This design comes from an exercise in tuning for small area, a short achievable clock period and few clock cycles on the open sky130 flow, not from production work. RTL that was checked went through simulation tests only; none was proved equivalent to the original. Not every run is shown, and edits may drop behaviour that the tests do not exercise. The RTL of runs 2 to 5 was laid out without a check of its function.

[design/flow/run.sh]
#!/bin/bash
# synth_recipe.tcl (not shown) runs the flow's synth.tcl, then flattens the netlist and writes it again
# the make line also repeats each setting of config.mk as NAME=value (left out here)
make -C /OpenROAD-flow-scripts/flow DESIGN_CONFIG=/design/flow/config.mk WORK_HOME=/design/flow/orfs CLKGATE_MAP_FILE= SYNTH_SCRIPT=/design/flow/synth_recipe.tcl finish
[design/flow/config.mk]
export PLATFORM = sky130hd
export DESIGN_NAME = EditDistance
export DESIGN_NICKNAME = EditDistance
export VERILOG_FILES = /design/flow/design.v
export SDC_FILE = /design/flow/constraint.sdc
export NUM_CORES = 4
export LEC_CHECK = 0
export CAP_MARGIN = 20
export CORE_MARGIN = 2
export CORE_UTILIZATION = 40
export SLEW_MARGIN = 20
[design/flow/constraint.sdc]
create_clock -name core_clock -period 5.0 [get_ports {clk}]
set_input_delay 1.0000 -clock core_clock [delete_from_list [all_inputs] [get_ports {clk}]]
set_output_delay 1.0000 -clock core_clock [all_outputs]
set_load 0.01 [all_outputs]
[design/flow/design.v]
`timescale 1ns / 1ps
module EditDistance(
output reg [(32-1):0]addr_rom_0,
input wire [(2-1):0]data_o_0,
output reg [(32-1):0]addr_rom_1,
input wire [(2-1):0]data_o_1,
input wire clk,
input wire rst,
output reg result_en,
output reg [(32-1):0]result_addr,
output reg [(32-1):0]result
);
function [5:0]distance;
input [5:0] a;
input [5:0] b;
input [5:0] c;
input [(2-1):0] x;
input [(2-1):0] y;
reg [5:0] a1;
reg [5:0] b1;
reg [5:0] c1;
begin
    a1=a+1;
    b1=(x==y)?b:(b+2);
    c1=c+1;
    distance=
    (((a1<=b1)&&(a1<=c1))?(a1):(6'd0))|
    (((b1<=c1)&&(b1<=a1))?(b1):(6'd0))|
    (((c1<=a1)&&(c1<=b1))?(c1):(6'd0));
end
endfunction
genvar d,e;
reg [(32-1):0] state;
reg [(32-1):0] delay_addr_0,addr_rom_o_0; 
reg read_en_0,delay_en_0,read_en_o_0; 
always@(posedge clk)begin
    delay_en_0<=read_en_0;   delay_addr_0<=addr_rom_0;
    read_en_o_0<=delay_en_0; addr_rom_o_0<=delay_addr_0;
end
reg [(32-1):0] delay_addr_1,addr_rom_o_1; 
reg read_en_1,delay_en_1,read_en_o_1; 
always@(posedge clk)begin
    delay_en_1<=read_en_1;   delay_addr_1<=addr_rom_1;
    read_en_o_1<=delay_en_1; addr_rom_o_1<=delay_addr_1;
end
localparam [(32-1):0] size_0=32'h668,size_1=32'h3a8; 
reg delay2_en_0[0:(2*16+1)]; 
always@(posedge clk)begin : en_delay
integer a;
if ( rst ) begin
    delay2_en_0[0]<=0;
    for ( a=0 ; a<(2*16+1); a=a+1) delay2_en_0[a+1]<=0;
    result_en<=0;
end else begin
    delay2_en_0[0]<=read_en_0;
    for ( a=0 ; a<(2*16+1); a=a+1) delay2_en_0[a+1]<=delay2_en_0[a];
    result_en<=delay2_en_0[2*16+1]&&(delay2_addr_0[2*16+1]<=(size_0-16));
end
end
reg [(32-1):0] delay2_addr_0[0:(2*16+1)]; 
always@(posedge clk)begin : addr_delay
integer a;
if ( rst ) begin
    delay2_addr_0[0]<=0;
    for ( a=0 ; a<(2*16+1); a=a+1) delay2_addr_0[a+1]<=0;
    result_addr<=0;
end else begin
    delay2_addr_0[0]<=addr_rom_0;
    for ( a=0 ; a<(2*16+1); a=a+1) delay2_addr_0[a+1]<=delay2_addr_0[a];
    result_addr<=delay2_addr_0[2*16+1];
end
end
reg [(2-1):0] fixed_data[0:(16-1)];
always @(posedge clk) begin
if ( read_en_o_1 ) begin 
    fixed_data[addr_rom_o_1[3:0]]<=data_o_1;
end
end
reg [(2-1):0] pipe_data[1:16];
always @(posedge clk) begin : pipe
integer a;
    pipe_data[1]<=data_o_0;
    for ( a=1 ; a<16; a=a+1) begin
        pipe_data[a+1]<=pipe_data[a];
    end
end
wire [5:0] compute_matrix[0:16][0:16];
wire [5:0] diag_matrix[0:16][0:16]; 
assign compute_matrix[0][0]=0; 
assign diag_matrix[0][0]=0;
for ( d=0 ; d<(16); d=d+1) begin : boundary
    assign compute_matrix[d+1][0]=d+1;
    assign compute_matrix[0][d+1]=d+1;
    assign diag_matrix[d+1][0]=d+1;
    assign diag_matrix[0][d+1]=d+1;
end
for ( e=1 ; e<(16+1); e=e+1) begin : row
    for ( d=1 ; d<(16+1); d=d+1) begin : col
        reg [5:0] mcell;
        reg [5:0] dcell;
        always@(posedge clk)begin
            mcell<=distance(
                compute_matrix[e][d-1],diag_matrix[e-1][d-1],compute_matrix[e-1][d],
                pipe_data[d],fixed_data[d-1]
                );
            dcell<=mcell;
        end
        assign compute_matrix[e][d]=mcell;
        assign diag_matrix[e][d]=dcell;
    end
end
always@(posedge clk)begin
    result<=compute_matrix[16][16];
end
always @(posedge clk)begin
if (rst) begin
    state<=0;
    read_en_0<=0;
    addr_rom_0<=0;
    read_en_1<=0;
    addr_rom_1<=0;
end
else if (state==0) begin
	state<=state+1; 
    read_en_0<=0;
    addr_rom_0<=0;
    read_en_1<=0;
    addr_rom_1<=0;
end
else if (state==1) begin 
    state<=state+1; 
    read_en_0<=0;
    addr_rom_0<=0;
    read_en_1<=1; 
    addr_rom_1<=0;
end
else if (state==2) begin 
	if ( addr_rom_1<(16-1) ) begin
        state<=state;
        read_en_0<=0;
        addr_rom_0<=0;
        read_en_1<=1; 
        addr_rom_1<=addr_rom_1+1; 
    end else
    begin
    state<=state+1; 
    read_en_0<=0;
    addr_rom_0<=0;
    read_en_1<=0;
    addr_rom_1<=0;
    end
end
else if (state==3) begin 
    state<=state+1; 
    read_en_0<=1; 
    addr_rom_0<=0;
    read_en_1<=0;
    addr_rom_1<=0;
end
else if (state==4) begin 
	if ( addr_rom_0<(size_0-1) ) begin
        state<=state;
        read_en_0<=1;
        addr_rom_0<=addr_rom_0+1;
        read_en_1<=0; 
        addr_rom_1<=0; 
    end else
    begin
    state<=state+1; 
    read_en_0<=0;
    addr_rom_0<=0;
    read_en_1<=0;
    addr_rom_1<=0;
    end
end
end
endmodule
Run 1, wiring heat map:
Drawn at 0.5 px/um. 20 x 20 tiles, from dark purple (low) to yellow (high), scaled to the fullest tile. Values are wire area over tile area, all layers added.
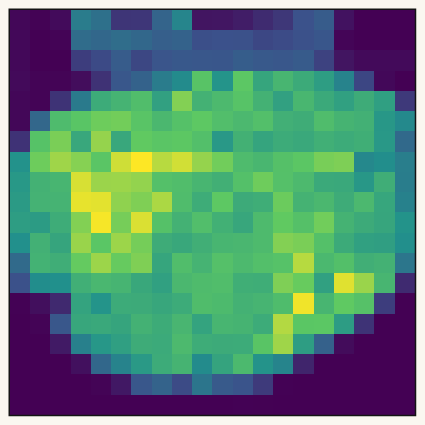
18% of the tiles are nearly empty. The fullest tile reaches 0.41. The mean over all tiles is 0.19. 57% of the tiles are over half the peak.

Run 1, register map, names as in the netlist:
Drawn at 1 px/um. Other sequential cells in the stronger gray, the rest of the logic in the fainter gray.
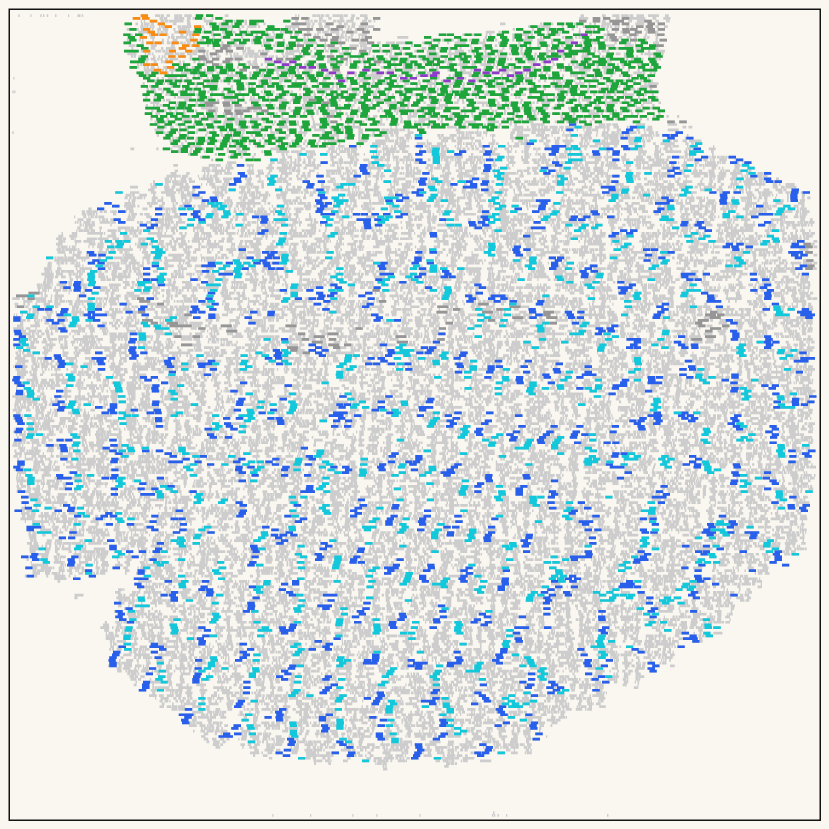
Blue marks `row.col.mcell`, placed flops 1501. Green marks `delay2_addr_0`, placed flops 1088. Cyan marks `row.col.dcell`, placed flops 1315. Purple marks `delay2_en_0`, placed flops 34, where north. Orange marks `addr_rom_0`, placed flops 32, where north-west.

Run 1, M4 wires:
Drawn at 1 px/um. Supply wires on this layer in gray.
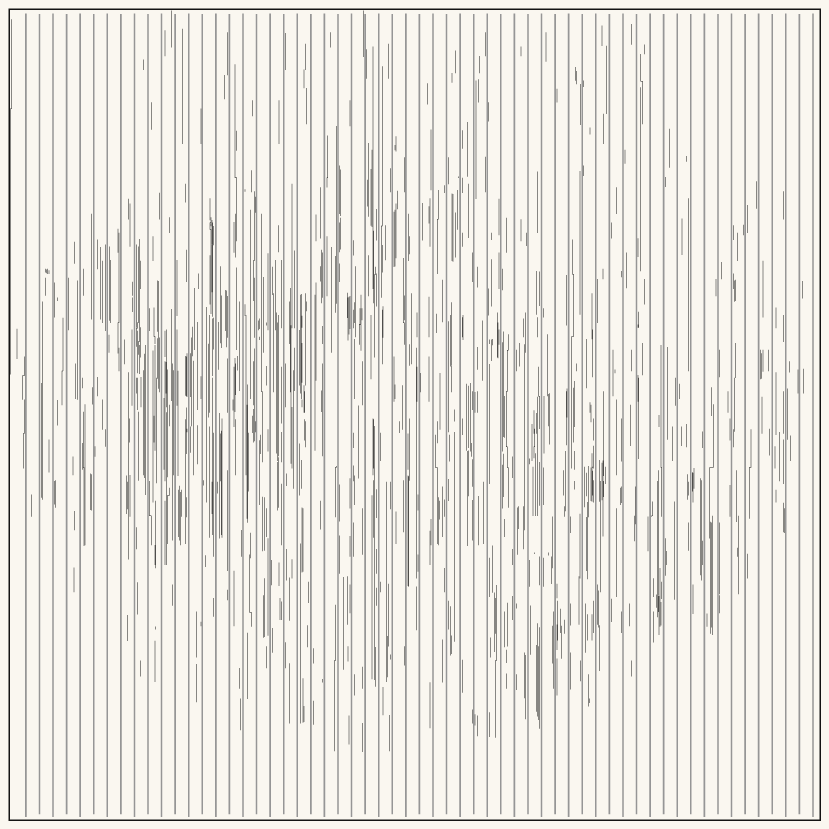
The layer holds 4.9% of the routed length. The longest straight run is 266 um. The layer carries 37.0 mm of wire. The wires run mostly vertical. 502 nets have wire on it.

Run 1, full-chip view from the flow's report step:
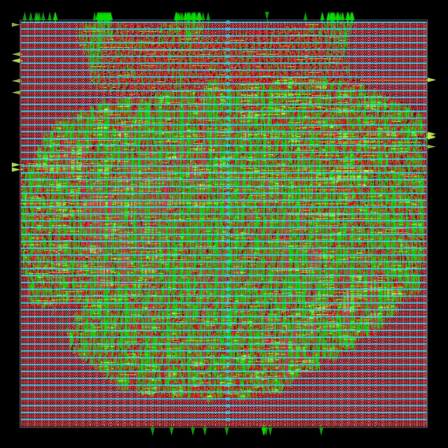
DRT Wirelength: 749 mm
Rows: 295
Die X: 809 um
Ports: 135

==> flow_summary.ini, run 1 <==
[outcome]
outcome = complete, no violations

[floorplanning]
die-area_um2 = 655000
core_um2 = 646000
tapCellCount = 8613
initial_core_util = 0.402

[cells_and_area]
final-clk-cell-share = 0.0558
nClkBuffers = 598
final_cells = 39000
multi_input_area_share = 0.568
nNonClkBuffers = 325
nFlopsAndLatches = 4149
diodes = 9
fin_nets = 33400
drive_above_1_share = 0.0453
multi_input_gates = 22100
fillers = 62500
seq_area_um2 = 83400
multi_input_comb_area_um2 = 164000
seq_share = 0.289
dominant_cells = multi-input gates
final_core_util = 0.447
nonClkBufAreaFrac = 0.0100
final_area_um2 = 289000
synthToLayoutAreaGrowth_pct = 11.2
inv_count = 3036

[hold_path]
hold_start = row[12].col[15].mcell[5]
hold_depth = 0
holdPathEnd = row[12].col[15].dcell[5]
hold_path.class = flop to flop

[timing]
setup_violations = 0
rsz0062_at_grt = no
tns_ps = 0
clock_skew_ps = 95.1
max_clock_freq_mhz = 236
slew_headroom = 0.226
post-route-min-period_ps = 4240
hold_viol_final = 0
fin_crit_sh = 0.847
tightest_slew_ps = 1160
final_max_slew_viol_count = 0
setup_ws_ps = 764
hold_slack_ps = 325

[yosys]
yosysTopAreaCell = dfxtp_1
ys.flop_type = dfxtp_1
ys_ff_latch = 4149
ys_seq_area_frac = 0.321
synth_warnings = 4
synth_edf_count = 32
synth-async-reset-ratio = 0
syn_area_um2 = 260000
avgSynthCellArea_um2 = 8.78
ys_top_cells_by_area = dfxtp_1 32%, ha_1 16%, xnor2_1 6.4%
syn_inst = 29600
yosysTopAreaCellShare = 0.318
synth_cell_types = 107

[clocking]
cts_max_path_buffers = 4
root_buffer = clkbuf_16
cts_setup_buffers = 0
h-tree-depth = 5
post_cts_resized = 0
cts.reportedPaths.clkPinSlew_ps = 60
holdBufCountCts = 0
clock_sinks = 4149
clkLatencyLatePin_ps = 1100
cts_tree = yes
cts_buffers = 448

[worst_setup_path]
crit_start = fixed_data[1][0]
slowest_delay_ps = 750
critPathCapture = row[10].col[2].mcell[5]
path_cells = xnor2_2 -> nand2_2 -> nand4_1 -> xnor2_1 -> ha_1 -> nand2_1 -> a21oi_1 -> o21a_1 -> o31ai_1 -> a21boi_0 -> o32ai_1 -> nor2_1 -> a221o_1
cp.required_ps = 5900
slowest_stage = o32ai_1
rr_endpoint = row[10].col[2].mcell[5]
rrSetupSlack_ps = 760
path_depth = 13
r2r_cells = 13
crit_path_start_kind = flop
cp_max_fo = 23
worstReg2RegStart = fixed_data[1][0]
cp.arrival_ps = 5130
crit_type = flop to flop
worst-path-buf-inv = 0
critical-path-top-delay-family = compound AO/OA/AOI/OAI gates
endpoint_kind = flop

[drt]
first_pass_iters = 7
route.antenna.remaining_nets = 0
drtIter0Drc = 16000
via_count = 220000
drc_errors = 0
viasPerCell = 5.63
routedWlPerCell_um = 19.2

[placed_design]
placed_area_um2 = 272000
dp_hpwl_mm = 593
pre_cts_slack_ps = 1020
port_buffers = 108
gp_congestion = 0.927
dp_cells = 38200

[global_route]
grt_max_degree = 234
overflow = 0
antenna_found_initial = 11
grt_pass1_wl_mm = 1180
grt_use_total = 0.218
grt_pass1_vias = 214000

[job]
max_cap_violations = 0
Testbench counts for the RTL of run 1, summed over its fixed seeds: cycles 53,760.
==> run 1: routing by layer <==
| layer | vias to the layer above | part of all wire | global-route usage |
|---|---|---|---|
| met5 | - | 0.000017 | 0 |
| met4 | 2 | 0.049 | 0.0962 |
| met3 | 1781 | 0.049 | 0.0232 |
| met2 | 6330 | 0.47 | 0.376 |
| met1 | 104000 | 0.43 | 0.274 |
| li1 | 107000 | - | - |
==> run 1: layout by cell type (no fill, tap or decap), types with 449 or more instances in the layout <==
master	instances
dfxtp_1	4117
ha_1	3369
inv_1	3015
nand2_1	2828
xnor2_1	1883
a21oi_1	1381
nor2b_1	1357
nand3_1	1212
o21ai_0	1188
xor2_1	1103
o221ai_1	1097
nor2_1	960
clkbuf_16	449
==> run 1: registers in the layout, indices dropped and copies added (netlist names), 4 cells and up <==
signal and flops:
state 32, result_addr 32, row.col.dcell 1315, fixed_data 32, delay2_addr_0 1088, result 6, delay_addr_1 4, addr_rom_1 32
pipe_data 32, delay2_en_0 34, addr_rom_o_1 4, row.col.mcell 1501, addr_rom_0 32
==> run 1: cell usage after synthesis, drive strengths merged, types with 154 or more instances <==
| library cell | number |
|---|---|
| a21oi | 1388 |
| nand4 | 379 |
| a21o | 219 |
| o21ai | 1267 |
| nor4 | 447 |
| maj3 | 165 |
| xor2 | 1153 |
| nor3 | 361 |
| ha | 3369 |
| o21a | 280 |
| and2 | 184 |
| nor2b | 1357 |
| o221ai | 1097 |
| o22ai | 179 |
| a41oi | 154 |
| or3 | 156 |
| inv | 3025 |
| nor2 | 965 |
| and3 | 179 |
| nand3 | 1212 |
| clkbuf | 299 |
| dfxtp | 4117 |
| nand2 | 2841 |
| a31oi | 262 |
| nand2b | 304 |
| xnor2 | 2005 |
| a221o | 189 |
| a2111oi | 224 |
==> run 1: cell families (layout without fill, tap and decap cells) <==
family,after synthesis,in the layout,synth area share
AOI/OAI and AO/OA,6567,6567,0.177
xor gates and xnor gates,3228,3228,0.116
adders and majority gates,3535,3535,0.169
buffers and inverters,3429,4190,0.0502
DFF,4149,4149,0.321
muxes,41,41,0.00165
other,2,94,0.0000289
and+or+nand+nor,8612,8612,0.165
Run 1, placed standard cells:
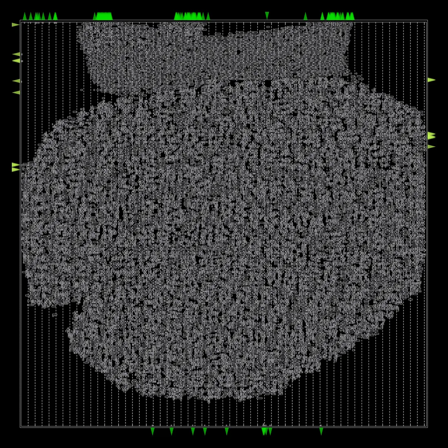

--- run 2 (diff from run 1) ---
==> design/flow/design.v (replaced) <==
`timescale 1ns / 1ps
module EditDistance(
output wire [31:0] addr_rom_0,
input  wire [1:0]  data_o_0,
output wire [31:0] addr_rom_1,
input  wire [1:0]  data_o_1,
input  wire clk,
input  wire rst,
output reg         result_en,
output wire [31:0] result_addr,
output wire [31:0] result
);
localparam P    = 16;         
localparam N    = 1640;       
localparam W    = N - P + 1;  
localparam NB   = 1;          
localparam CW   = P / NB;     
reg        ph;
reg [10:0] cnt;
reg        done;
reg [10:0] raddr;
reg        ld1, ld2;          
always @(posedge clk) begin
    if (rst) begin
        ph    <= 1'b0;
        cnt   <= 11'd0;
        done  <= 1'b0;
        result_en <= 1'b0;
        raddr <= 11'd0;
    end else begin
        if (!ph && cnt[3:0] == 4'd15) begin
            ph  <= 1'b1;
            cnt <= 11'd0;
        end else begin
            cnt <= cnt + 11'd1;
        end
        if (ph && cnt == (11'd19 + NB - 1) && !done)
            result_en <= 1'b1;
        if (result_en) begin
            raddr <= raddr + 11'd1;
            if (raddr == W - 1) begin
                result_en <= 1'b0;
                done <= 1'b1;
            end
        end
    end
end
always @(posedge clk) begin
    ld1 <= !ph;
    ld2 <= ld1;
end
assign addr_rom_0  = {21'd0, cnt};
assign addr_rom_1  = {28'd0, cnt[3:0]};
assign result_addr = {21'd0, raddr};
reg [1:0] pat [0:P-1];
always @(posedge clk) begin : pat_shift
    integer j;
    if (ld2) begin
        pat[P-1] <= data_o_1;
        for (j = 0; j < P-1; j = j + 1) pat[j] <= pat[j+1];
    end
end
wire [1:0] tsel [0:NB-1];
assign tsel[0] = data_o_0;
genvar g;
for (g = 1; g < NB; g = g + 1) begin : tdel
    reg [1:0] q;
    if (g == 1) begin : d1
        always @(posedge clk) q <= data_o_0;
    end else begin : dn
        always @(posedge clk) q <= tdel[g-1].q;
    end
    assign tsel[g] = q;
end
reg [P-1:0] m;
always @(posedge clk) begin : match
    integer j;
    for (j = 0; j < P; j = j + 1) m[j] <= (tsel[j / CW] == pat[j]);
end
wire [P-1:0] nbr [0:P];
assign nbr[0] = {P{1'b1}};
genvar r, k, c;
for (r = 1; r <= P; r = r + 1) begin : row
    reg [P-1:0] nbq;
    wire [NB:0] aout;              
    reg  [NB:0] aq;
    assign aout[0] = 1'b0;
    always @(posedge clk) aq <= aout;
    for (k = 0; k < NB; k = k + 1) begin : blk
        wire [CW:0] a;
        assign a[0] = (k == 0) ? 1'b0 : aq[k];
        for (c = 0; c < CW; c = c + 1) begin : cl
            assign a[c+1] = nbr[r-1][k*CW+c] & (m[k*CW+c] | a[c]);
            always @(posedge clk)
                nbq[k*CW+c] <= a[c] | (~m[k*CW+c] & nbr[r-1][k*CW+c]);
        end
        assign aout[k+1] = a[CW];
    end
    assign nbr[r] = nbq;
end
function [4:0] pop;
input [P-1:0] v;
integer j;
begin
    pop = 5'd0;
    for (j = 0; j < P; j = j + 1) pop = pop + v[j];
end
endfunction
reg [4:0] acc [0:NB-1];
for (k = 0; k < NB; k = k + 1) begin : sum
    wire [P-1:0] part = nbr[P] & ({{(P-CW){1'b0}}, {CW{1'b1}}} << (k*CW));
    always @(posedge clk)
        acc[k] <= (k == 0 ? 5'd0 : acc[k == 0 ? 0 : k-1]) + pop(part);
end
assign result = {26'd0, acc[NB-1], 1'b0};
endmodule
Run 2, placed standard cells:
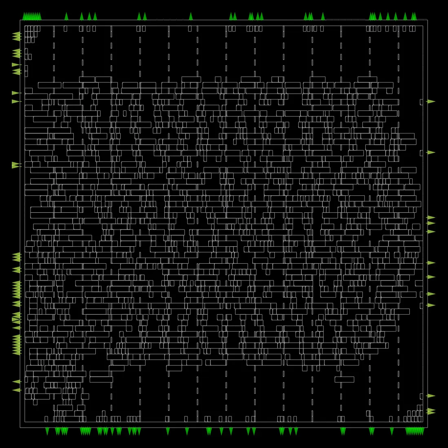
core area: 36400 um^2
Rows: 70
fill count: 3514
num sequential: 336

==> run 2 against run 1 <==
Maximum frequency increased by 29%. Worst hold slack improved by 1.5 ps. Sequential cell count fell by 3813. First-iteration DRC count down 97%. Critical endpoint is now acc[0][4].
==> flow_summary.ini, run 2 <==
[clocking]
holdBufCountCts = 0
cts.reportedPaths.clkPinSlew_ps = 60
root_buffer = clkbuf_16
cts_buffers = 37
cts_tree = yes
h-tree-depth = 2
cts_setup_buffers = 0
clkLatencyLatePin_ps = 530
cts_max_path_buffers = 3
clock_sinks = 336
post_cts_resized = 0

[worst_setup_path]
path_cells = fa_1 -> inv_1 -> fa_1 -> fa_1 -> fa_1 -> inv_1 -> ha_1 -> inv_1 -> fa_1 -> nor2b_1 -> o21a_1
cp.arrival_ps = 3750
critPathMostFrequentCell = fa_1
crit_type = flop to flop
slowest_stage = fa_1
endpoint_kind = flop
cp.required_ps = 5470
crit_path_start_kind = flop
slowest_delay_ps = 530
cp_max_fo = 2

[yosys]
synth_warnings = 3
ys_top_cells_by_area = dfxtp_1 41%, edfxtp_1 6.5%, o21ai_0 5.3%
ys_seq_area_frac = 0.478
syn_area_um2 = 14700
ys_ff_latch = 336
yosysTopAreaCell = dfxtp_1
ys.flop_type = dfxtp_1
yosysMostFrequentCell = dfxtp_1
synth_cell_types = 50
synth-async-reset-ratio = 0
syn_inst = 1617
synth_common_cells = 304 x dfxtp_1, 166 x inv_1, 155 x o21ai_0
avgSynthCellArea_um2 = 9.11
yosysTopAreaCellShare = 0.413
synth_edf_count = 32

[timing]
rsz0062_at_grt = no
setup_ws_ps = 1720
clock_skew_ps = 11.9
slew_headroom = 0.345
final_max_slew_viol_count = 0
setup_violations = 0
fin_crit_sh = 0.656
max_clock_freq_mhz = 305
hold_slack_ps = 326
hold_viol_final = 0
tightest_slew_ps = 957
post-route-min-period_ps = 3280
tns_ps = 0

[drt]
via_count = 10800
route.antenna.remaining_nets = 0
routedWlPerCell_um = 13.7
drtIter0Drc = 428
totalWireLength_mm = 28.9
drc_errors = 0
first_pass_iters = 5
viasPerCell = 5.10

[cells_and_area]
final_area_um2 = 16200
fin_nets = 1643
layout_common_cells = 302 x dfxtp_1, 166 x inv_1, 155 x o21ai_0, 123 x a21oi_1, 97 x conb_1
final_common_cell = dfxtp_1
synthToLayoutAreaGrowth_pct = 10.2
multi_input_comb_area_um2 = 6310
drive_above_1_share = 0.0601
largestRegisters = row.nbq x256, pat x32, m x16
largest_reg_flops = 256
diodes = 0
top_register = row.nbq
seq_area_um2 = 7050

[global_route]
antenna_found_initial = 0
grt_pass1_vias = 10300
grt_pass1_wl_mm = 47.8
grt_use_total = 0.148
overflow = 0
grt_max_degree = 64

[floorplanning]
die-area_um2 = 38400
initial_core_util = 0.404
die_x_um = 196
die_h_um = 196
ios = 135

[placed_design]
placed_area_um2 = 15000
pre_cts_slack_ps = 1720
gp_congestion = 0.830
dp_hpwl_mm = 20.5
port_buffers = 37

[job]
max_cap_violations = 0

[hold_path]
hold_path.class = flop to flop

[outcome]
outcome = complete, no violations
Run 2, M4 wires:
Drawn at 2 px/um. Supply wires on this layer in gray.
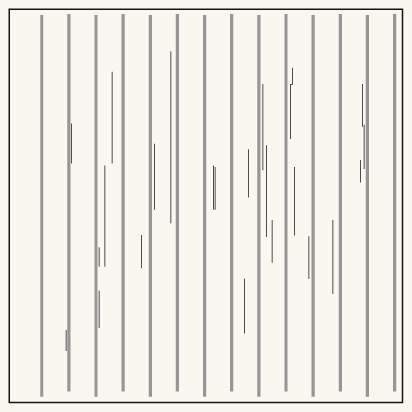
The longest straight run is 85.7 um. The layer holds 2.3% of the routed length.

-- run 2: cell types whose count changed in the layout (fill, tap and decap cells not counted), moves of 891 or more --
cell      delta
a21oi_1   -1258
dfxtp_1   -3815
ha_1      -3361
inv_1     -2849
nand2_1   -2751
nand3_1   -1174
nor2_1     -891
nor2b_1   -1341
o21ai_0   -1033
o221ai_1  -1058
xnor2_1   -1877
xor2_1    -1061
-- run 2: path summary, 6_finish.rpt --
check / from / to / depth (start not counted) / slack [ps]
max: row[16].nbq[0] / acc[0][4] / 11 / 1720
min: ld1 / ld2 / 0 / 330
max reg2reg: row[16].nbq[0] / acc[0][4] / 11 / 1720
min reg2reg: ld1 / ld2 / 0 / 330
-- run 2: kinds of logic after synthesis --
kind of cell / Yosys count / synth area share
simple gates: 300 / 0.101
xor+xnor: 48 / 0.0285
mux: 1 / 0.000679
buf+inv: 350 / 0.118
compound gates: 563 / 0.253
other cells: 1 / 0.000255
fa+ha+maj: 18 / 0.0204
flops: 336 / 0.478
-- run 2: final cells by class --
| cell class | count | share of cell area |
|---|---|---|
| Clock buffer | 59 | 0.0691 |
| Clock inverter | 8 | 0.00432 |
| Inverter | 168 | 0.0388 |
| Multi-Input combinational cell | 1027 | 0.389 |
| Sequential cell | 336 | 0.434 |
| Tap cell | 468 | 0.0361 |
| Timing Repair Buffer | 49 | 0.0284 |
-- run 2: worst max-delay path: cells and delay by family (launching register included) --
family / cells / cell delay, ps
compound gates: 1 / 110
fa+ha+maj: 6 / 2510
buf+inv: 3 / 190
flops: 1 / 310
simple gates: 1 / 130
-- run 2: through the flow --
stage	cells	util
6_report	2115	0.446
5_1_grt	2115	0.446
4_1_cts	2115	0.445
3_5_place_dp	2048	0.413
3_3_place_gp	2048	0.413
2_1_floorplan	1713	-
-- run 2: per-layer routing --
| layer | global-route usage | up-vias | wire (um) |
|---|---|---|---|
| met5 | 0 | - | 0 |
| met4 | 0.0558 | 0 | 673 |
| met3 | 0.0270 | 50 | 1030 |
| met2 | 0.272 | 147 | 14500 |
| met1 | 0.171 | 5149 | 12700 |
| li1 | - | 5433 | - |
Run 2, wiring heat map:
Drawn at 2 px/um. 39 x 39 tiles, from dark purple (low) to yellow (high), scaled to the fullest tile. Values are wire area over tile area, all layers added.
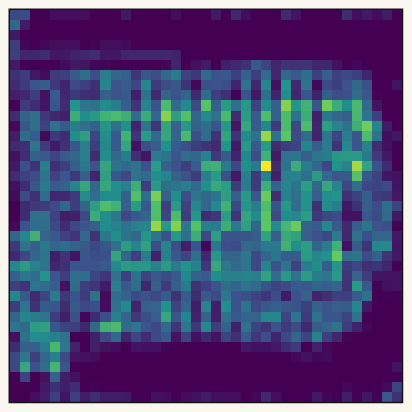

--- run 3 (diff from run 2) ---
--- a/design/flow/design.v
+++ b/design/flow/design.v
@@ -15,3 +15,3 @@
 localparam W    = N - P + 1;  
-localparam NB   = 1;          
+localparam NB   = 2;          
 localparam CW   = P / NB;     
@@ -36,3 +36,3 @@
         end
-        if (ph && cnt == (11'd19 + NB - 1) && !done)
+        if (ph && cnt == (11'd19 + NB) && !done)
             result_en <= 1'b1;
@@ -100,17 +100,23 @@
 end
-function [4:0] pop;
-input [P-1:0] v;
+function [3:0] pop8;
+input [7:0] v;
 integer j;
 begin
-    pop = 5'd0;
-    for (j = 0; j < P; j = j + 1) pop = pop + v[j];
+    pop8 = 4'd0;
+    for (j = 0; j < 8; j = j + 1) pop8 = pop8 + v[j];
 end
 endfunction
-reg [4:0] acc [0:NB-1];
-for (k = 0; k < NB; k = k + 1) begin : sum
-    wire [P-1:0] part = nbr[P] & ({{(P-CW){1'b0}}, {CW{1'b1}}} << (k*CW));
-    always @(posedge clk)
-        acc[k] <= (k == 0 ? 5'd0 : acc[k == 0 ? 0 : k-1]) + pop(part);
+wire [3:0] pal [0:1];
+for (k = 0; k < 2; k = k + 1) begin : half
+    localparam DL = NB - 1 - (k * 8) / CW;    
+    reg [3:0] pc [0:DL];
+    always @(posedge clk) pc[0] <= pop8(nbr[P][k*8 +: 8]);
+    for (c = 1; c <= DL; c = c + 1) begin : dly
+        always @(posedge clk) pc[c] <= pc[c-1];
+    end
+    assign pal[k] = pc[DL];
 end
-assign result = {26'd0, acc[NB-1], 1'b0};
+reg [4:0] zeros;
+always @(posedge clk) zeros <= pal[0] + pal[1];
+assign result = {26'd0, zeros, 1'b0};
 endmodule
Run 3, wiring heat map:
Drawn at 2 px/um. 39 x 39 tiles, from dark purple (low) to yellow (high), scaled to the fullest tile. Values are wire area over tile area, all layers added.
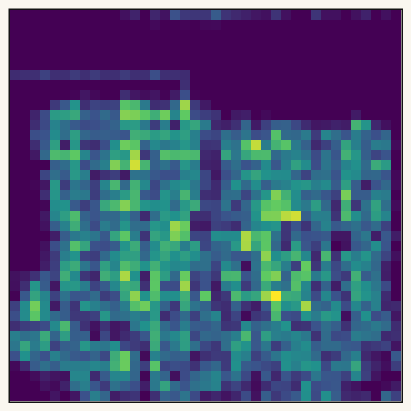
27% of the tiles are nearly empty. The mean over all tiles is 0.11. 16% of the tiles are over half the peak. The emptiest ninth of the die: north-east.

Run 3, M4 wires:
Drawn at 2 px/um. Supply wires on this layer in gray.
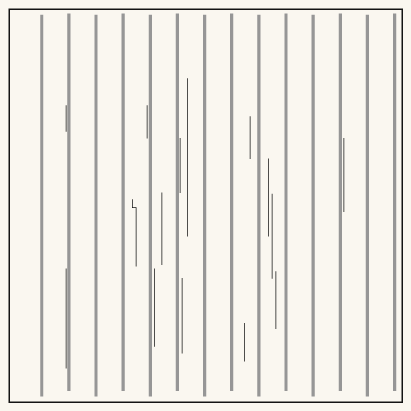
6 nets have wire on it. The longest straight run is 78.9 um. The layer holds 2.0% of the routed length.
DRT Wirelength: 26.3 mm
vias: 9686

==> run 3 against run 2 <==
Die area down 0.19%. Largest cell class unchanged. Still clean on timing, DRC and antenna. Highest routed layer unchanged. Sequential cell count is 30 higher. Critical path depth down 2. Critical path type unchanged. Synthesized cell count decreased by 6.1%.
==> flow_summary.ini, run 3 <==
[outcome]
outcome = complete, no violations

[clocking]
clkLatencyLatePin_ps = 510
clock_sinks = 366
cts_setup_buffers = 0
root_buffer = clkbuf_16
cts_max_path_buffers = 3
cts_tree = yes
cts.reportedPaths.clkPinSlew_ps = 60
holdBufCountCts = 0
post_cts_resized = 0
cts_buffers = 37
h-tree-depth = 2

[drt]
first_pass_iters = 5
viasPerCell = 4.78
drc_errors = 0
routedWlPerCell_um = 13.0
route.antenna.remaining_nets = 0

[cells_and_area]
top_register = row.nbq
diodes = 0
synthToLayoutAreaGrowth_pct = 10.0
largestRegisters = row.nbq x256, pat x32
layout_common_cells = 333 x dfxtp_1, 174 x inv_1, 163 x o21ai_0, 97 x conb_1, 76 x a21o_1
drive_above_1_share = 0.0699
final_common_cell = dfxtp_1
final_core_util = 0.444
largest_reg_flops = 256
seq_area_um2 = 7650
final_cells = 2027
multi_input_comb_area_um2 = 5690
fin_nets = 1564
fillers = 3512

[yosys]
syn_area_um2 = 14700
synth_warnings = 4
yosysTopAreaCell = dfxtp_1
avgSynthCellArea_um2 = 9.69
synth_cell_types = 52
yosysTopAreaCellShare = 0.455
ys_ff_latch = 366
ys_seq_area_frac = 0.520
synth_edf_count = 32
synth-async-reset-ratio = 0
syn_inst = 1518
ys.flop_type = dfxtp_1
synth_common_cells = 334 x dfxtp_1, 174 x inv_1, 163 x o21ai_0

[hold_path]
hold_path.class = flop to flop
hold_start = ld1

[placed_design]
port_buffers = 37
dp_hpwl_mm = 17.7
dp_cells = 1964
placed_area_um2 = 15000

[worst_setup_path]
path_cells = fa_1 -> inv_1 -> fa_1 -> fa_1 -> inv_1 -> ha_1 -> inv_1 -> fa_1 -> xnor2_1
critPathMostFrequentCell = fa_1
crit_start = row[16].nbq[8]
worstReg2RegStart = row[16].nbq[8]
crit_path_start_kind = flop
cp.required_ps = 5390
cp_max_fo = 2
cp.arrival_ps = 3080
endpoint_kind = flop
slowest_delay_ps = 530
slowest_stage = fa_1

[timing]
final_max_slew_viol_count = 0
tns_ps = 0
slew_headroom = 0.298
max_clock_freq_mhz = 371
hold_slack_ps = 326
hold_viol_final = 0
setup_violations = 0
tightest_slew_ps = 1050
fin_crit_sh = 0.539
post-route-min-period_ps = 2700

[floorplanning]
die_x_um = 196
die_h_um = 196
die-area_um2 = 38300
core_um2 = 36400

[global_route]
antenna_found_initial = 0
grt_max_degree = 49
grt_pass1_vias = 9083
grt_use_total = 0.137
overflow = 0
grt_pass1_wl_mm = 44.6

[job]
max_cap_violations = 0
[run 3: cell count changes in the layout (fill, tap and decap cells not counted), sizes merged, moves of 19 or more]
cell / previous run / this run
o21ai: 157 / 228
a21oi: 123 / 66
nand2: 77 / 29
nand2b: 54 / 17
dfxtp: 304 / 334
o21a: 28 / 0
o2bb2ai: 26 / 0
o221ai: 39 / 15
a211oi: 19 / 0
nor3: 3 / 22
[run 3: worst paths after layout]
| check | to | slack (ps) | depth (start not counted) |
|---|---|---|---|
| worst max-delay path | half[1].pc[0][2] | 2300 | 9 |
| worst max register to register | half[1].pc[0][2] | 2300 | 9 |
| worst min register to register | ld2 | 330 | 0 |
| worst min-delay path | ld2 | 330 | 0 |
[run 3: final cells by class]
type	instances	share of cell area
flip-flops and latches	366	0.473
multi-input cells	907	0.352
clock buffers	55	0.0664
inverters	175	0.0406
well taps	468	0.0362
repair buffers	48	0.0280
clock inverters	8	0.00418
[run 3: through the flow]
step                      worst slack (ps)
final                                 2300
after global routing                  2150
after CTS                             2290
after detailed placement              2290
after global placement                2350
after floorplan                       2400
[run 3: layer usage]
metal | wire, um | up-vias | GRT usage
met5 | 0 | - | 0
met4 | 518 | 0 | 0.0382
met3 | 845 | 41 | 0.0229
met2 | 11500 | 112 | 0.212
met1 | 13500 | 4541 | 0.197
li1 | - | 4992 | -
[run 3: logic make-up (layout without fill, tap and decap cells)]
family / count (synthesis) / count (layout) / share of synthesized area
buf+inv: 341 / 286 / 0.118
xor+xnor: 53 / 53 / 0.0316
fa+ha+maj: 23 / 23 / 0.0242
compound gates: 494 / 494 / 0.220
other cells: 1 / 97 / 0.000255
mux: 1 / 1 / 0.000681
flops: 366 / 366 / 0.520
simple gates: 239 / 239 / 0.0851
[run 3: critical path, delay by kind of cell (launching register included)]
family     cells  cell delay, ps
flops          1             310
fa+ha+maj      5            1950
buf+inv        3             180
xor+xnor       1             140
Run 3, register map, names as in the netlist:
Drawn at 3 px/um. Other sequential cells in the stronger gray, the rest of the logic in the fainter gray.
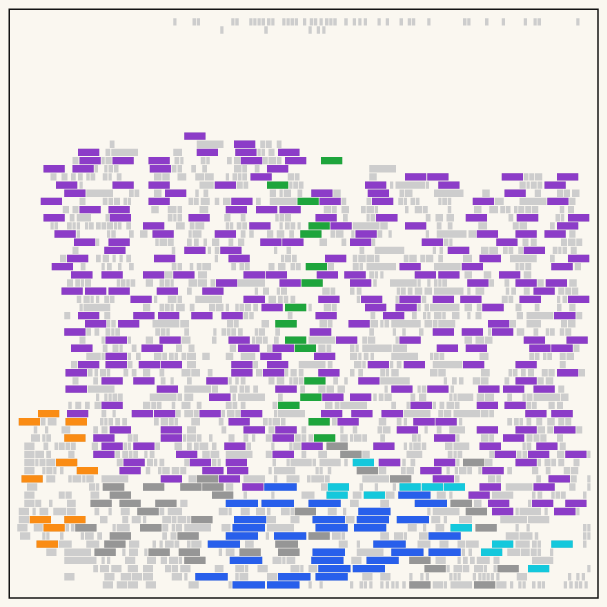

--- run 4 (diff from run 3) ---
--- a/design/flow/design.v
+++ b/design/flow/design.v
@@ -79,18 +79,27 @@
 end
-wire [P-1:0] nbr [0:P];
-assign nbr[0] = {P{1'b1}};
+wire [P-1:0] vr [0:P];
 genvar r, k, c;
+for (k = 0; k < P; k = k + 1) begin : top
+    assign vr[0][k] = (k % 2 == 1);           
+end
 for (r = 1; r <= P; r = r + 1) begin : row
-    reg [P-1:0] nbq;
+    reg [P-1:0] vq;
     wire [NB:0] aout;              
     reg  [NB:0] aq;
+    always @(posedge clk) aq <= aout;
     assign aout[0] = 1'b0;
-    always @(posedge clk) aq <= aout;
     for (k = 0; k < NB; k = k + 1) begin : blk
-        wire [CW:0] a;
-        assign a[0] = (k == 0) ? 1'b0 : aq[k];
+        wire [CW:0] a;                 
+        assign a[0] = (k == 0) ? ((r % 2) == 1) : aq[k];
         for (c = 0; c < CW; c = c + 1) begin : cl
-            assign a[c+1] = nbr[r-1][k*CW+c] & (m[k*CW+c] | a[c]);
-            always @(posedge clk)
-                nbq[k*CW+c] <= a[c] | (~m[k*CW+c] & nbr[r-1][k*CW+c]);
+            localparam J = k*CW + c;
+            wire mm = m[J];
+            wire v  = vr[r-1][J];
+            if ((r + J) % 2 == 0) begin : ev
+                assign a[c+1] = ~((mm | a[c]) & v);
+                always @(posedge clk) vq[J] <= ~((~mm & v) | a[c]);
+            end else begin : od
+                assign a[c+1] = ~((a[c] & ~mm) | v);
+                always @(posedge clk) vq[J] <= ~((mm | v) & a[c]);
+            end
         end
@@ -98,3 +107,7 @@
     end
-    assign nbr[r] = nbq;
+    assign vr[r] = vq;
+end
+wire [P-1:0] nbr16;
+for (k = 0; k < P; k = k + 1) begin : fix
+    assign nbr16[k] = (k % 2 == 0) ? ~vr[P][k] : vr[P][k];
 end
@@ -112,3 +125,3 @@
     reg [3:0] pc [0:DL];
-    always @(posedge clk) pc[0] <= pop8(nbr[P][k*8 +: 8]);
+    always @(posedge clk) pc[0] <= pop8(nbr16[k*8 +: 8]);
     for (c = 1; c <= DL; c = c + 1) begin : dly
--- a/design/flow/config.mk
+++ b/design/flow/config.mk
@@ -10,2 +10,3 @@
 export CORE_UTILIZATION = 40
+export SETUP_SLACK_MARGIN = 2.8
 export SLEW_MARGIN = 20
Run 4, register map, names as in the netlist:
Drawn at 3 px/um. Other sequential cells in the stronger gray, the rest of the logic in the fainter gray.
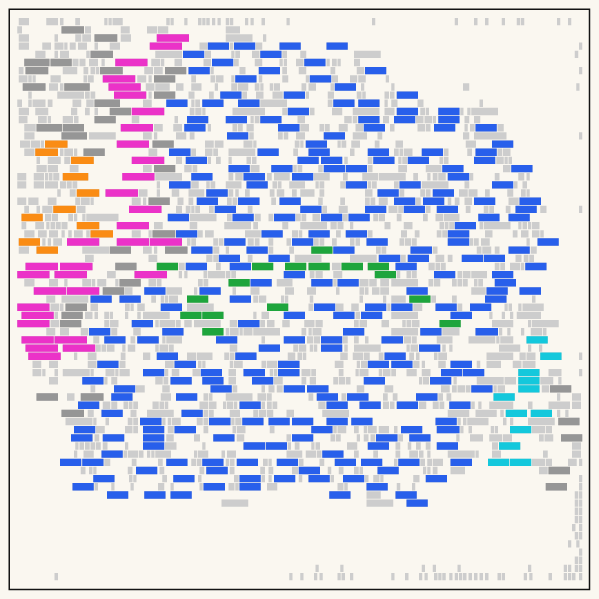
Orange marks `raddr`, placed flops 11. Magenta marks `pat`, placed flops 32. Blue marks `row.vq`, placed flops 256. Green marks `row.aq`, placed flops 16, where center. Cyan marks `half.pc`, placed flops 12.
Another 39 sequential cells are not colored.

Run 4, placed standard cells:
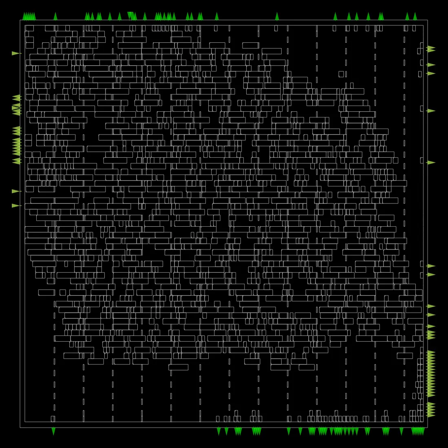
Rows: 69
num sequential: 366
fraction of area in registers: 0.481
fin util: 0.452
tapcell count: 461

==> run 4 against run 3 <==
Synthesized cell count decreased by 5.1%. Sequential share of layout area rose by 0.83 points. Sequential cell count unchanged. Routed wire length fell by 3.2%. Die area shrank 2.8%. Critical path type unchanged.
==> flow_summary.ini, run 4 <==
[outcome]
outcome = complete, no violations

[global_route]
antenna_found_initial = 0
overflow = 0
grt_pass1_vias = 9570
grt_max_degree = 35

[worst_setup_path]
rrSetupSlack_ps = 2260
worst-path-buf-inv = 5
r2r_cells = 10
crit_path_start_kind = flop
endpoint_kind = flop
path_cells = inv_2 -> fa_1 -> inv_1 -> fa_1 -> fa_1 -> inv_2 -> ha_4 -> inv_2 -> fa_2 -> inv_1
slowest_stage = fa_1
worstReg2RegStart = row[16].vq[8]
cp_max_fo = 2
slowest_delay_ps = 520
critical-path-top-delay-family = adder cells
cp.required_ps = 5410

[clocking]
h-tree-depth = 2
cts_tree = yes
cts.reportedPaths.clkPinSlew_ps = 60
root_buffer = clkbuf_16
clkLatencyLatePin_ps = 510
cts_max_path_buffers = 3
cts_buffers = 38
holdBufCountCts = 0

[cells_and_area]
fin_nets = 1494
final_common_cell = dfxtp_1
diodes = 0
top_register = row.vq
drive_above_1_share = 0.108
largest_reg_flops = 256
layout_common_cells = 309 x dfxtp_1, 141 x o21ai_0, 134 x a21oi_1, 97 x conb_1, 94 x inv_1
fillers = 3366
final_cells = 1955

[yosys]
synth_common_cells = 334 x dfxtp_1, 141 x o21ai_0, 136 x a21oi_1
yosysTopAreaCellShare = 0.468
yosysTopAreaCell = dfxtp_1
avgSynthCellArea_um2 = 9.91
ys_ff_latch = 366
synth-async-reset-ratio = 0
synth_warnings = 4
syn_inst = 1441
ys.flop_type = dfxtp_1
synth_cell_types = 60

[timing]
setup_ws_ps = 2260
max_clock_freq_mhz = 365
hold_viol_final = 0
fin_crit_sh = 0.547
post-route-min-period_ps = 2740
tns_ps = 0
tightest_slew_ps = 969
final_max_slew_viol_count = 0
setup_violations = 0
slew_headroom = 0.352

[placed_design]
port_buffers = 37
dp_cells = 1883
dp_hpwl_mm = 17.4
placed_area_um2 = 14600
pre_cts_slack_ps = 2240

[floorplanning]
die_x_um = 193
die-area_um2 = 37200

[drt]
route.antenna.remaining_nets = 0
via_count = 9696
routedWlPerCell_um = 13.0
drc_errors = 0
first_pass_iters = 5

[job]
max_cap_violations = 0
==> run 4: cell count changes in the layout (fill, tap and decap cells not counted), sizes merged, moves of 28 or more <==
| cell | change |
|---|---|
| nand2 | +35 |
| a21o | -46 |
| inv | -72 |
| nor2 | +28 |
| a21oi | +70 |
| o21ai | -83 |
| clkdlybuf4s50 | -32 |
==> run 4: kinds of logic (layout without fill, tap and decap cells) <==
family / after synthesis / after routing / share of synthesized area
buf+inv: 268 / 225 / 0.101
fa+ha+maj: 23 / 23 / 0.0249
other cells: 1 / 97 / 0.000263
flops: 366 / 366 / 0.536
compound gates: 469 / 469 / 0.213
simple gates: 260 / 260 / 0.0916
xor+xnor: 53 / 53 / 0.0325
mux: 1 / 1 / 0.000701
==> run 4: layout make-up <==
cell class	instances	area (um^2)	share of cell area
Clock buffer	56	1140	0.0713
Sequential cell	366	7690	0.481
Multi-Input combinational cell	903	5590	0.350
Inverter	104	390	0.0244
Clock inverter	13	140	0.00877
Tap cell	461	577	0.0361
Timing Repair Buffer	52	455	0.0285
==> run 4: timing repair <==
| item | 4_1_cts | 5_1_grt |
|---|---|---|
| pin swaps | 2 | 1 |
| gates resized for setup | 87 | 21 |
| setup buffers | 2 | 1 |
| endpoints found under the setup margin | 43 | 40 |
==> run 4: worst reg2reg max path, stage by stage (launching register included) <==
cell	delay, ps
dfxtp_2	320
inv_2	30
fa_1	520
inv_1	50
fa_1	500
fa_1	430
inv_2	80
ha_4	130
inv_2	40
fa_2	510
inv_1	30
==> run 4: worst max path at each step <==
stage	from	end	slack [ps]	cells after the start
floorplan	row[16].vq[0]	half[0].pc[0][2]	2370	10
global placement	row[16].vq[0]	half[0].pc[0][1]	2310	10
detailed placement	row[16].vq[8]	half[1].pc[0][2]	2240	10
CTS	row[16].vq[8]	half[1].pc[0][2]	2270	10
global route	row[16].vq[0]	half[0].pc[0][1]	2200	10
finish	row[16].vq[8]	half[1].pc[0][1]	2260	10
==> run 4: per-layer routing <==
layer	up-vias	part of all wire	routed length (um)	global-route usage
met5	-	0	0	0
met4	0	0.023	584	0.0452
met3	51	0.030	754	0.0221
met2	131	0.48	12200	0.247
met1	4663	0.47	11900	0.175
li1	4851	-	-	-
Run 4, wiring heat map:
Drawn at 2 px/um. 39 x 39 tiles, from dark purple (low) to yellow (high), scaled to the fullest tile. Values are wire area over tile area, all layers added.
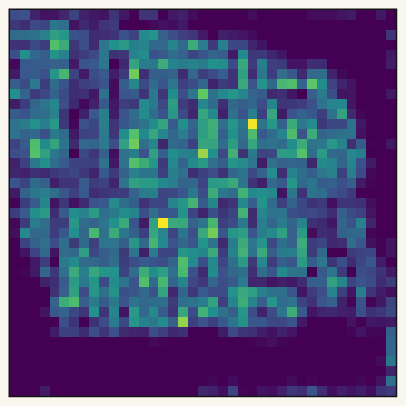

--- run 5 (diff from run 4) ---
--- a/design/flow/config.mk
+++ b/design/flow/config.mk
@@ -10,3 +10,2 @@
 export CORE_UTILIZATION = 40
-export SETUP_SLACK_MARGIN = 2.8
 export SLEW_MARGIN = 20
Run 5, wiring heat map:
Drawn at 2 px/um. 39 x 39 tiles, from dark purple (low) to yellow (high), scaled to the fullest tile. Values are wire area over tile area, all layers added.
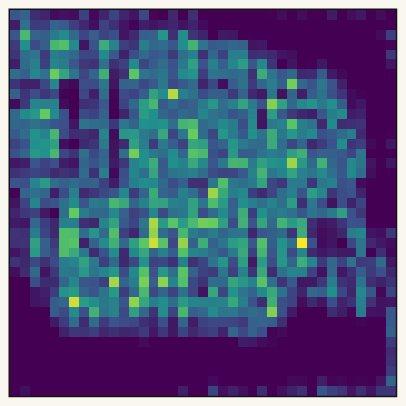
26% of the tiles are nearly empty. The densest ninth of the die: center. The mean over all tiles is 0.11. The emptiest ninth of the die: south-east. 11% of the tiles are over half the peak. The fullest tile reaches 0.47.

==> run 5 against run 4 <==
Sequential share of layout area grew 0.080 points. Synthesized cell count did not move. First-iteration DRC count decreased by 4.7%. Non-clock buffer count shrank 4. Critical path depth unchanged. Die area stayed put. Highest routed layer unchanged.
==> flow_summary.ini, run 5 <==
[floorplanning]
die-area_um2 = 37200
core_um2 = 35400
die_x_um = 193
ios = 135
initial_core_util = 0.403
row_count = 69

[cells_and_area]
drive_above_1_share = 0.0800
fin_nets = 1489
largestRegisters = row.vq x256, pat x32
final_core_util = 0.448
final_common_cell = dfxtp_1
seq_area_um2 = 7650
top_register = row.vq
multi_input_comb_area_um2 = 5550
largest_reg_flops = 256
fillers = 3386
diodes = 0
layout_common_cells = 334 x dfxtp_1, 141 x o21ai_0, 136 x a21oi_1, 100 x inv_1, 97 x conb_1

[drt]
drc_errors = 0
routedWlPerCell_um = 13.4
via_count = 9643
first_pass_iters = 4
drtIter0Drc = 425
viasPerCell = 4.95
route.antenna.remaining_nets = 0

[yosys]
synth_common_cells = 334 x dfxtp_1, 141 x o21ai_0, 136 x a21oi_1
synth_edf_count = 32
syn_inst = 1441
yosysTopAreaCell = dfxtp_1
synth_warnings = 4
ys.flop_type = dfxtp_1
synth-async-reset-ratio = 0
syn_area_um2 = 14300
yosysTopAreaCellShare = 0.468
ys_ff_latch = 366
synth_cell_types = 60
yosysMostFrequentCell = dfxtp_1
avgSynthCellArea_um2 = 9.91

[worst_setup_path]
endpoint_kind = flop
critical-path-top-delay-family = adder cells
worst-path-buf-inv = 4
crit_path_start_kind = flop
r2r_cells = 10
slowest_stage = fa_1
cp.required_ps = 5410
path_cells = inv_1 -> fa_1 -> inv_1 -> fa_1 -> fa_1 -> inv_1 -> ha_1 -> inv_1 -> fa_1 -> xnor2_1
cp.arrival_ps = 3150
slowest_delay_ps = 530
rr_endpoint = half[1].pc[0][2]
worstReg2RegStart = row[16].vq[8]
rrSetupSlack_ps = 2260
crit_type = flop to flop
cp_max_fo = 2

[hold_path]
holdPathEnd = half[0].pc[1][1]
hold_depth = 0
hold_start = half[0].pc[0][1]
hold_path.class = flop to flop

[clocking]
cts_tree = yes
cts_max_path_buffers = 3
root_buffer = clkbuf_16
cts.reportedPaths.clkPinSlew_ps = 60
cts_setup_buffers = 0
cts_buffers = 37
clock_sinks = 366
post_cts_resized = 0
holdBufCountCts = 0
h-tree-depth = 2
clkLatencyLatePin_ps = 520

[placed_design]
dp_hpwl_mm = 17.8
port_buffers = 37
gp_congestion = 0.749
placed_area_um2 = 14600

[global_route]
antenna_found_initial = 0
grt_use_total = 0.144
grt_pass1_vias = 9521
grt_max_degree = 35
grt_pass1_wl_mm = 44.8
overflow = 0

[timing]
max_clock_freq_mhz = 365
post-route-min-period_ps = 2740
fin_crit_sh = 0.547
slew_headroom = 0.356
clock_skew_ps = 21.0
setup_violations = 0
rsz0062_at_grt = no
hold_viol_final = 0
final_max_slew_viol_count = 0
tns_ps = 0
tightest_slew_ps = 957

[job]
max_cap_violations = 0

[outcome]
outcome = complete, no violations
Run 5, full-chip view from the flow's report step:
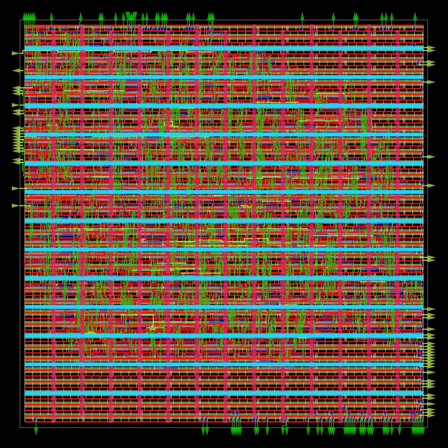
Final Instance Area: 15900 um^2
die height: 193 um
Non-Filler Instances: 1948
DRT Wirelength: 26.1 mm

## run 5: cell types whose count changed in the layout (fill, tap and decap cells not counted), sizes merged, moves of 2 or more
cell and delta:
clkdlybuf4s50 +32, clkbuf -7, bufinv -2, buf -4, dlygate4sd2 -10, clkdlybuf4s15 -17
## run 5: area by class of cell
type	instances	area share
multi-input combinational	903	0.350
clock buffer	54	0.0720
timing repair buffer	48	0.0286
tap	461	0.0364
clock inverter	12	0.00639
sequential	366	0.482
inverter	104	0.0246
## run 5: worst max path at each step
stage / startpoint / to / slack (ps) / depth (start not counted)
2_1_floorplan: row[16].vq[0] / half[0].pc[0][2] / 2370 / 10
3_3_place_gp: row[16].vq[0] / half[0].pc[0][1] / 2310 / 10
3_5_place_dp: row[16].vq[0] / half[0].pc[0][2] / 2250 / 10
4_1_cts: row[16].vq[0] / half[0].pc[0][2] / 2250 / 10
5_1_grt: row[16].vq[8] / half[1].pc[0][1] / 2120 / 10
6_report: row[16].vq[8] / half[1].pc[0][2] / 2260 / 10
## run 5: per-layer routing
metal / track usage / routed length [um]
met2: 0.245 / 12400
met4: 0.0466 / 514
met5: 0 / 0
met3: 0.0290 / 911
met1: 0.183 / 12300
## run 5: per-stage QoR
step | hold slack (ps) | cells | setup slack (ps)
floorplan | 310 | 1537 | 2370
global placement | 311 | 1882 | 2310
detailed placement | 313 | 1882 | 2250
CTS | 328 | 1948 | 2250
global route | 336 | 1948 | 2120
finish | 325 | 1948 | 2260
## run 5: logic make-up (layout without fill, tap and decap cells)
family / Yosys count / in the layout / synth area share
simple gates: 260 / 260 / 0.0916
flops: 366 / 366 / 0.536
compound gates: 469 / 469 / 0.213
buf+inv: 268 / 218 / 0.101
mux: 1 / 1 / 0.000701
xor+xnor: 53 / 53 / 0.0325
fa+ha+maj: 23 / 23 / 0.0249
other cells: 1 / 97 / 0.000263
Run 5, M4 wires:
Drawn at 2 px/um. Supply wires on this layer in gray.
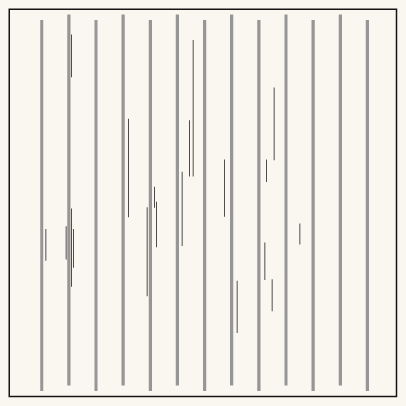

--- run 6 (diff from run 5) ---
--- a/design/flow/design.v
+++ b/design/flow/design.v
@@ -113,15 +113,40 @@
 end
-function [3:0] pop8;
+localparam HALF = 8;
+localparam G    = P / HALF;
+function [3:0] popg;
 input [7:0] v;
-integer j;
+reg [7:0] s;
+reg x;
 begin
-    pop8 = 4'd0;
-    for (j = 0; j < 8; j = j + 1) pop8 = pop8 + v[j];
+    s = v;
+    x = s[0] & s[1]; s[1] = s[0] | s[1]; s[0] = x;
+    x = s[2] & s[3]; s[3] = s[2] | s[3]; s[2] = x;
+    x = s[0] & s[2]; s[2] = s[0] | s[2]; s[0] = x;
+    x = s[1] & s[3]; s[3] = s[1] | s[3]; s[1] = x;
+    x = s[1] & s[2]; s[2] = s[1] | s[2]; s[1] = x;
+    x = s[4] & s[5]; s[5] = s[4] | s[5]; s[4] = x;
+    x = s[6] & s[7]; s[7] = s[6] | s[7]; s[6] = x;
+    x = s[4] & s[6]; s[6] = s[4] | s[6]; s[4] = x;
+    x = s[5] & s[7]; s[7] = s[5] | s[7]; s[5] = x;
+    x = s[5] & s[6]; s[6] = s[5] | s[6]; s[5] = x;
+    x = s[0] & s[4]; s[4] = s[0] | s[4]; s[0] = x;
+    x = s[2] & s[6]; s[6] = s[2] | s[6]; s[2] = x;
+    x = s[2] & s[4]; s[4] = s[2] | s[4]; s[2] = x;
+    x = s[1] & s[5]; s[5] = s[1] | s[5]; s[1] = x;
+    x = s[3] & s[7]; s[7] = s[3] | s[7]; s[3] = x;
+    x = s[3] & s[5]; s[5] = s[3] | s[5]; s[3] = x;
+    x = s[1] & s[2]; s[2] = s[1] | s[2]; s[1] = x;
+    x = s[3] & s[4]; s[4] = s[3] | s[4]; s[3] = x;
+    x = s[5] & s[6]; s[6] = s[5] | s[6]; s[5] = x;
+    popg[0] = (s[7] & ~s[6]) | (s[5] & ~s[4]) | (s[3] & ~s[2]) | (s[1] & ~s[0]);
+    popg[1] = (s[6] & ~s[5]) | (s[5] & ~s[4]) | (s[2] & ~s[1]) | (s[1] & ~s[0]);
+    popg[2] = (s[4] & ~s[3]) | (s[3] & ~s[2]) | (s[2] & ~s[1]) | (s[1] & ~s[0]);
+    popg[3] = (s[0]);
 end
 endfunction
-wire [3:0] pal [0:1];
-for (k = 0; k < 2; k = k + 1) begin : half
-    localparam DL = NB - 1 - (k * 8) / CW;    
-    reg [3:0] pc [0:DL];
-    always @(posedge clk) pc[0] <= pop8(nbr16[k*8 +: 8]);
+wire [4-1:0] pal [0:G-1];
+for (k = 0; k < G; k = k + 1) begin : grp
+    localparam DL = NB - 1 - (k * HALF) / CW;    
+    reg [4-1:0] pc [0:DL];
+    always @(posedge clk) pc[0] <= popg(nbr16[k*HALF +: HALF]);
     for (c = 1; c <= DL; c = c + 1) begin : dly
@@ -132,3 +157,9 @@
 reg [4:0] zeros;
-always @(posedge clk) zeros <= pal[0] + pal[1];
+always @(posedge clk) begin : tot
+    integer j;
+    reg [4:0] z;
+    z = 5'd0;
+    for (j = 0; j < G; j = j + 1) z = z + pal[j];
+    zeros <= z;
+end
 assign result = {26'd0, zeros, 1'b0};
--- a/design/flow/config.mk
+++ b/design/flow/config.mk
@@ -10,2 +10,4 @@
 export CORE_UTILIZATION = 40
+export CTS_BUF_LIST = sky130_fd_sc_hd__clkbuf_8
+export CTS_CLUSTER_SIZE = 30
 export SLEW_MARGIN = 20
Run 6, M4 wires:
Drawn at 2 px/um. Supply wires on this layer in gray.
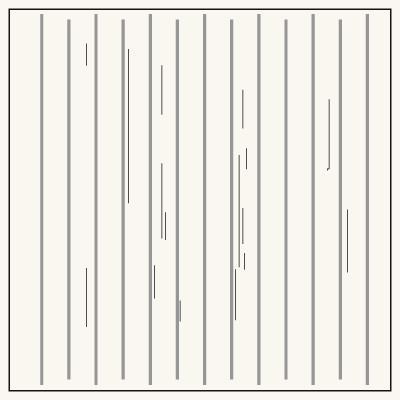
6 nets have wire on it. The longest straight run is 76.8 um. The wires run mostly vertical. The layer holds 1.7% of the routed length.
DRT Wirelength: 25.2 mm
vias: 9661

==> run 6 against run 5 <==
Still clean on timing, DRC and antenna. Clock-buffer cell count grew 16. Clock skew grew 20 ps. Non-clock buffer count shrank 6. Routed wire length shrank 3.3%. Utilization is essentially flat. Largest cell class unchanged. Highest routed layer unchanged.
==> flow_summary.ini, run 6 <==
[outcome]
outcome = complete, no violations

[timing]
tightest_slew_ps = 807
hold_viol_final = 0
setup_ws_ps = 2290
setup_violations = 0
tns_ps = 0
clock_skew_ps = 41.2
rsz0062_at_grt = no
post-route-min-period_ps = 2710
final_max_slew_viol_count = 0
max_clock_freq_mhz = 369
fin_crit_sh = 0.542
slew_headroom = 0.461

[global_route]
grt_max_degree = 33
grt_pass1_wl_mm = 42.7
overflow = 0
grt_pass1_vias = 8853
grt_use_total = 0.139
antenna_found_initial = 0

[yosys]
synth_edf_count = 32
synth_warnings = 4
yosysTopAreaCellShare = 0.483
synth-async-reset-ratio = 0
syn_area_um2 = 13800
ys_ff_latch = 366
yosysTopAreaCell = dfxtp_1
syn_inst = 1448
yosysMostFrequentCell = dfxtp_1
avgSynthCellArea_um2 = 9.55
synth_common_cells = 334 x dfxtp_1, 181 x a21oi_1, 153 x o21ai_0
synth_cell_types = 59
ys.flop_type = dfxtp_1
ys_top_cells_by_area = dfxtp_1 48%, edfxtp_1 6.9%, a21oi_1 6.5%
ys_seq_area_frac = 0.553

[worst_setup_path]
rrSetupSlack_ps = 2480
slowest_stage = clkdlybuf4s50_1
critical-path-top-delay-family = buffers and inverters
slowest_delay_ps = 610
crit_type = flop to output port
path_depth = 1
r2r_cells = 6
crit_path_start_kind = flop
worst-path-buf-inv = 1
cp_max_fo = 8
path_cells = clkdlybuf4s50_1
critPathCapture = result_en
endpoint_kind = output port
crit_start = result_en
cp.arrival_ps = 1710
rr_endpoint = row[4].vq[14]
cp.required_ps = 4000
worstReg2RegStart = m[9]

[cells_and_area]
synthToLayoutAreaGrowth_pct = 11.2
largestRegisters = row.vq x256, pat x32
diodes = 0
top_register = row.vq
layout_common_cells = 334 x dfxtp_1, 181 x a21oi_1, 153 x o21ai_0, 116 x nor2_1, 97 x conb_1
fin_nets = 1510
drive_above_1_share = 0.0665
final_common_cell = dfxtp_1
final_cells = 1989
largest_reg_flops = 256

[floorplanning]
initial_core_util = 0.403
die_h_um = 190
core_um2 = 34300
row_count = 68
die_x_um = 190
ios = 135
die-area_um2 = 36100

[drt]
drc_errors = 0
route.antenna.remaining_nets = 0
viasPerCell = 4.86
first_pass_iters = 5
routedWlPerCell_um = 12.7
drtIter0Drc = 467

[clocking]
post_cts_resized = 0
cts.reportedPaths.clkPinSlew_ps = 60
root_buffer = clkbuf_8
cts_setup_buffers = 0
h-tree-depth = 2
clkLatencyLatePin_ps = 600
cts_max_path_buffers = 3
cts_tree = yes
cts_buffers = 57
holdBufCountCts = 0
clock_sinks = 366

[placed_design]
dp_hpwl_mm = 17.4
pre_cts_slack_ps = 2440
dp_cells = 1887
gp_congestion = 0.767

[hold_path]
hold_path.class = flop to flop

[job]
max_cap_violations = 0
Testbench counts for the RTL of run 6, summed over its fixed seeds: cycles 53,248.
Run 6, I/O nets highlighted:
Drawn at 3 px/um.
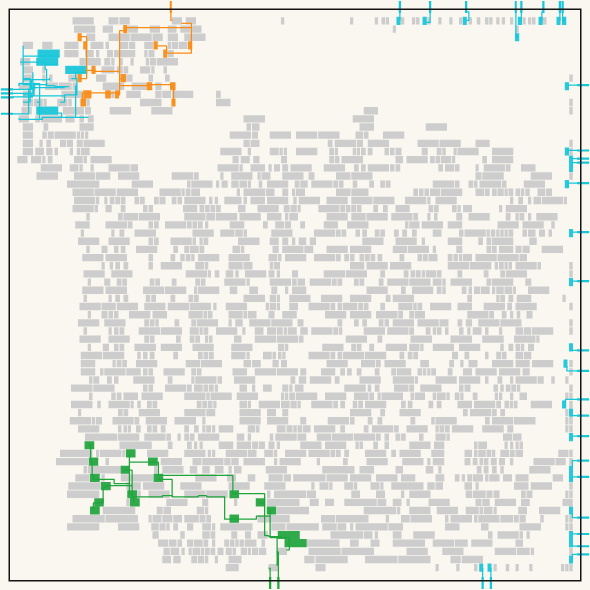
Cyan marks `addr_rom_1`, bits 32, direction output, end cells 32, buffers 4, wire 342 um. Orange marks `rst`, bits 1, direction input, end cells 16, buffers 1, wire 148 um. Green marks `data_o_0`, bits 2, direction input, end cells 18, buffers 2, wire 263 um.
port bufs: 37

[run 6: changes by cell type in the layout (fill, tap and decap cells not counted), moves of 24 or more]
cell	change
nand2_1	+24
a21oi_1	+45
clkbuf_16	-39
inv_1	-26
clkbuf_8	+59
nor2_1	+31
[run 6: kinds of logic after synthesis]
| group | after synthesis | synth area share |
|---|---|---|
| xor gates and xnor gates | 50 | 0.0317 |
| muxes | 2 | 0.00145 |
| buffers and inverters | 214 | 0.0857 |
| AOI/OAI and AO/OA | 477 | 0.204 |
| adders and majority gates | 14 | 0.0130 |
| and+or+nand+nor | 324 | 0.111 |
| DFF | 366 | 0.553 |
| other | 1 | 0.000271 |
[run 6: area by class of cell]
class	instances	area [um^2]
Fill cell	3323	18900
Sequential cell	366	7650
Multi-Input combinational cell	964	5360
Clock buffer	70	963
Tap cell	455	569
Timing Repair Buffer	42	408
Inverter	60	225
Clock inverter	32	209
[run 6: metrics by stage]
| step | utilization | cell area, um^2 | hold slack, ps |
|---|---|---|---|
| after detailed placement | 0.414 | 14200 | 314 |
| final | 0.449 | 15400 | 326 |
| after global placement | 0.414 | 14200 | 313 |
| after global routing | 0.449 | 15400 | 335 |
| after floorplan | - | 14200 | 310 |
| after CTS | 0.449 | 15400 | 328 |
[run 6: worst min-delay path by stage]
stage	from	to	slack, ps	depth (start not counted)
finish	ld1	ld2	330	0
global route	grp[0].pc[0][3]	grp[0].pc[1][3]	340	0
CTS	ld1	ld2	330	0
detailed placement	ld1	ld2	310	0
global placement	ld1	ld2	310	0
floorplan	grp[0].pc[0][0]	grp[0].pc[1][0]	310	0
[run 6: worst reg2reg max path: cells and delay by family, from the launching register on]
family                 cells  cell delay (ps)
buffers and inverters      1              580
flip-flops                 1              660
AO/OA/AOI/OAI              5             1130
[run 6: metal layers]
layer / wire (um) / vias up / GRT usage
met5: 0 / - / 0
met4: 422 / 0 / 0.0441
met3: 1050 / 38 / 0.0258
met2: 11300 / 193 / 0.224
met1: 12500 / 4484 / 0.188
li1: - / 4946 / -
Run 6, register map, names as in the netlist:
Drawn at 3 px/um. Other sequential cells in the stronger gray, the rest of the logic in the fainter gray.
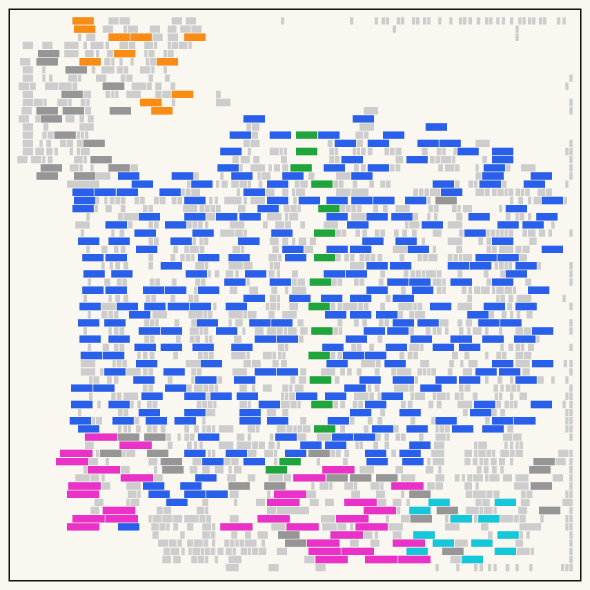

--- run 7 (diff from run 6) ---
--- a/design/flow/config.mk
+++ b/design/flow/config.mk
@@ -7,2 +7,3 @@
 export LEC_CHECK = 0
+export ABC_CLOCK_PERIOD_IN_PS = 1500
 export CAP_MARGIN = 20
@@ -10,4 +11,6 @@
 export CORE_UTILIZATION = 40
-export CTS_BUF_LIST = sky130_fd_sc_hd__clkbuf_8
+export CTS_BUF_LIST = sky130_fd_sc_hd__clkbuf_16
+export CTS_CLUSTER_DIAMETER = 100
 export CTS_CLUSTER_SIZE = 30
+export SETUP_SLACK_MARGIN = 2.9
 export SLEW_MARGIN = 20
Run 7, register map, names as in the netlist:
Drawn at 3 px/um. Other sequential cells in the stronger gray, the rest of the logic in the fainter gray.
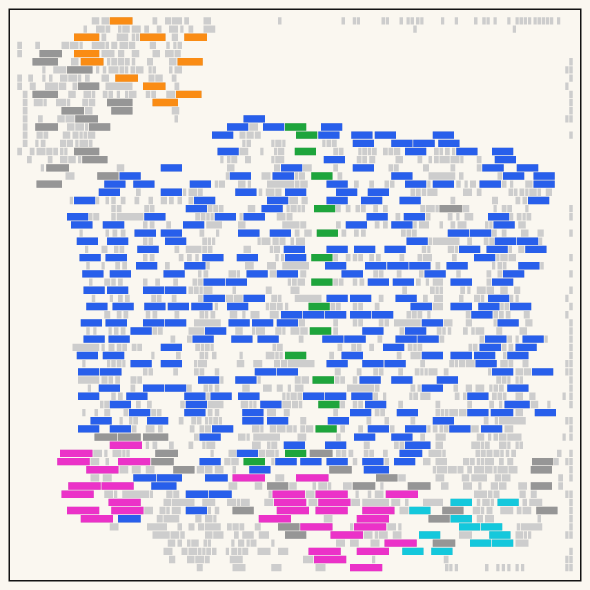
Orange marks `raddr`, placed flops 11, where north-west. Cyan marks `grp.pc`, placed flops 12, where south-east. Magenta marks `pat`, placed flops 32. Blue marks `row.vq`, placed flops 256. Green marks `row.aq`, placed flops 16.

Run 7, wiring heat map:
Drawn at 2 px/um. 38 x 38 tiles, from dark purple (low) to yellow (high), scaled to the fullest tile. Values are wire area over tile area, all layers added.
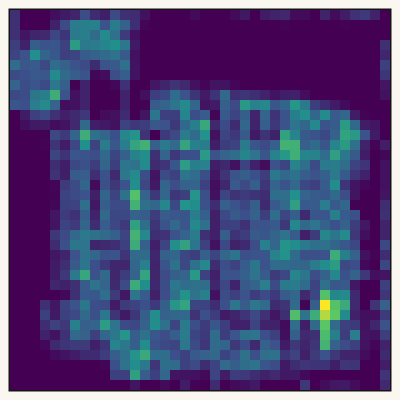
The mean over all tiles is 0.11. The emptiest ninth of the die: north-east. 27% of the tiles are nearly empty. 4.1% of the tiles are over half the peak.

==> run 7 against run 6 <==
Still clean on timing, DRC and antenna. Worst hold slack better by 12 ps. Register-to-register slack better by 430 ps. Clock-buffer cell count is 54 lower. First-iteration DRC count is 1.9% lower.
==> flow_summary.ini, run 7 <==
[clocking]
cts_tree = yes
clock_sinks = 366
cts_buffers = 16
root_buffer = clkbuf_16
cts.reportedPaths.clkPinSlew_ps = 110
cts_max_path_buffers = 3
clkLatencyLatePin_ps = 520
h-tree-depth = 1
holdBufCountCts = 0

[yosys]
ys_top_cells_by_area = dfxtp_1 48%, edfxtp_1 6.9%, a21oi_1 6.5%
ys_seq_area_frac = 0.553
synth-async-reset-ratio = 0
syn_inst = 1448
yosysMostFrequentCell = dfxtp_1
synth_common_cells = 334 x dfxtp_1, 181 x a21oi_1, 153 x o21ai_0
synth_edf_count = 32
yosysTopAreaCell = dfxtp_1
synth_cell_types = 59
avgSynthCellArea_um2 = 9.55
ys_ff_latch = 366
yosysTopAreaCellShare = 0.483
ys.flop_type = dfxtp_1
syn_area_um2 = 13800
synth_warnings = 4

[timing]
tns_ps = 0
hold_viol_final = 0
slew_headroom = 0.509
post-route-min-period_ps = 2090
rsz0062_at_grt = yes
clock_skew_ps = 26.0
final_max_slew_viol_count = 0
setup_violations = 0
tightest_slew_ps = 735
fin_crit_sh = 0.417
max_clock_freq_mhz = 479

[drt]
first_pass_iters = 5
routedWlPerCell_um = 12.9
totalWireLength_mm = 25.1
drtIter0Drc = 458
via_count = 9478
route.antenna.remaining_nets = 0
drc_errors = 0
viasPerCell = 4.88

[placed_design]
dp_cells = 1887
placed_area_um2 = 14200
dp_hpwl_mm = 17.4
gp_congestion = 0.769
port_buffers = 37

[global_route]
grtUsageMet1 = 0.189
gr-max-usage-layer = met2
grt_pass1_vias = 8778
grt_pass1_wl_mm = 42.6
grtUsageMet3 = 0.0166
grt_use_total = 0.137
antenna_found_initial = 0
overflow = 0
grt_max_degree = 33
use_met2 = 0.231

[floorplanning]
ios = 135
die_x_um = 190
initial_core_util = 0.403
die_h_um = 190
core_um2 = 34300
die-area_um2 = 36100
row_count = 68

[cells_and_area]
largestRegisters = row.vq x256, pat x32
diodes = 0
final_area_um2 = 15000
layout_common_cells = 288 x dfxtp_1, 179 x a21oi_1, 150 x o21ai_0, 114 x nor2_1, 97 x conb_1
final_common_cell = dfxtp_1
largest_reg_flops = 256
final_cells = 1944
fin_nets = 1502
top_register = row.vq
fillers = 3316
synthToLayoutAreaGrowth_pct = 8.55
drive_above_1_share = 0.121

[worst_setup_path]
cp.required_ps = 5410
crit_path_start_kind = flop
cp_max_fo = 5
cp.arrival_ps = 2490
endpoint_kind = flop
crit_type = flop to flop

[outcome]
outcome = complete, no violations

[hold_path]
hold_path.class = flop to flop

[job]
max_cap_violations = 0
-- run 7: cell families after synthesis --
family | share of synthesized area
xor gates and xnor gates | 0.0317
AOI/OAI and AO/OA | 0.204
muxes | 0.00145
adders and majority gates | 0.0130
buffers and inverters | 0.0857
and+or+nand+nor | 0.111
DFF | 0.553
other | 0.000271
-- run 7: area by class of cell --
cell class                 instances  area (um^2)  area share
timing repair inverter             1         5.00    0.000333
timing repair buffer              74          500      0.0333
tap                              455          569      0.0379
clock buffer                      16          400      0.0267
sequential                       366         7750       0.516
inverter                          60          243      0.0162
clock inverter                     8         60.1     0.00400
multi-input combinational        964         5490       0.365
-- run 7: per-layer routing --
| layer | share of wire | wire, um |
|---|---|---|
| met4 | 0.013 | 334 |
| met5 | 0 | 0 |
| met2 | 0.45 | 11400 |
| met3 | 0.031 | 769 |
| met1 | 0.50 | 12600 |
-- run 7: worst max-delay path: stages (launching register included) --
cell	delay [ps]
dfxtp_4	380
nor3b_4	230
nand2_2	140
a21oi_2	160
o21ai_1	60
o21ai_1	130
nand2_1	80
ha_2	190
nor3b_1	130
or4_1	480
-- run 7: path summary, 6_finish.rpt --
path	slack, ps	to	startpoint	cells past startpoint
setup / recovery	2910	grp[1].pc[0][0]	row[16].vq[8]	9
hold / removal	340	grp[0].pc[1][1]	grp[0].pc[0][1]	0
setup reg to reg	2910	grp[1].pc[0][0]	row[16].vq[8]	9
hold reg to reg	340	grp[0].pc[1][1]	grp[0].pc[0][1]	0
-- run 7: what timing repair did --
| item | in CTS | in global routing |
|---|---|---|
| gates resized for setup | 167 | 57 |
| setup endpoints to repair | 163 | 99 |
| pin swaps | 2 | 10 |
| gates cloned | 0 | 1 |
| buffers inserted | 24 | 8 |
-- run 7: stage by stage --
step	setup slack (ps)	util	hold slack (ps)
final	2910	0.438	338
after global routing	2790	0.438	347
after CTS	2760	0.436	338
after detailed placement	2470	0.415	312
after global placement	2490	0.415	311
after floorplan	2910	-	310
Run 7, placed standard cells:
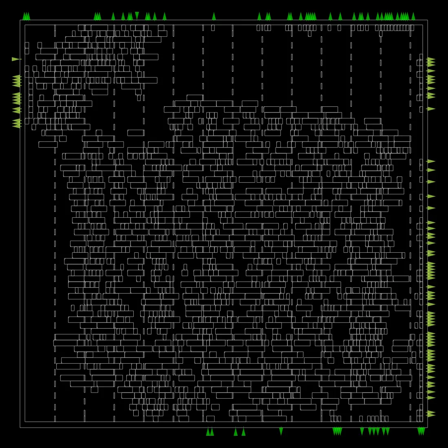

--- run 8 (diff from run 7) ---
--- a/design/flow/config.mk
+++ b/design/flow/config.mk
@@ -7,3 +7,2 @@
 export LEC_CHECK = 0
-export ABC_CLOCK_PERIOD_IN_PS = 1500
 export CAP_MARGIN = 20
@@ -14,3 +13,3 @@
 export CTS_CLUSTER_SIZE = 30
-export SETUP_SLACK_MARGIN = 2.9
+export SETUP_SLACK_MARGIN = 3.1
 export SLEW_MARGIN = 20
Run 8, placed standard cells:
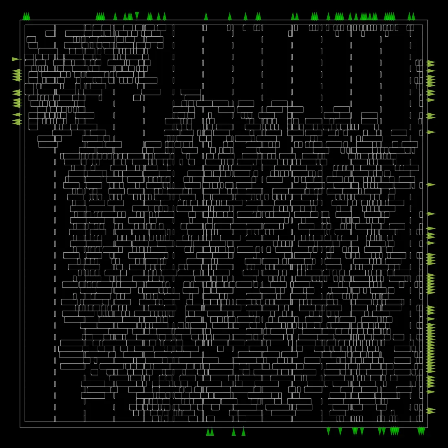
fill count: 3253
fraction of area in registers: 0.500

Run 8, M4 wires:
Drawn at 2 px/um. Supply wires on this layer in gray.
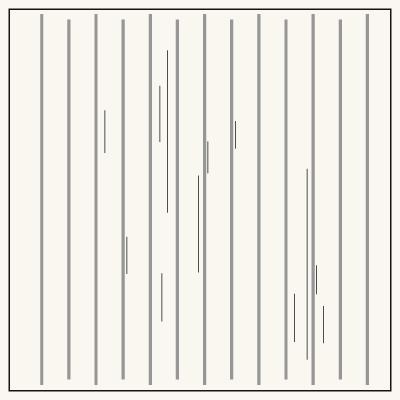
The layer carries 401 um of wire. The layer holds 1.6% of the routed length.
vias: 9576
DRT Wirelength: 25.7 mm

==> run 8 against run 7 <==
Sequential share of layout area decreased by 1.6 points. Register-to-register slack improved by 30 ps. Die area unchanged. First-iteration DRC count increased by 15%. Routed wire length increased by 2.4%. Maximum frequency increased by 1.4%.
==> flow_summary.ini, run 8 <==
[outcome]
outcome = complete, no violations

[yosys]
synthXorXnorAreaFrac = 0.0317
ys_ff_latch = 366
synthAdderAreaFrac = 0.0130
syn_inst = 1448
synthMuxAreaShare = 0.00145
ys.flop_type = dfxtp_1
synth_warnings = 4
synth_edf_count = 32
synth_common_cells = 334 x dfxtp_1, 181 x a21oi_1, 153 x o21ai_0
synth-simple-area-share = 0.111
ys_top_cells_by_area = dfxtp_1 48%, edfxtp_1 6.9%, a21oi_1 6.5%
ys_seq_area_frac = 0.553
yosysTopAreaCellShare = 0.483
synth_cell_types = 59
synth-async-reset-ratio = 0
synth_top_family_by_area = compound AO/OA/AOI/OAI gates
syn_area_um2 = 13800
avgSynthCellArea_um2 = 9.55
synth_compound_gate_area_share = 0.204
yosysMostFrequentCell = dfxtp_1
yosysTopAreaCell = dfxtp_1

[global_route]
grt_max_degree = 33
grt_pass1_wl_mm = 43.2
grt_use_total = 0.140
overflow = 0
antenna_found_initial = 0
grt_pass1_vias = 8919

[drt]
viasPerCell = 4.88
drtIter0Drc = 526
drc_errors = 0
route.antenna.remaining_nets = 0
first_pass_iters = 4
routedWlPerCell_um = 13.1

[worst_setup_path]
cp.required_ps = 5390
crit_start = row[16].vq[14]
cp.arrival_ps = 2440
cp_max_fo = 4
worstReg2RegStart = row[16].vq[14]
crit_path_start_kind = flop
crit_type = flop to flop
endpoint_kind = flop

[floorplanning]
initial_core_util = 0.403
die_x_um = 190
row_count = 68
die_h_um = 190
core_um2 = 34300
die-area_um2 = 36100
ios = 135

[clocking]
h-tree-depth = 1
cts.reportedPaths.clkPinSlew_ps = 110
root_buffer = clkbuf_16
cts_max_path_buffers = 3
cts_buffers = 16
cts_tree = yes
clock_sinks = 366
clkLatencyLatePin_ps = 510

[cells_and_area]
synthToLayoutAreaGrowth_pct = 12.3
layout_common_cells = 286 x dfxtp_1, 175 x a21oi_1, 146 x o21ai_0, 114 x nor2_1, 97 x conb_1
top_register = row.vq
drive_above_1_share = 0.147
diodes = 0
fin_nets = 1519
seq_area_um2 = 7770
final_common_cell = dfxtp_1
final_area_um2 = 15500
multi_input_comb_area_um2 = 5630
final_cells = 1961
largest_reg_flops = 256
largestRegisters = row.vq x256, pat x32

[placed_design]
dp_hpwl_mm = 17.4
placed_area_um2 = 14300
pre_cts_slack_ps = 2460
dp_cells = 1887
port_buffers = 37
gp_congestion = 0.770

[timing]
tightest_slew_ps = 704
setup_ws_ps = 2940
fin_crit_sh = 0.412
clock_skew_ps = 13.8
post-route-min-period_ps = 2060
hold_viol_final = 0
slew_headroom = 0.530
rsz0062_at_grt = yes
setup_violations = 0
final_max_slew_viol_count = 0
max_clock_freq_mhz = 486
tns_ps = 0

[hold_path]
hold_path.class = flop to flop
hold_start = grp[0].pc[0][1]

[job]
max_cap_violations = 0
-- run 8: cell types whose count changed in the layout (fill, tap and decap cells not counted), moves of 5 or more --
cell / before / now
buf_4: 37 / 48
buf_6: 0 / 30
dfxtp_4: 19 / 26
dfxtp_2: 27 / 22
buf_2: 26 / 5
-- run 8: repair_timing --
| action | CTS | global route |
|---|---|---|
| pin swaps | 17 | 16 |
| resized for setup | 252 | 44 |
| buffers inserted | 40 | 8 |
| gates cloned | 1 | 1 |
| hold buffers | 0 | 0 |
| endpoints found under the hold margin | 0 | 0 |
| endpoints found under the setup margin | 195 | 110 |
-- run 8: cells by family (layout without fill, tap and decap cells) --
logic type / count (synthesis) / after routing
xor gates and xnor gates: 50 / 50
muxes: 2 / 2
DFF: 366 / 366
buffers and inverters: 214 / 176
and+or+nand+nor: 324 / 324
AOI/OAI and AO/OA: 477 / 477
other: 1 / 97
adders and majority gates: 14 / 14
-- run 8: final cells by class --
cell class                 instances  area share
timing repair inverter             2    0.000805
clock buffer                      18      0.0290
inverter                          60      0.0165
timing repair buffer              90      0.0519
tap                              455      0.0366
sequential                       366       0.500
multi-input combinational        964       0.362
clock inverter                     6     0.00242
-- run 8: critical path, cell delays in order (launching register included) --
cell      delay (ps)
dfxtp_2          350
nand2b_4         160
a21o_1           170
o22a_1           220
or2_4            280
ha_4             160
nor3b_1          130
or4_4            470
-- run 8: path summary, 6_finish.rpt --
| kind | endpoint | slack [ps] | cells after the start |
|---|---|---|---|
| worst max-delay path | grp[1].pc[0][0] | 2940 | 7 |
| worst max register to register | grp[1].pc[0][0] | 2940 | 7 |
| worst min register to register | grp[0].pc[1][1] | 340 | 0 |
| worst min-delay path | grp[0].pc[1][1] | 340 | 0 |
-- run 8: per-stage QoR --
stage	hold slack [ps]	util
after CTS	338	0.446
final	336	0.453
after detailed placement	312	0.416
after global routing	353	0.453
after global placement	312	0.416
after floorplan	310	-
-- run 8: metal layers --
metal  vias to the layer above  share of wire  track usage
met3                        28          0.032       0.0173
met1                      4473           0.49        0.196
li1                       4933              -            -
met2                       142           0.46        0.230
met5                         -              0            0
met4                         0          0.016       0.0328
Run 8, register map, names as in the netlist:
Drawn at 3 px/um. Other sequential cells in the stronger gray, the rest of the logic in the fainter gray.
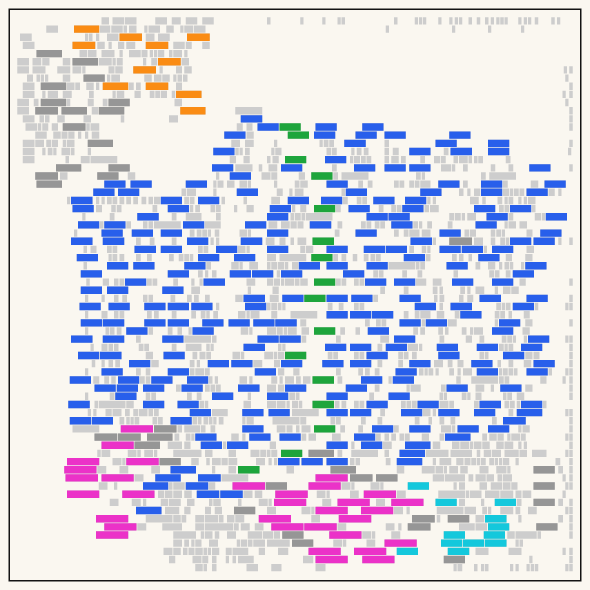

--- run 9 (diff from run 8) ---
--- a/design/flow/config.mk
+++ b/design/flow/config.mk
@@ -9,3 +9,3 @@
 export CORE_MARGIN = 2
-export CORE_UTILIZATION = 40
+export CORE_UTILIZATION = 70
 export CTS_BUF_LIST = sky130_fd_sc_hd__clkbuf_16
@@ -13,3 +13,4 @@
 export CTS_CLUSTER_SIZE = 30
-export SETUP_SLACK_MARGIN = 3.1
+export PLACE_DENSITY = 0.8
+export SETUP_SLACK_MARGIN = 2.9
 export SLEW_MARGIN = 20
Run 9, register map, names as in the netlist:
Drawn at 4 px/um. Other sequential cells in the stronger gray, the rest of the logic in the fainter gray.
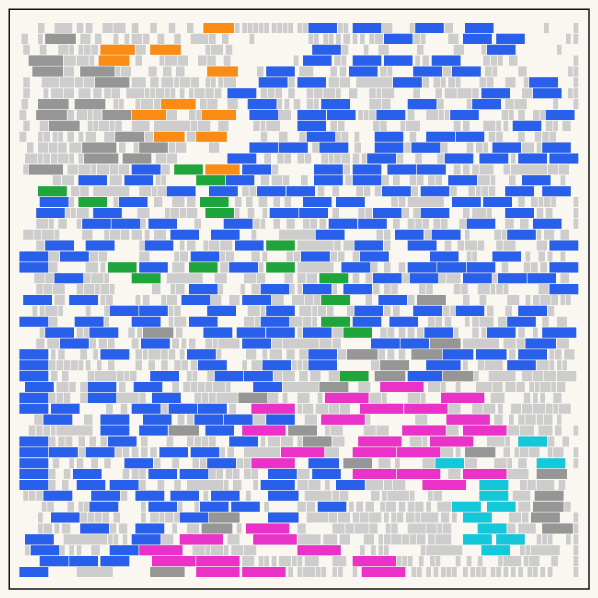
Magenta marks `pat`, placed flops 32. Green marks `row.aq`, placed flops 16. Blue marks `row.vq`, placed flops 256, where all over the die. Orange marks `raddr`, placed flops 11. Cyan marks `grp.pc`, placed flops 12, where south-east.
Another 39 sequential cells are not colored.

==> run 9 against run 8 <==
Final area down 5.3%. Setup slack gained 22 ps. Via count increased by 2.9%. Non-clock buffer count is 19 lower. Clock skew up 15 ps. Routed wire length is 1.9% higher. Worst hold slack about the same. Critical path depth decreased by 1. Maximum frequency grew 1.1%. Critical path type unchanged. Largest cell class unchanged.
==> flow_summary.ini, run 9 <==
[outcome]
outcome = complete, no violations

[yosys]
ys.flop_type = dfxtp_1
synth_edf_count = 32
ys_ff_latch = 366
synth_cell_types = 59
syn_inst = 1448
yosysMostFrequentCell = dfxtp_1
avgSynthCellArea_um2 = 9.55
synth-async-reset-ratio = 0
ys_seq_area_frac = 0.553
synth_common_cells = 334 x dfxtp_1, 181 x a21oi_1, 153 x o21ai_0
ys_top_cells_by_area = dfxtp_1 48%, edfxtp_1 6.9%, a21oi_1 6.5%
synth_warnings = 4
syn_area_um2 = 13800
yosysTopAreaCellShare = 0.483
yosysTopAreaCell = dfxtp_1

[timing]
hold_viol_final = 0
hold_slack_ps = 337
slew_headroom = 0.496
rsz0062_at_grt = no
clock_skew_ps = 28.5
tns_ps = 0
post-route-min-period_ps = 2040
final_max_slew_viol_count = 0
setup_violations = 0
max_clock_freq_mhz = 491
tightest_slew_ps = 755
fin_crit_sh = 0.407

[cells_and_area]
largestRegisters = row.vq x256, pat x32
final_cells = 1749
top_register = row.vq
final_common_cell = dfxtp_1
synthToLayoutAreaGrowth_pct = 6.41
diodes = 0
layout_common_cells = 287 x dfxtp_1, 179 x a21oi_1, 151 x o21ai_0, 115 x nor2_1, 97 x conb_1
drive_above_1_share = 0.116
fin_nets = 1499
largest_reg_flops = 256

[worst_setup_path]
rrSetupSlack_ps = 2960
worstReg2RegStart = row[16].vq[1]
slowest_stage = or3b_2
critical-path-top-delay-family = simple AND/OR/NAND/NOR gates
crit_start = row[16].vq[1]
cp.arrival_ps = 2450
slowest_delay_ps = 500
endpoint_kind = flop
worst-path-buf-inv = 0
cp_max_fo = 7
crit_path_start_kind = flop
rr_endpoint = grp[0].pc[0][0]
crit_type = flop to flop
cp.required_ps = 5410
path_cells = or3b_2 -> o311a_1 -> and2_1 -> ha_1 -> nor2b_1 -> a2111o_1
r2r_cells = 6

[drt]
drc_errors = 0
viasPerCell = 5.64
via_count = 9857
drtIter0Drc = 516
first_pass_iters = 5
route.antenna.remaining_nets = 0
totalWireLength_mm = 26.2
routedWlPerCell_um = 15.0

[clocking]
h-tree-depth = 1
cts_tree = yes
cts.reportedPaths.clkPinSlew_ps = 110
cts_max_path_buffers = 3
cts_buffers = 16
clkLatencyLatePin_ps = 520
holdBufCountCts = 0
clock_sinks = 366
root_buffer = clkbuf_16

[global_route]
grt_max_degree = 33
overflow = 0
grt_pass1_wl_mm = 42.1
antenna_found_initial = 0
grt_pass1_vias = 9011
grt_use_total = 0.244

[floorplanning]
initial_core_util = 0.713
ios = 135
row_count = 51
die-area_um2 = 20900
core_um2 = 19400

[placed_design]
port_buffers = 37
dp_cells = 1696
dp_hpwl_mm = 17.5
gp_congestion = 0.826

[hold_path]
holdPathEnd = ld2
hold_depth = 0
hold_start = ld1
hold_path.class = flop to flop

[job]
max_cap_violations = 0
Run 9, full-chip view from the flow's report step:
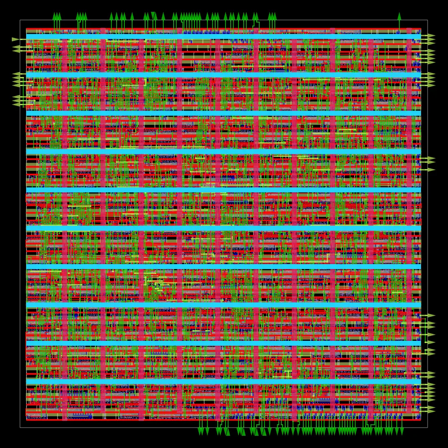
Final Instance Area: 14700 um^2
Die X: 145 um
fin util: 0.759

## run 9: cell counts after synthesis
Identical to the previous run, type by type.
## run 9: kinds of logic after synthesis
logic type,share of synthesized area
XOR/XNOR,0.0317
AO/OA/AOI/OAI,0.204
buffers and inverters,0.0857
AND/OR/NAND/NOR,0.111
other,0.000271
adder cells (fa/ha/maj),0.0130
multiplexers,0.00145
flip-flops,0.553
## run 9: worst max path at each step
stage                      endpoint  slack, ps  cells past startpoint
CTS                   addr_rom_0[4]       2900                      1
detailed placement           cnt[3]       2440                      3
finish              grp[0].pc[0][0]       2960                      6
floorplan           grp[1].pc[0][2]       2910                      7
global placement             cnt[6]       2510                      3
global route        grp[1].pc[0][0]       2880                      8
## run 9: metal layers
metal | routed length [um] | track usage | up-vias
li1 | - | - | 4895
met1 | 11800 | 0.325 | 4758
met2 | 13100 | 0.432 | 172
met3 | 930 | 0.0268 | 32
met4 | 328 | 0.0562 | 0
met5 | 0 | 0 | -
## run 9: what timing repair did
action / in CTS / in global routing
setup buffers: 24 / 6
setup endpoints to repair: 141 / 103
resized for setup: 153 / 66
cloned: 0 / 1
pin swaps: 1 / 7
## run 9: layout make-up
class / instances / area (um^2)
sequential: 366 / 7750
multi-input combinational: 964 / 5460
fill: 1398 / 4680
timing repair buffer: 71 / 468
clock buffer: 17 / 425
tap: 265 / 332
inverter: 60 / 240
clock inverter: 5 / 45.0
timing repair inverter: 1 / 5.00
## run 9: stage by stage
stage	setup WS [ps]	cell area (um^2)
6_report	2960	14700
5_1_grt	2880	14700
4_1_cts	2900	14800
3_5_place_dp	2440	14000
3_3_place_gp	2510	14000
2_1_floorplan	2910	14200
Run 9, wiring heat map:
Drawn at 2 px/um. 29 x 29 tiles, from dark purple (low) to yellow (high), scaled to the fullest tile. Values are wire area over tile area, all layers added.
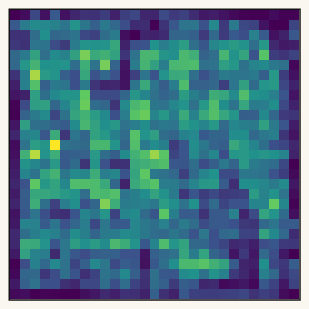

--- run 10 (diff from run 9) ---
--- a/design/flow/config.mk
+++ b/design/flow/config.mk
@@ -9,3 +9,3 @@
 export CORE_MARGIN = 2
-export CORE_UTILIZATION = 70
+export CORE_UTILIZATION = 60
 export CTS_BUF_LIST = sky130_fd_sc_hd__clkbuf_16
@@ -13,3 +13,2 @@
 export CTS_CLUSTER_SIZE = 30
-export PLACE_DENSITY = 0.8
 export SETUP_SLACK_MARGIN = 2.9
Run 10, wiring heat map:
Drawn at 2 px/um. 31 x 31 tiles, from dark purple (low) to yellow (high), scaled to the fullest tile. Values are wire area over tile area, all layers added.
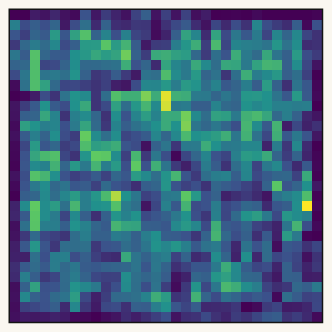
The mean over all tiles is 0.17. 3.1% of the tiles are nearly empty. The fullest tile reaches 0.51. 18% of the tiles are over half the peak.

Run 10, M4 wires:
Drawn at 2 px/um. Supply wires on this layer in gray.
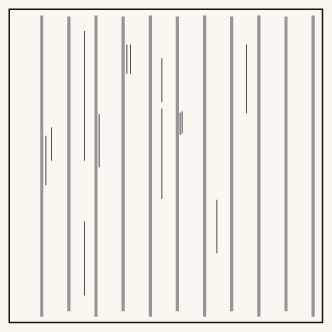
The layer holds 1.3% of the routed length. The longest straight run is 64.6 um. The layer carries 346 um of wire. 11 nets have wire on it. The wires run mostly vertical.

==> run 10 against run 9 <==
Via count is 1.1% lower. Synthesized area stayed put. Setup slack worse by 26 ps. Register-to-register slack hardly changed. Synthesized cell count stayed put. Still clean. Cell count is 1.2% higher. Maximum frequency is 1.2% lower.
==> flow_summary.ini, run 10 <==
[hold_path]
hold_depth = 0
hold_path.class = flop to flop
hold_start = grp[0].pc[0][0]
holdPathEnd = grp[0].pc[1][0]

[timing]
tightest_slew_ps = 807
hold_slack_ps = 336
slew_headroom = 0.461
final_max_slew_viol_count = 0
setup_violations = 0
rsz0062_at_grt = yes
hold_viol_final = 0
fin_crit_sh = 0.413
post-route-min-period_ps = 2060
max_clock_freq_mhz = 485
clock_skew_ps = 24.3

[yosys]
synth-async-reset-ratio = 0
syn_inst = 1448
synth_warnings = 4
avgSynthCellArea_um2 = 9.55
syn_area_um2 = 13800
synth_cell_types = 59
ys.flop_type = dfxtp_1
synth_edf_count = 32
yosysMostFrequentCell = dfxtp_1
yosysTopAreaCellShare = 0.483

[worst_setup_path]
worst-path-buf-inv = 1
slowest_delay_ps = 310
worstReg2RegStart = row[16].vq[8]
slowest_stage = dfxtp_1
path_cells = dlygate4sd2_1
cp_max_fo = 1
crit_type = flop to output port
cp.arrival_ps = 1060
crit_path_start_kind = flop
rr_endpoint = grp[1].pc[0][0]
critical-path-top-delay-family = flip-flops

[clocking]
cts_max_path_buffers = 3
cts_tree = yes
root_buffer = clkbuf_16
cts_buffers = 16
h-tree-depth = 1
clkLatencyLatePin_ps = 510
clock_sinks = 366

[outcome]
outcome = complete, no violations

[cells_and_area]
final_core_util = 0.652
drive_above_1_share = 0.112
synthToLayoutAreaGrowth_pct = 6.72
fin_nets = 1499
top_register = row.vq
diodes = 0
fillers = 1928
largestRegisters = row.vq x256, pat x32
largest_reg_flops = 256
layout_common_cells = 291 x dfxtp_1, 178 x a21oi_1, 151 x o21ai_0, 115 x nor2_1, 97 x conb_1

[drt]
viasPerCell = 5.51
route.antenna.remaining_nets = 0
drc_errors = 0
drtIter0Drc = 478
wl_met3_um = 714
first_pass_iters = 5
wl_met1_mm = 12.5
routedWlPerCell_um = 14.7
met2_length_mm = 12.5

[global_route]
grt_max_degree = 33
overflow = 0
grt_pass1_vias = 9143
grt_use_total = 0.212
antenna_found_initial = 0
grt_pass1_wl_mm = 43.0

[floorplanning]
row_count = 55
core_um2 = 22600
ios = 135
initial_core_util = 0.611
die_x_um = 156

[placed_design]
port_buffers = 37
dp_hpwl_mm = 17.7
gp_congestion = 0.776

[job]
max_cap_violations = 0
[run 10: cell counts after synthesis]
No cell type changed its count.
[run 10: cell families after synthesis]
logic type,Yosys count,share of synthesized area
mux,2,0.00145
xor+xnor,50,0.0317
fa+ha+maj,14,0.0130
buf+inv,214,0.0857
flops,366,0.553
compound gates,477,0.204
other cells,1,0.000271
simple gates,324,0.111
[run 10: cell type report]
class                      count  area [um^2]  share of cell area
sequential                   366         7740               0.524
multi-input combinational    964         5470               0.370
timing repair buffer          72          495              0.0336
clock buffer                  17          425              0.0288
tap                          285          357              0.0242
inverter                      60          236              0.0160
clock inverter                 6         42.5             0.00288
[run 10: worst max-delay path by stage]
stage | startpoint | end | slack [ps]
finish | zeros[0] | result[1] | 2940
global route | row[16].vq[3] | grp[0].pc[0][0] | 2870
CTS | cnt[4] | addr_rom_0[4] | 2900
detailed placement | m[14] | row[8].vq[15] | 2390
global placement | m[9] | row[10].vq[14] | 2430
floorplan | row[16].vq[14] | grp[1].pc[0][2] | 2910
[run 10: repair_timing]
action / 4_1_cts / 5_1_grt
gates cloned: 0 / 0
setup buffers: 25 / 4
pin swaps: 1 / 5
endpoints found under the setup margin: 152 / 105
resized for setup: 154 / 55
hold buffers: 0 / 0
[run 10: metal layers]
| layer | global-route usage | up-vias |
|---|---|---|
| li1 | - | 4898 |
| met1 | 0.291 | 4674 |
| met2 | 0.366 | 145 |
| met3 | 0.0206 | 28 |
| met4 | 0.0454 | 0 |
| met5 | 0 | - |
[run 10: metrics by stage]
stage | setup slack [ps] | cell area, um^2 | instances
2_1_floorplan | 2910 | 14200 | 1544
3_3_place_gp | 2430 | 14000 | 1718
3_5_place_dp | 2390 | 14000 | 1718
4_1_cts | 2900 | 14700 | 1766
5_1_grt | 2870 | 14800 | 1770
6_report | 2940 | 14800 | 1770
Run 10, register map, names as in the netlist:
Drawn at 4 px/um. Other sequential cells in the stronger gray, the rest of the logic in the fainter gray.
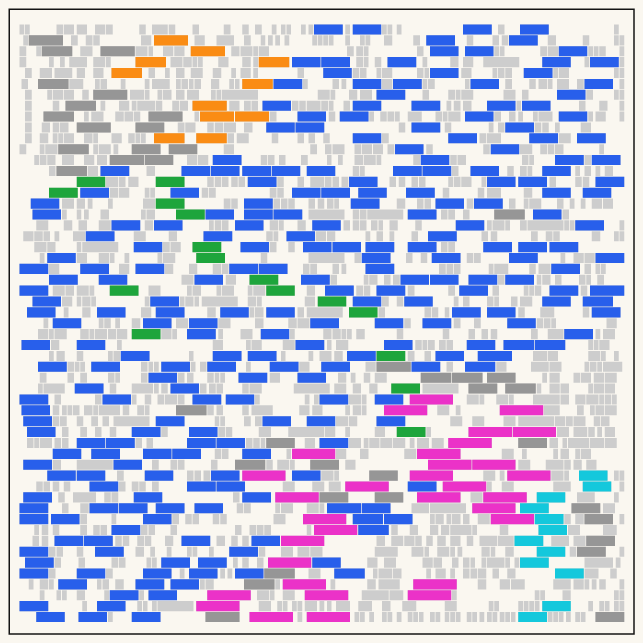

--- run 11 (diff from run 10) ---
--- a/design/flow/config.mk
+++ b/design/flow/config.mk
@@ -9,3 +9,3 @@
 export CORE_MARGIN = 2
-export CORE_UTILIZATION = 60
+export CORE_UTILIZATION = 80
 export CTS_BUF_LIST = sky130_fd_sc_hd__clkbuf_16
@@ -13,2 +13,3 @@
 export CTS_CLUSTER_SIZE = 30
+export PLACE_DENSITY = 0.85
 export SETUP_SLACK_MARGIN = 2.9
Run 11, register map, names as in the netlist:
Drawn at 4 px/um. Other sequential cells in the stronger gray, the rest of the logic in the fainter gray.
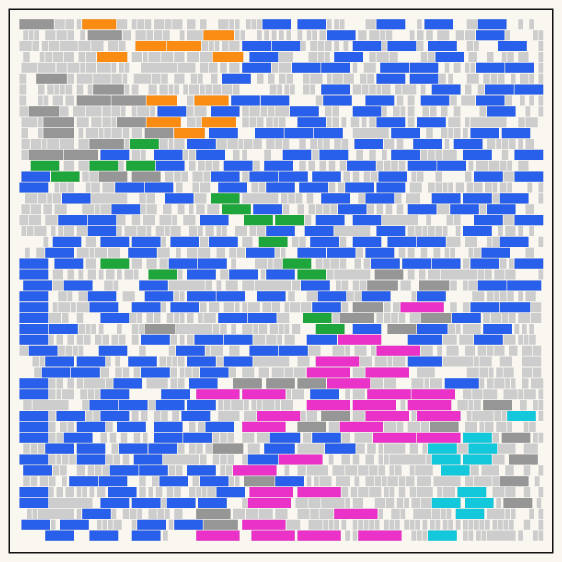
Magenta marks `pat`, placed flops 32. Cyan marks `grp.pc`, placed flops 12, where south-east. Orange marks `raddr`, placed flops 11. Blue marks `row.vq`, placed flops 256, where all over the die. Green marks `row.aq`, placed flops 16.
Another 39 sequential cells are not colored.

Run 11, full-chip view from the flow's report step:
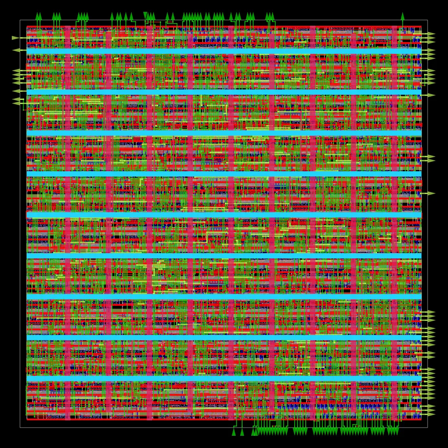
Rows: 48
DRT Wirelength: 29.3 mm
Die X: 135 um

==> run 11 against run 10 <==
Final area up 0.26%. Via count up 7.2%. Global-route usage up 8.8 points. Clock skew up 0.80 ps. Critical path depth up 7. Register-to-register slack worse by 140 ps. Synthesized area unchanged. Routed wire length up 12%. Clock-buffer cell count unchanged. Synthesized cell count unchanged. Sequential share of layout area down 0.078 points. First-iteration DRC count up 67%. Critical path type is now flop to flop. Critical endpoint is now grp[1].pc[0][0].
==> flow_summary.ini, run 11 <==
[worst_setup_path]
crit_path_start_kind = flop
crit_type = flop to flop
cp_max_fo = 4
endpoint_kind = flop
cp.arrival_ps = 2550
cp.required_ps = 5380
r2r_cells = 8

[yosys]
synth_compound_gate_area_share = 0.204
synthAdderAreaFrac = 0.0130
syn_area_um2 = 13800
avgSynthCellArea_um2 = 9.55
synth-async-reset-ratio = 0
synth_top_family_by_area = compound AO/OA/AOI/OAI gates
ys_ff_latch = 366
yosysMostFrequentCell = dfxtp_1
synth_edf_count = 32
yosysTopAreaCell = dfxtp_1
synth_cell_types = 59
synthXorXnorAreaFrac = 0.0317
synth-simple-area-share = 0.111
synth_common_cells = 334 x dfxtp_1, 181 x a21oi_1, 153 x o21ai_0
yosysTopAreaCellShare = 0.483
ys_top_cells_by_area = dfxtp_1 48%, edfxtp_1 6.9%, a21oi_1 6.5%
synthMuxAreaShare = 0.00145
syn_inst = 1448
ys_seq_area_frac = 0.553
ys.flop_type = dfxtp_1
synth_warnings = 4

[timing]
tightest_slew_ps = 861
fin_crit_sh = 0.434
final_max_slew_viol_count = 0
tns_ps = 0
max_clock_freq_mhz = 461
rsz0062_at_grt = yes
slew_headroom = 0.424
hold_viol_final = 0
clock_skew_ps = 25.1
post-route-min-period_ps = 2170
setup_violations = 0

[hold_path]
hold_depth = 0
hold_path.class = flop to flop

[clocking]
holdBufCountCts = 0
cts.reportedPaths.clkPinSlew_ps = 110
cts_max_path_buffers = 3
cts_buffers = 16
clock_sinks = 366
cts_tree = yes
root_buffer = clkbuf_16
h-tree-depth = 1
clkLatencyLatePin_ps = 500

[drt]
routedWlPerCell_um = 17.0
drc_errors = 0
viasPerCell = 6.07
route.antenna.remaining_nets = 0
drtIter0Drc = 798
via_count = 10400
first_pass_iters = 5

[floorplanning]
die-area_um2 = 18400
core_um2 = 17100
initial_core_util = 0.808
ios = 135

[cells_and_area]
final_area_um2 = 14800
layout_common_cells = 290 x dfxtp_1, 179 x a21oi_1, 151 x o21ai_0, 115 x nor2_1, 97 x conb_1
top_register = row.vq
fin_nets = 1511
drive_above_1_share = 0.120
final_common_cell = dfxtp_1
largestRegisters = row.vq x256, pat x32
synthToLayoutAreaGrowth_pct = 7.00
diodes = 0
largest_reg_flops = 256

[global_route]
antenna_found_initial = 0
grt_use_total = 0.300
grt_max_degree = 33
overflow = 0
grt_pass1_wl_mm = 45.3
grt_pass1_vias = 9658

[placed_design]
dp_hpwl_mm = 18.0
placed_area_um2 = 13900
port_buffers = 37
gp_congestion = 0.864

[job]
max_cap_violations = 0

[outcome]
outcome = complete, no violations
-- run 11: final cells by class --
| type | count | area, um^2 |
|---|---|---|
| timing repair buffer | 83 | 592 |
| fill | 938 | 2310 |
| sequential | 366 | 7750 |
| tap | 225 | 282 |
| clock buffer | 17 | 425 |
| inverter | 60 | 240 |
| multi-input combinational | 964 | 5460 |
| clock inverter | 5 | 45.0 |
| timing repair inverter | 1 | 5.00 |
-- run 11: through the flow --
stage	std cells	utilization	worst slack (ps)	hold WS (ps)
2_1_floorplan	1544	-	2910	310
3_3_place_gp	1658	0.814	2520	311
3_5_place_dp	1658	0.814	2450	313
4_1_cts	1709	0.861	2800	347
5_1_grt	1721	0.865	2740	348
6_report	1721	0.865	2830	333
-- run 11: path summary, 6_finish.rpt --
path / from / endpoint / slack, ps
worst max-delay path: row[16].vq[8] / grp[1].pc[0][0] / 2830
worst min-delay path: grp[0].pc[0][3] / grp[0].pc[1][3] / 330
worst max register to register: row[16].vq[8] / grp[1].pc[0][0] / 2830
worst min register to register: grp[0].pc[0][3] / grp[0].pc[1][3] / 330
-- run 11: cells by family after synthesis --
| group | count (synthesis) |
|---|---|
| compound gates | 477 |
| fa+ha+maj | 14 |
| buf+inv | 214 |
| other cells | 1 |
| xor+xnor | 50 |
| mux | 2 |
| simple gates | 324 |
| flops | 366 |
-- run 11: metal layers --
layer  GRT usage  vias up  part of all wire
li1            -     4929                 -
met1       0.380     5098              0.41
met3      0.0333       56             0.051
met5           0        -                 0
met4      0.0735        0             0.021
met2       0.549      364              0.52
-- run 11: what timing repair did --
action	in CTS	in global routing
buffers inserted	29	11
cloned	0	1
pin swaps	1	9
resized for setup	145	67
setup endpoints to repair	158	98
-- run 11: critical path, cell delays in order (launching register included) --
cell and delay [ps]:
dfxtp_4 400, inv_1 70, maj3_1 360, a21oi_2 210, or2_4 160, inv_1 50, ha_1 210, nor2b_1 160
or4_1 430
Run 11, M4 wires:
Drawn at 3 px/um. Supply wires on this layer in gray.
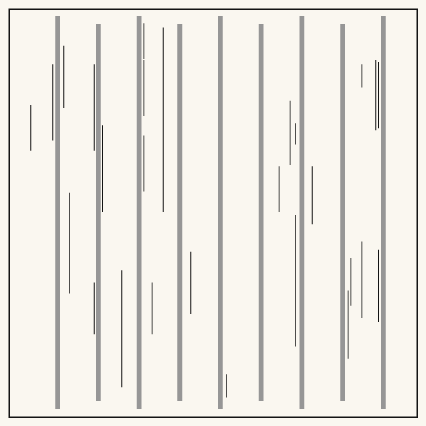

--- run 12 (diff from run 11) ---
--- a/design/flow/config.mk
+++ b/design/flow/config.mk
@@ -9,3 +9,3 @@
 export CORE_MARGIN = 2
-export CORE_UTILIZATION = 80
+export CORE_UTILIZATION = 40
 export CTS_BUF_LIST = sky130_fd_sc_hd__clkbuf_16
@@ -13,3 +13,2 @@
 export CTS_CLUSTER_SIZE = 30
-export PLACE_DENSITY = 0.85
 export SETUP_SLACK_MARGIN = 2.9
Run 12, M4 wires:
Drawn at 2 px/um. Supply wires on this layer in gray.
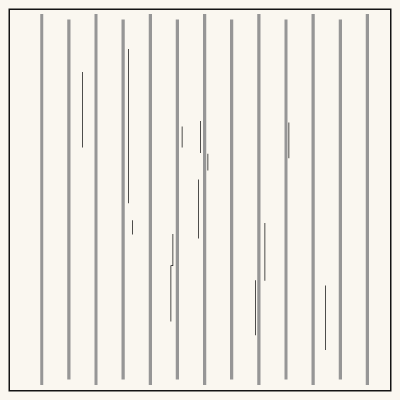
The layer holds 1.3% of the routed length. 6 nets have wire on it. The wires run mostly vertical. The longest straight run is 76.8 um. The layer carries 334 um of wire.
vias: 9478
DRT Wirelength: 25.1 mm

==> run 12 against run 11 <==
Register-to-register slack better by 80 ps. Synthesized cell count unchanged. Highest routed layer unchanged. Critical path depth up 1. Cell count up 13%.
==> flow_summary.ini, run 12 <==
[outcome]
outcome = complete, no violations

[yosys]
synthXorXnorAreaFrac = 0.0317
yosysTopAreaCellShare = 0.483
synth_edf_count = 32
synth_common_cells = 334 x dfxtp_1, 181 x a21oi_1, 153 x o21ai_0
synth-async-reset-ratio = 0
synth_cell_types = 59
synthAdderAreaFrac = 0.0130
ys_top_cells_by_area = dfxtp_1 48%, edfxtp_1 6.9%, a21oi_1 6.5%
synth-simple-area-share = 0.111
yosysTopAreaCell = dfxtp_1
synth_warnings = 4
avgSynthCellArea_um2 = 9.55
ys_seq_area_frac = 0.553
ys.flop_type = dfxtp_1
synthMuxAreaShare = 0.00145
syn_inst = 1448
yosysMostFrequentCell = dfxtp_1
synth_compound_gate_area_share = 0.204
synth_top_family_by_area = compound AO/OA/AOI/OAI gates
ys_ff_latch = 366
syn_area_um2 = 13800

[drt]
routedWlPerCell_um = 12.9
drtIter0Drc = 458
first_pass_iters = 5
drc_errors = 0
viasPerCell = 4.88
route.antenna.remaining_nets = 0

[global_route]
grt_pass1_wl_mm = 42.6
grt_use_total = 0.137
overflow = 0
antenna_found_initial = 0
grt_max_degree = 33
grt_pass1_vias = 8778

[timing]
hold_viol_final = 0
post-route-min-period_ps = 2090
final_max_slew_viol_count = 0
fin_crit_sh = 0.417
tns_ps = 0
tightest_slew_ps = 735
rsz0062_at_grt = yes
hold_slack_ps = 338
max_clock_freq_mhz = 479
clock_skew_ps = 26.0
slew_headroom = 0.509
setup_violations = 0

[clocking]
cts_max_path_buffers = 3
root_buffer = clkbuf_16
cts_tree = yes
h-tree-depth = 1
cts.reportedPaths.clkPinSlew_ps = 110
clock_sinks = 366
clkLatencyLatePin_ps = 520
cts_buffers = 16

[placed_design]
dp_hpwl_mm = 17.4
gp_congestion = 0.769
port_buffers = 37

[worst_setup_path]
endpoint_kind = flop
cp_max_fo = 5
cp.arrival_ps = 2490
r2r_cells = 9
crit_path_start_kind = flop
cp.required_ps = 5410
crit_type = flop to flop

[floorplanning]
die_h_um = 190
row_count = 68
initial_core_util = 0.403
die_x_um = 190
ios = 135
core_um2 = 34300
die-area_um2 = 36100

[hold_path]
hold_depth = 0
hold_path.class = flop to flop

[cells_and_area]
layout_common_cells = 288 x dfxtp_1, 179 x a21oi_1, 150 x o21ai_0, 114 x nor2_1, 97 x conb_1
largest_reg_flops = 256
top_register = row.vq
fin_nets = 1502
final_common_cell = dfxtp_1
largestRegisters = row.vq x256, pat x32
drive_above_1_share = 0.121
diodes = 0
synthToLayoutAreaGrowth_pct = 8.55
fillers = 3316

[job]
max_cap_violations = 0
Run 12, I/O nets highlighted:
Drawn at 3 px/um.
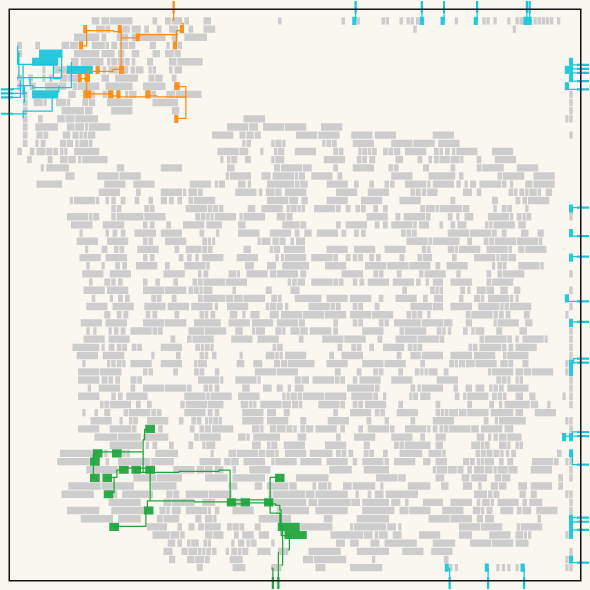
Cyan marks `addr_rom_1`, bits 32, direction output, end cells 32, buffers 4, wire 244 um. Green marks `data_o_0`, bits 2, direction input, end cells 18, buffers 2, wire 270 um. Orange marks `rst`, bits 1, direction input, end cells 16, buffers 1, wire 142 um.

[run 12: cell counts after synthesis]
No cell type changed its count.
[run 12: critical path: stages, from the launching register on]
cell	delay, ps
dfxtp_4	380
nor3b_4	230
nand2_2	140
a21oi_2	160
o21ai_1	60
o21ai_1	130
nand2_1	80
ha_2	190
nor3b_1	130
or4_1	480
[run 12: kinds of logic (layout without fill, tap and decap cells)]
family / after synthesis / in the layout
other: 1 / 97
multiplexers: 2 / 2
flip-flops: 366 / 366
adder cells (fa/ha/maj): 14 / 14
AO/OA/AOI/OAI: 477 / 477
AND/OR/NAND/NOR: 324 / 324
XOR/XNOR: 50 / 50
buffers and inverters: 214 / 159
[run 12: through the flow]
step / utilization / cells / cell area (um^2) / worst slack [ps]
floorplan: - / 1544 / 14200 / 2910
finish: 0.438 / 1944 / 15000 / 2910
detailed placement: 0.415 / 1887 / 14200 / 2470
global placement: 0.415 / 1887 / 14200 / 2490
CTS: 0.436 / 1935 / 14900 / 2760
global route: 0.438 / 1944 / 15000 / 2790
[run 12: path summary, 6_finish.rpt]
kind / from / endpoint / slack [ps]
hold / removal: grp[0].pc[0][1] / grp[0].pc[1][1] / 340
setup reg to reg: row[16].vq[8] / grp[1].pc[0][0] / 2910
hold reg to reg: grp[0].pc[0][1] / grp[0].pc[1][1] / 340
setup / recovery: row[16].vq[8] / grp[1].pc[0][0] / 2910
[run 12: repair_timing]
action,CTS,global route
cloned,0,1
hold endpoints to repair,0,0
pin swaps,2,10
hold buffers,0,0
gates resized for setup,167,57
setup endpoints to repair,163,99
buffers inserted,24,8
[run 12: layout make-up]
class / instances / area [um^2] / share of cell area
sequential: 366 / 7750 / 0.516
tap: 455 / 569 / 0.0379
clock buffer: 16 / 400 / 0.0267
inverter: 60 / 243 / 0.0162
timing repair inverter: 1 / 5.00 / 0.000333
multi-input combinational: 964 / 5490 / 0.365
timing repair buffer: 74 / 500 / 0.0333
clock inverter: 8 / 60.1 / 0.00400
[run 12: layer usage]
layer  global-route usage  share of wire
met1                0.189           0.50
met2                0.231           0.45
met3               0.0166          0.031
met4               0.0253          0.013
met5                    0              0

## Gallery

Wiring heat map.
(a)
Drawn at 2 px/um. 38 x 38 tiles, from dark purple (low) to yellow (high), scaled to the fullest tile. Values are wire area over tile area, all layers added.
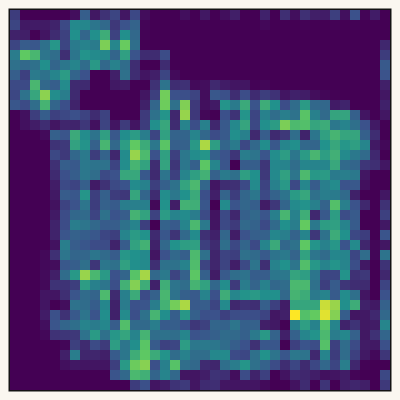
(b)
Drawn at 3 px/um. 27 x 27 tiles, from dark purple (low) to yellow (high), scaled to the fullest tile. Values are wire area over tile area, all layers added.
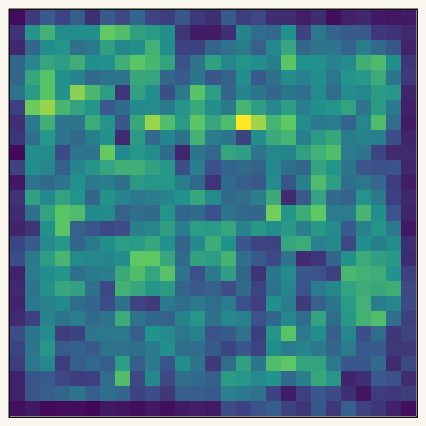
- largest die: (a)
| picture | from |
|---|---|
| (a) | run 8 |
| (b) | run 11 |

[afterwards: timing with drivers on the ports]
The flow's constraints put no driver on any port. The routed layouts listed below were extracted and timed again, unchanged, in two steps.
Step 1: set_driving_cell puts a clkbuf_16 on clk and a buf_2 on each other input, an assumption about the parent block.
Step 2 times the ports against the registers' clock, not the clock port: input delays grow and output delays shrink by t, the midpoint of the rising clock arrivals with the driver on.
Three values: ideal ports, drivers, drivers and shift; two values: the first two.
run | t (ns) | slack for setup (ns) | worst hold slack (ns) | worst data-port slew with drivers (ns) | pins driven straight from the clock port
run 1 | 1.166 | 0.764 / 0.764 / 0.764 | 0.325 / 0.308 / 0.325 | 0.05 | 1
run 2 | 0.571 | 1.719 / 1.719 / 1.719 | 0.326 / 0.326 / 0.326 | 0.03 | 1
run 3 | 0.552 | 2.304 / 2.280 / 2.304 | 0.326 / 0.326 / 0.326 | 0.03 | 1
run 4 | 0.558 | 2.263 / 2.263 / 2.263 | 0.327 / 0.327 / 0.327 | 0.03 | 1
run 5 | 0.564 | 2.264 / 2.264 / 2.264 | 0.325 / 0.325 / 0.325 | 0.03 | 1
run 6 | 0.629 | 2.292 / 2.244 / 2.466 | 0.326 / 0.326 / 0.326 | 0.03 | 1
run 7 | 0.561 | 2.914 / 2.886 / 2.471 | 0.338 / 0.338 / 0.338 | 0.03 | 1
run 8 | 0.554 | 2.941 / 2.939 / 2.754 | 0.336 / 0.336 / 0.336 | 0.03 | 1
run 9 | 0.552 | 2.963 / 2.946 / 2.707 | 0.337 / 0.337 / 0.337 | 0.03 | 1
run 10 | 0.543 | 2.937 / 2.890 / 2.777 | 0.336 / 0.336 / 0.336 | 0.03 | 1
run 11 | 0.541 | 2.831 / 2.831 / 2.744 | 0.333 / 0.333 / 0.333 | 0.04 | 1
run 12 | 0.561 | 2.914 / 2.886 / 2.471 | 0.338 / 0.338 / 0.338 | 0.03 | 1
After both steps every run listed still meets setup and hold.
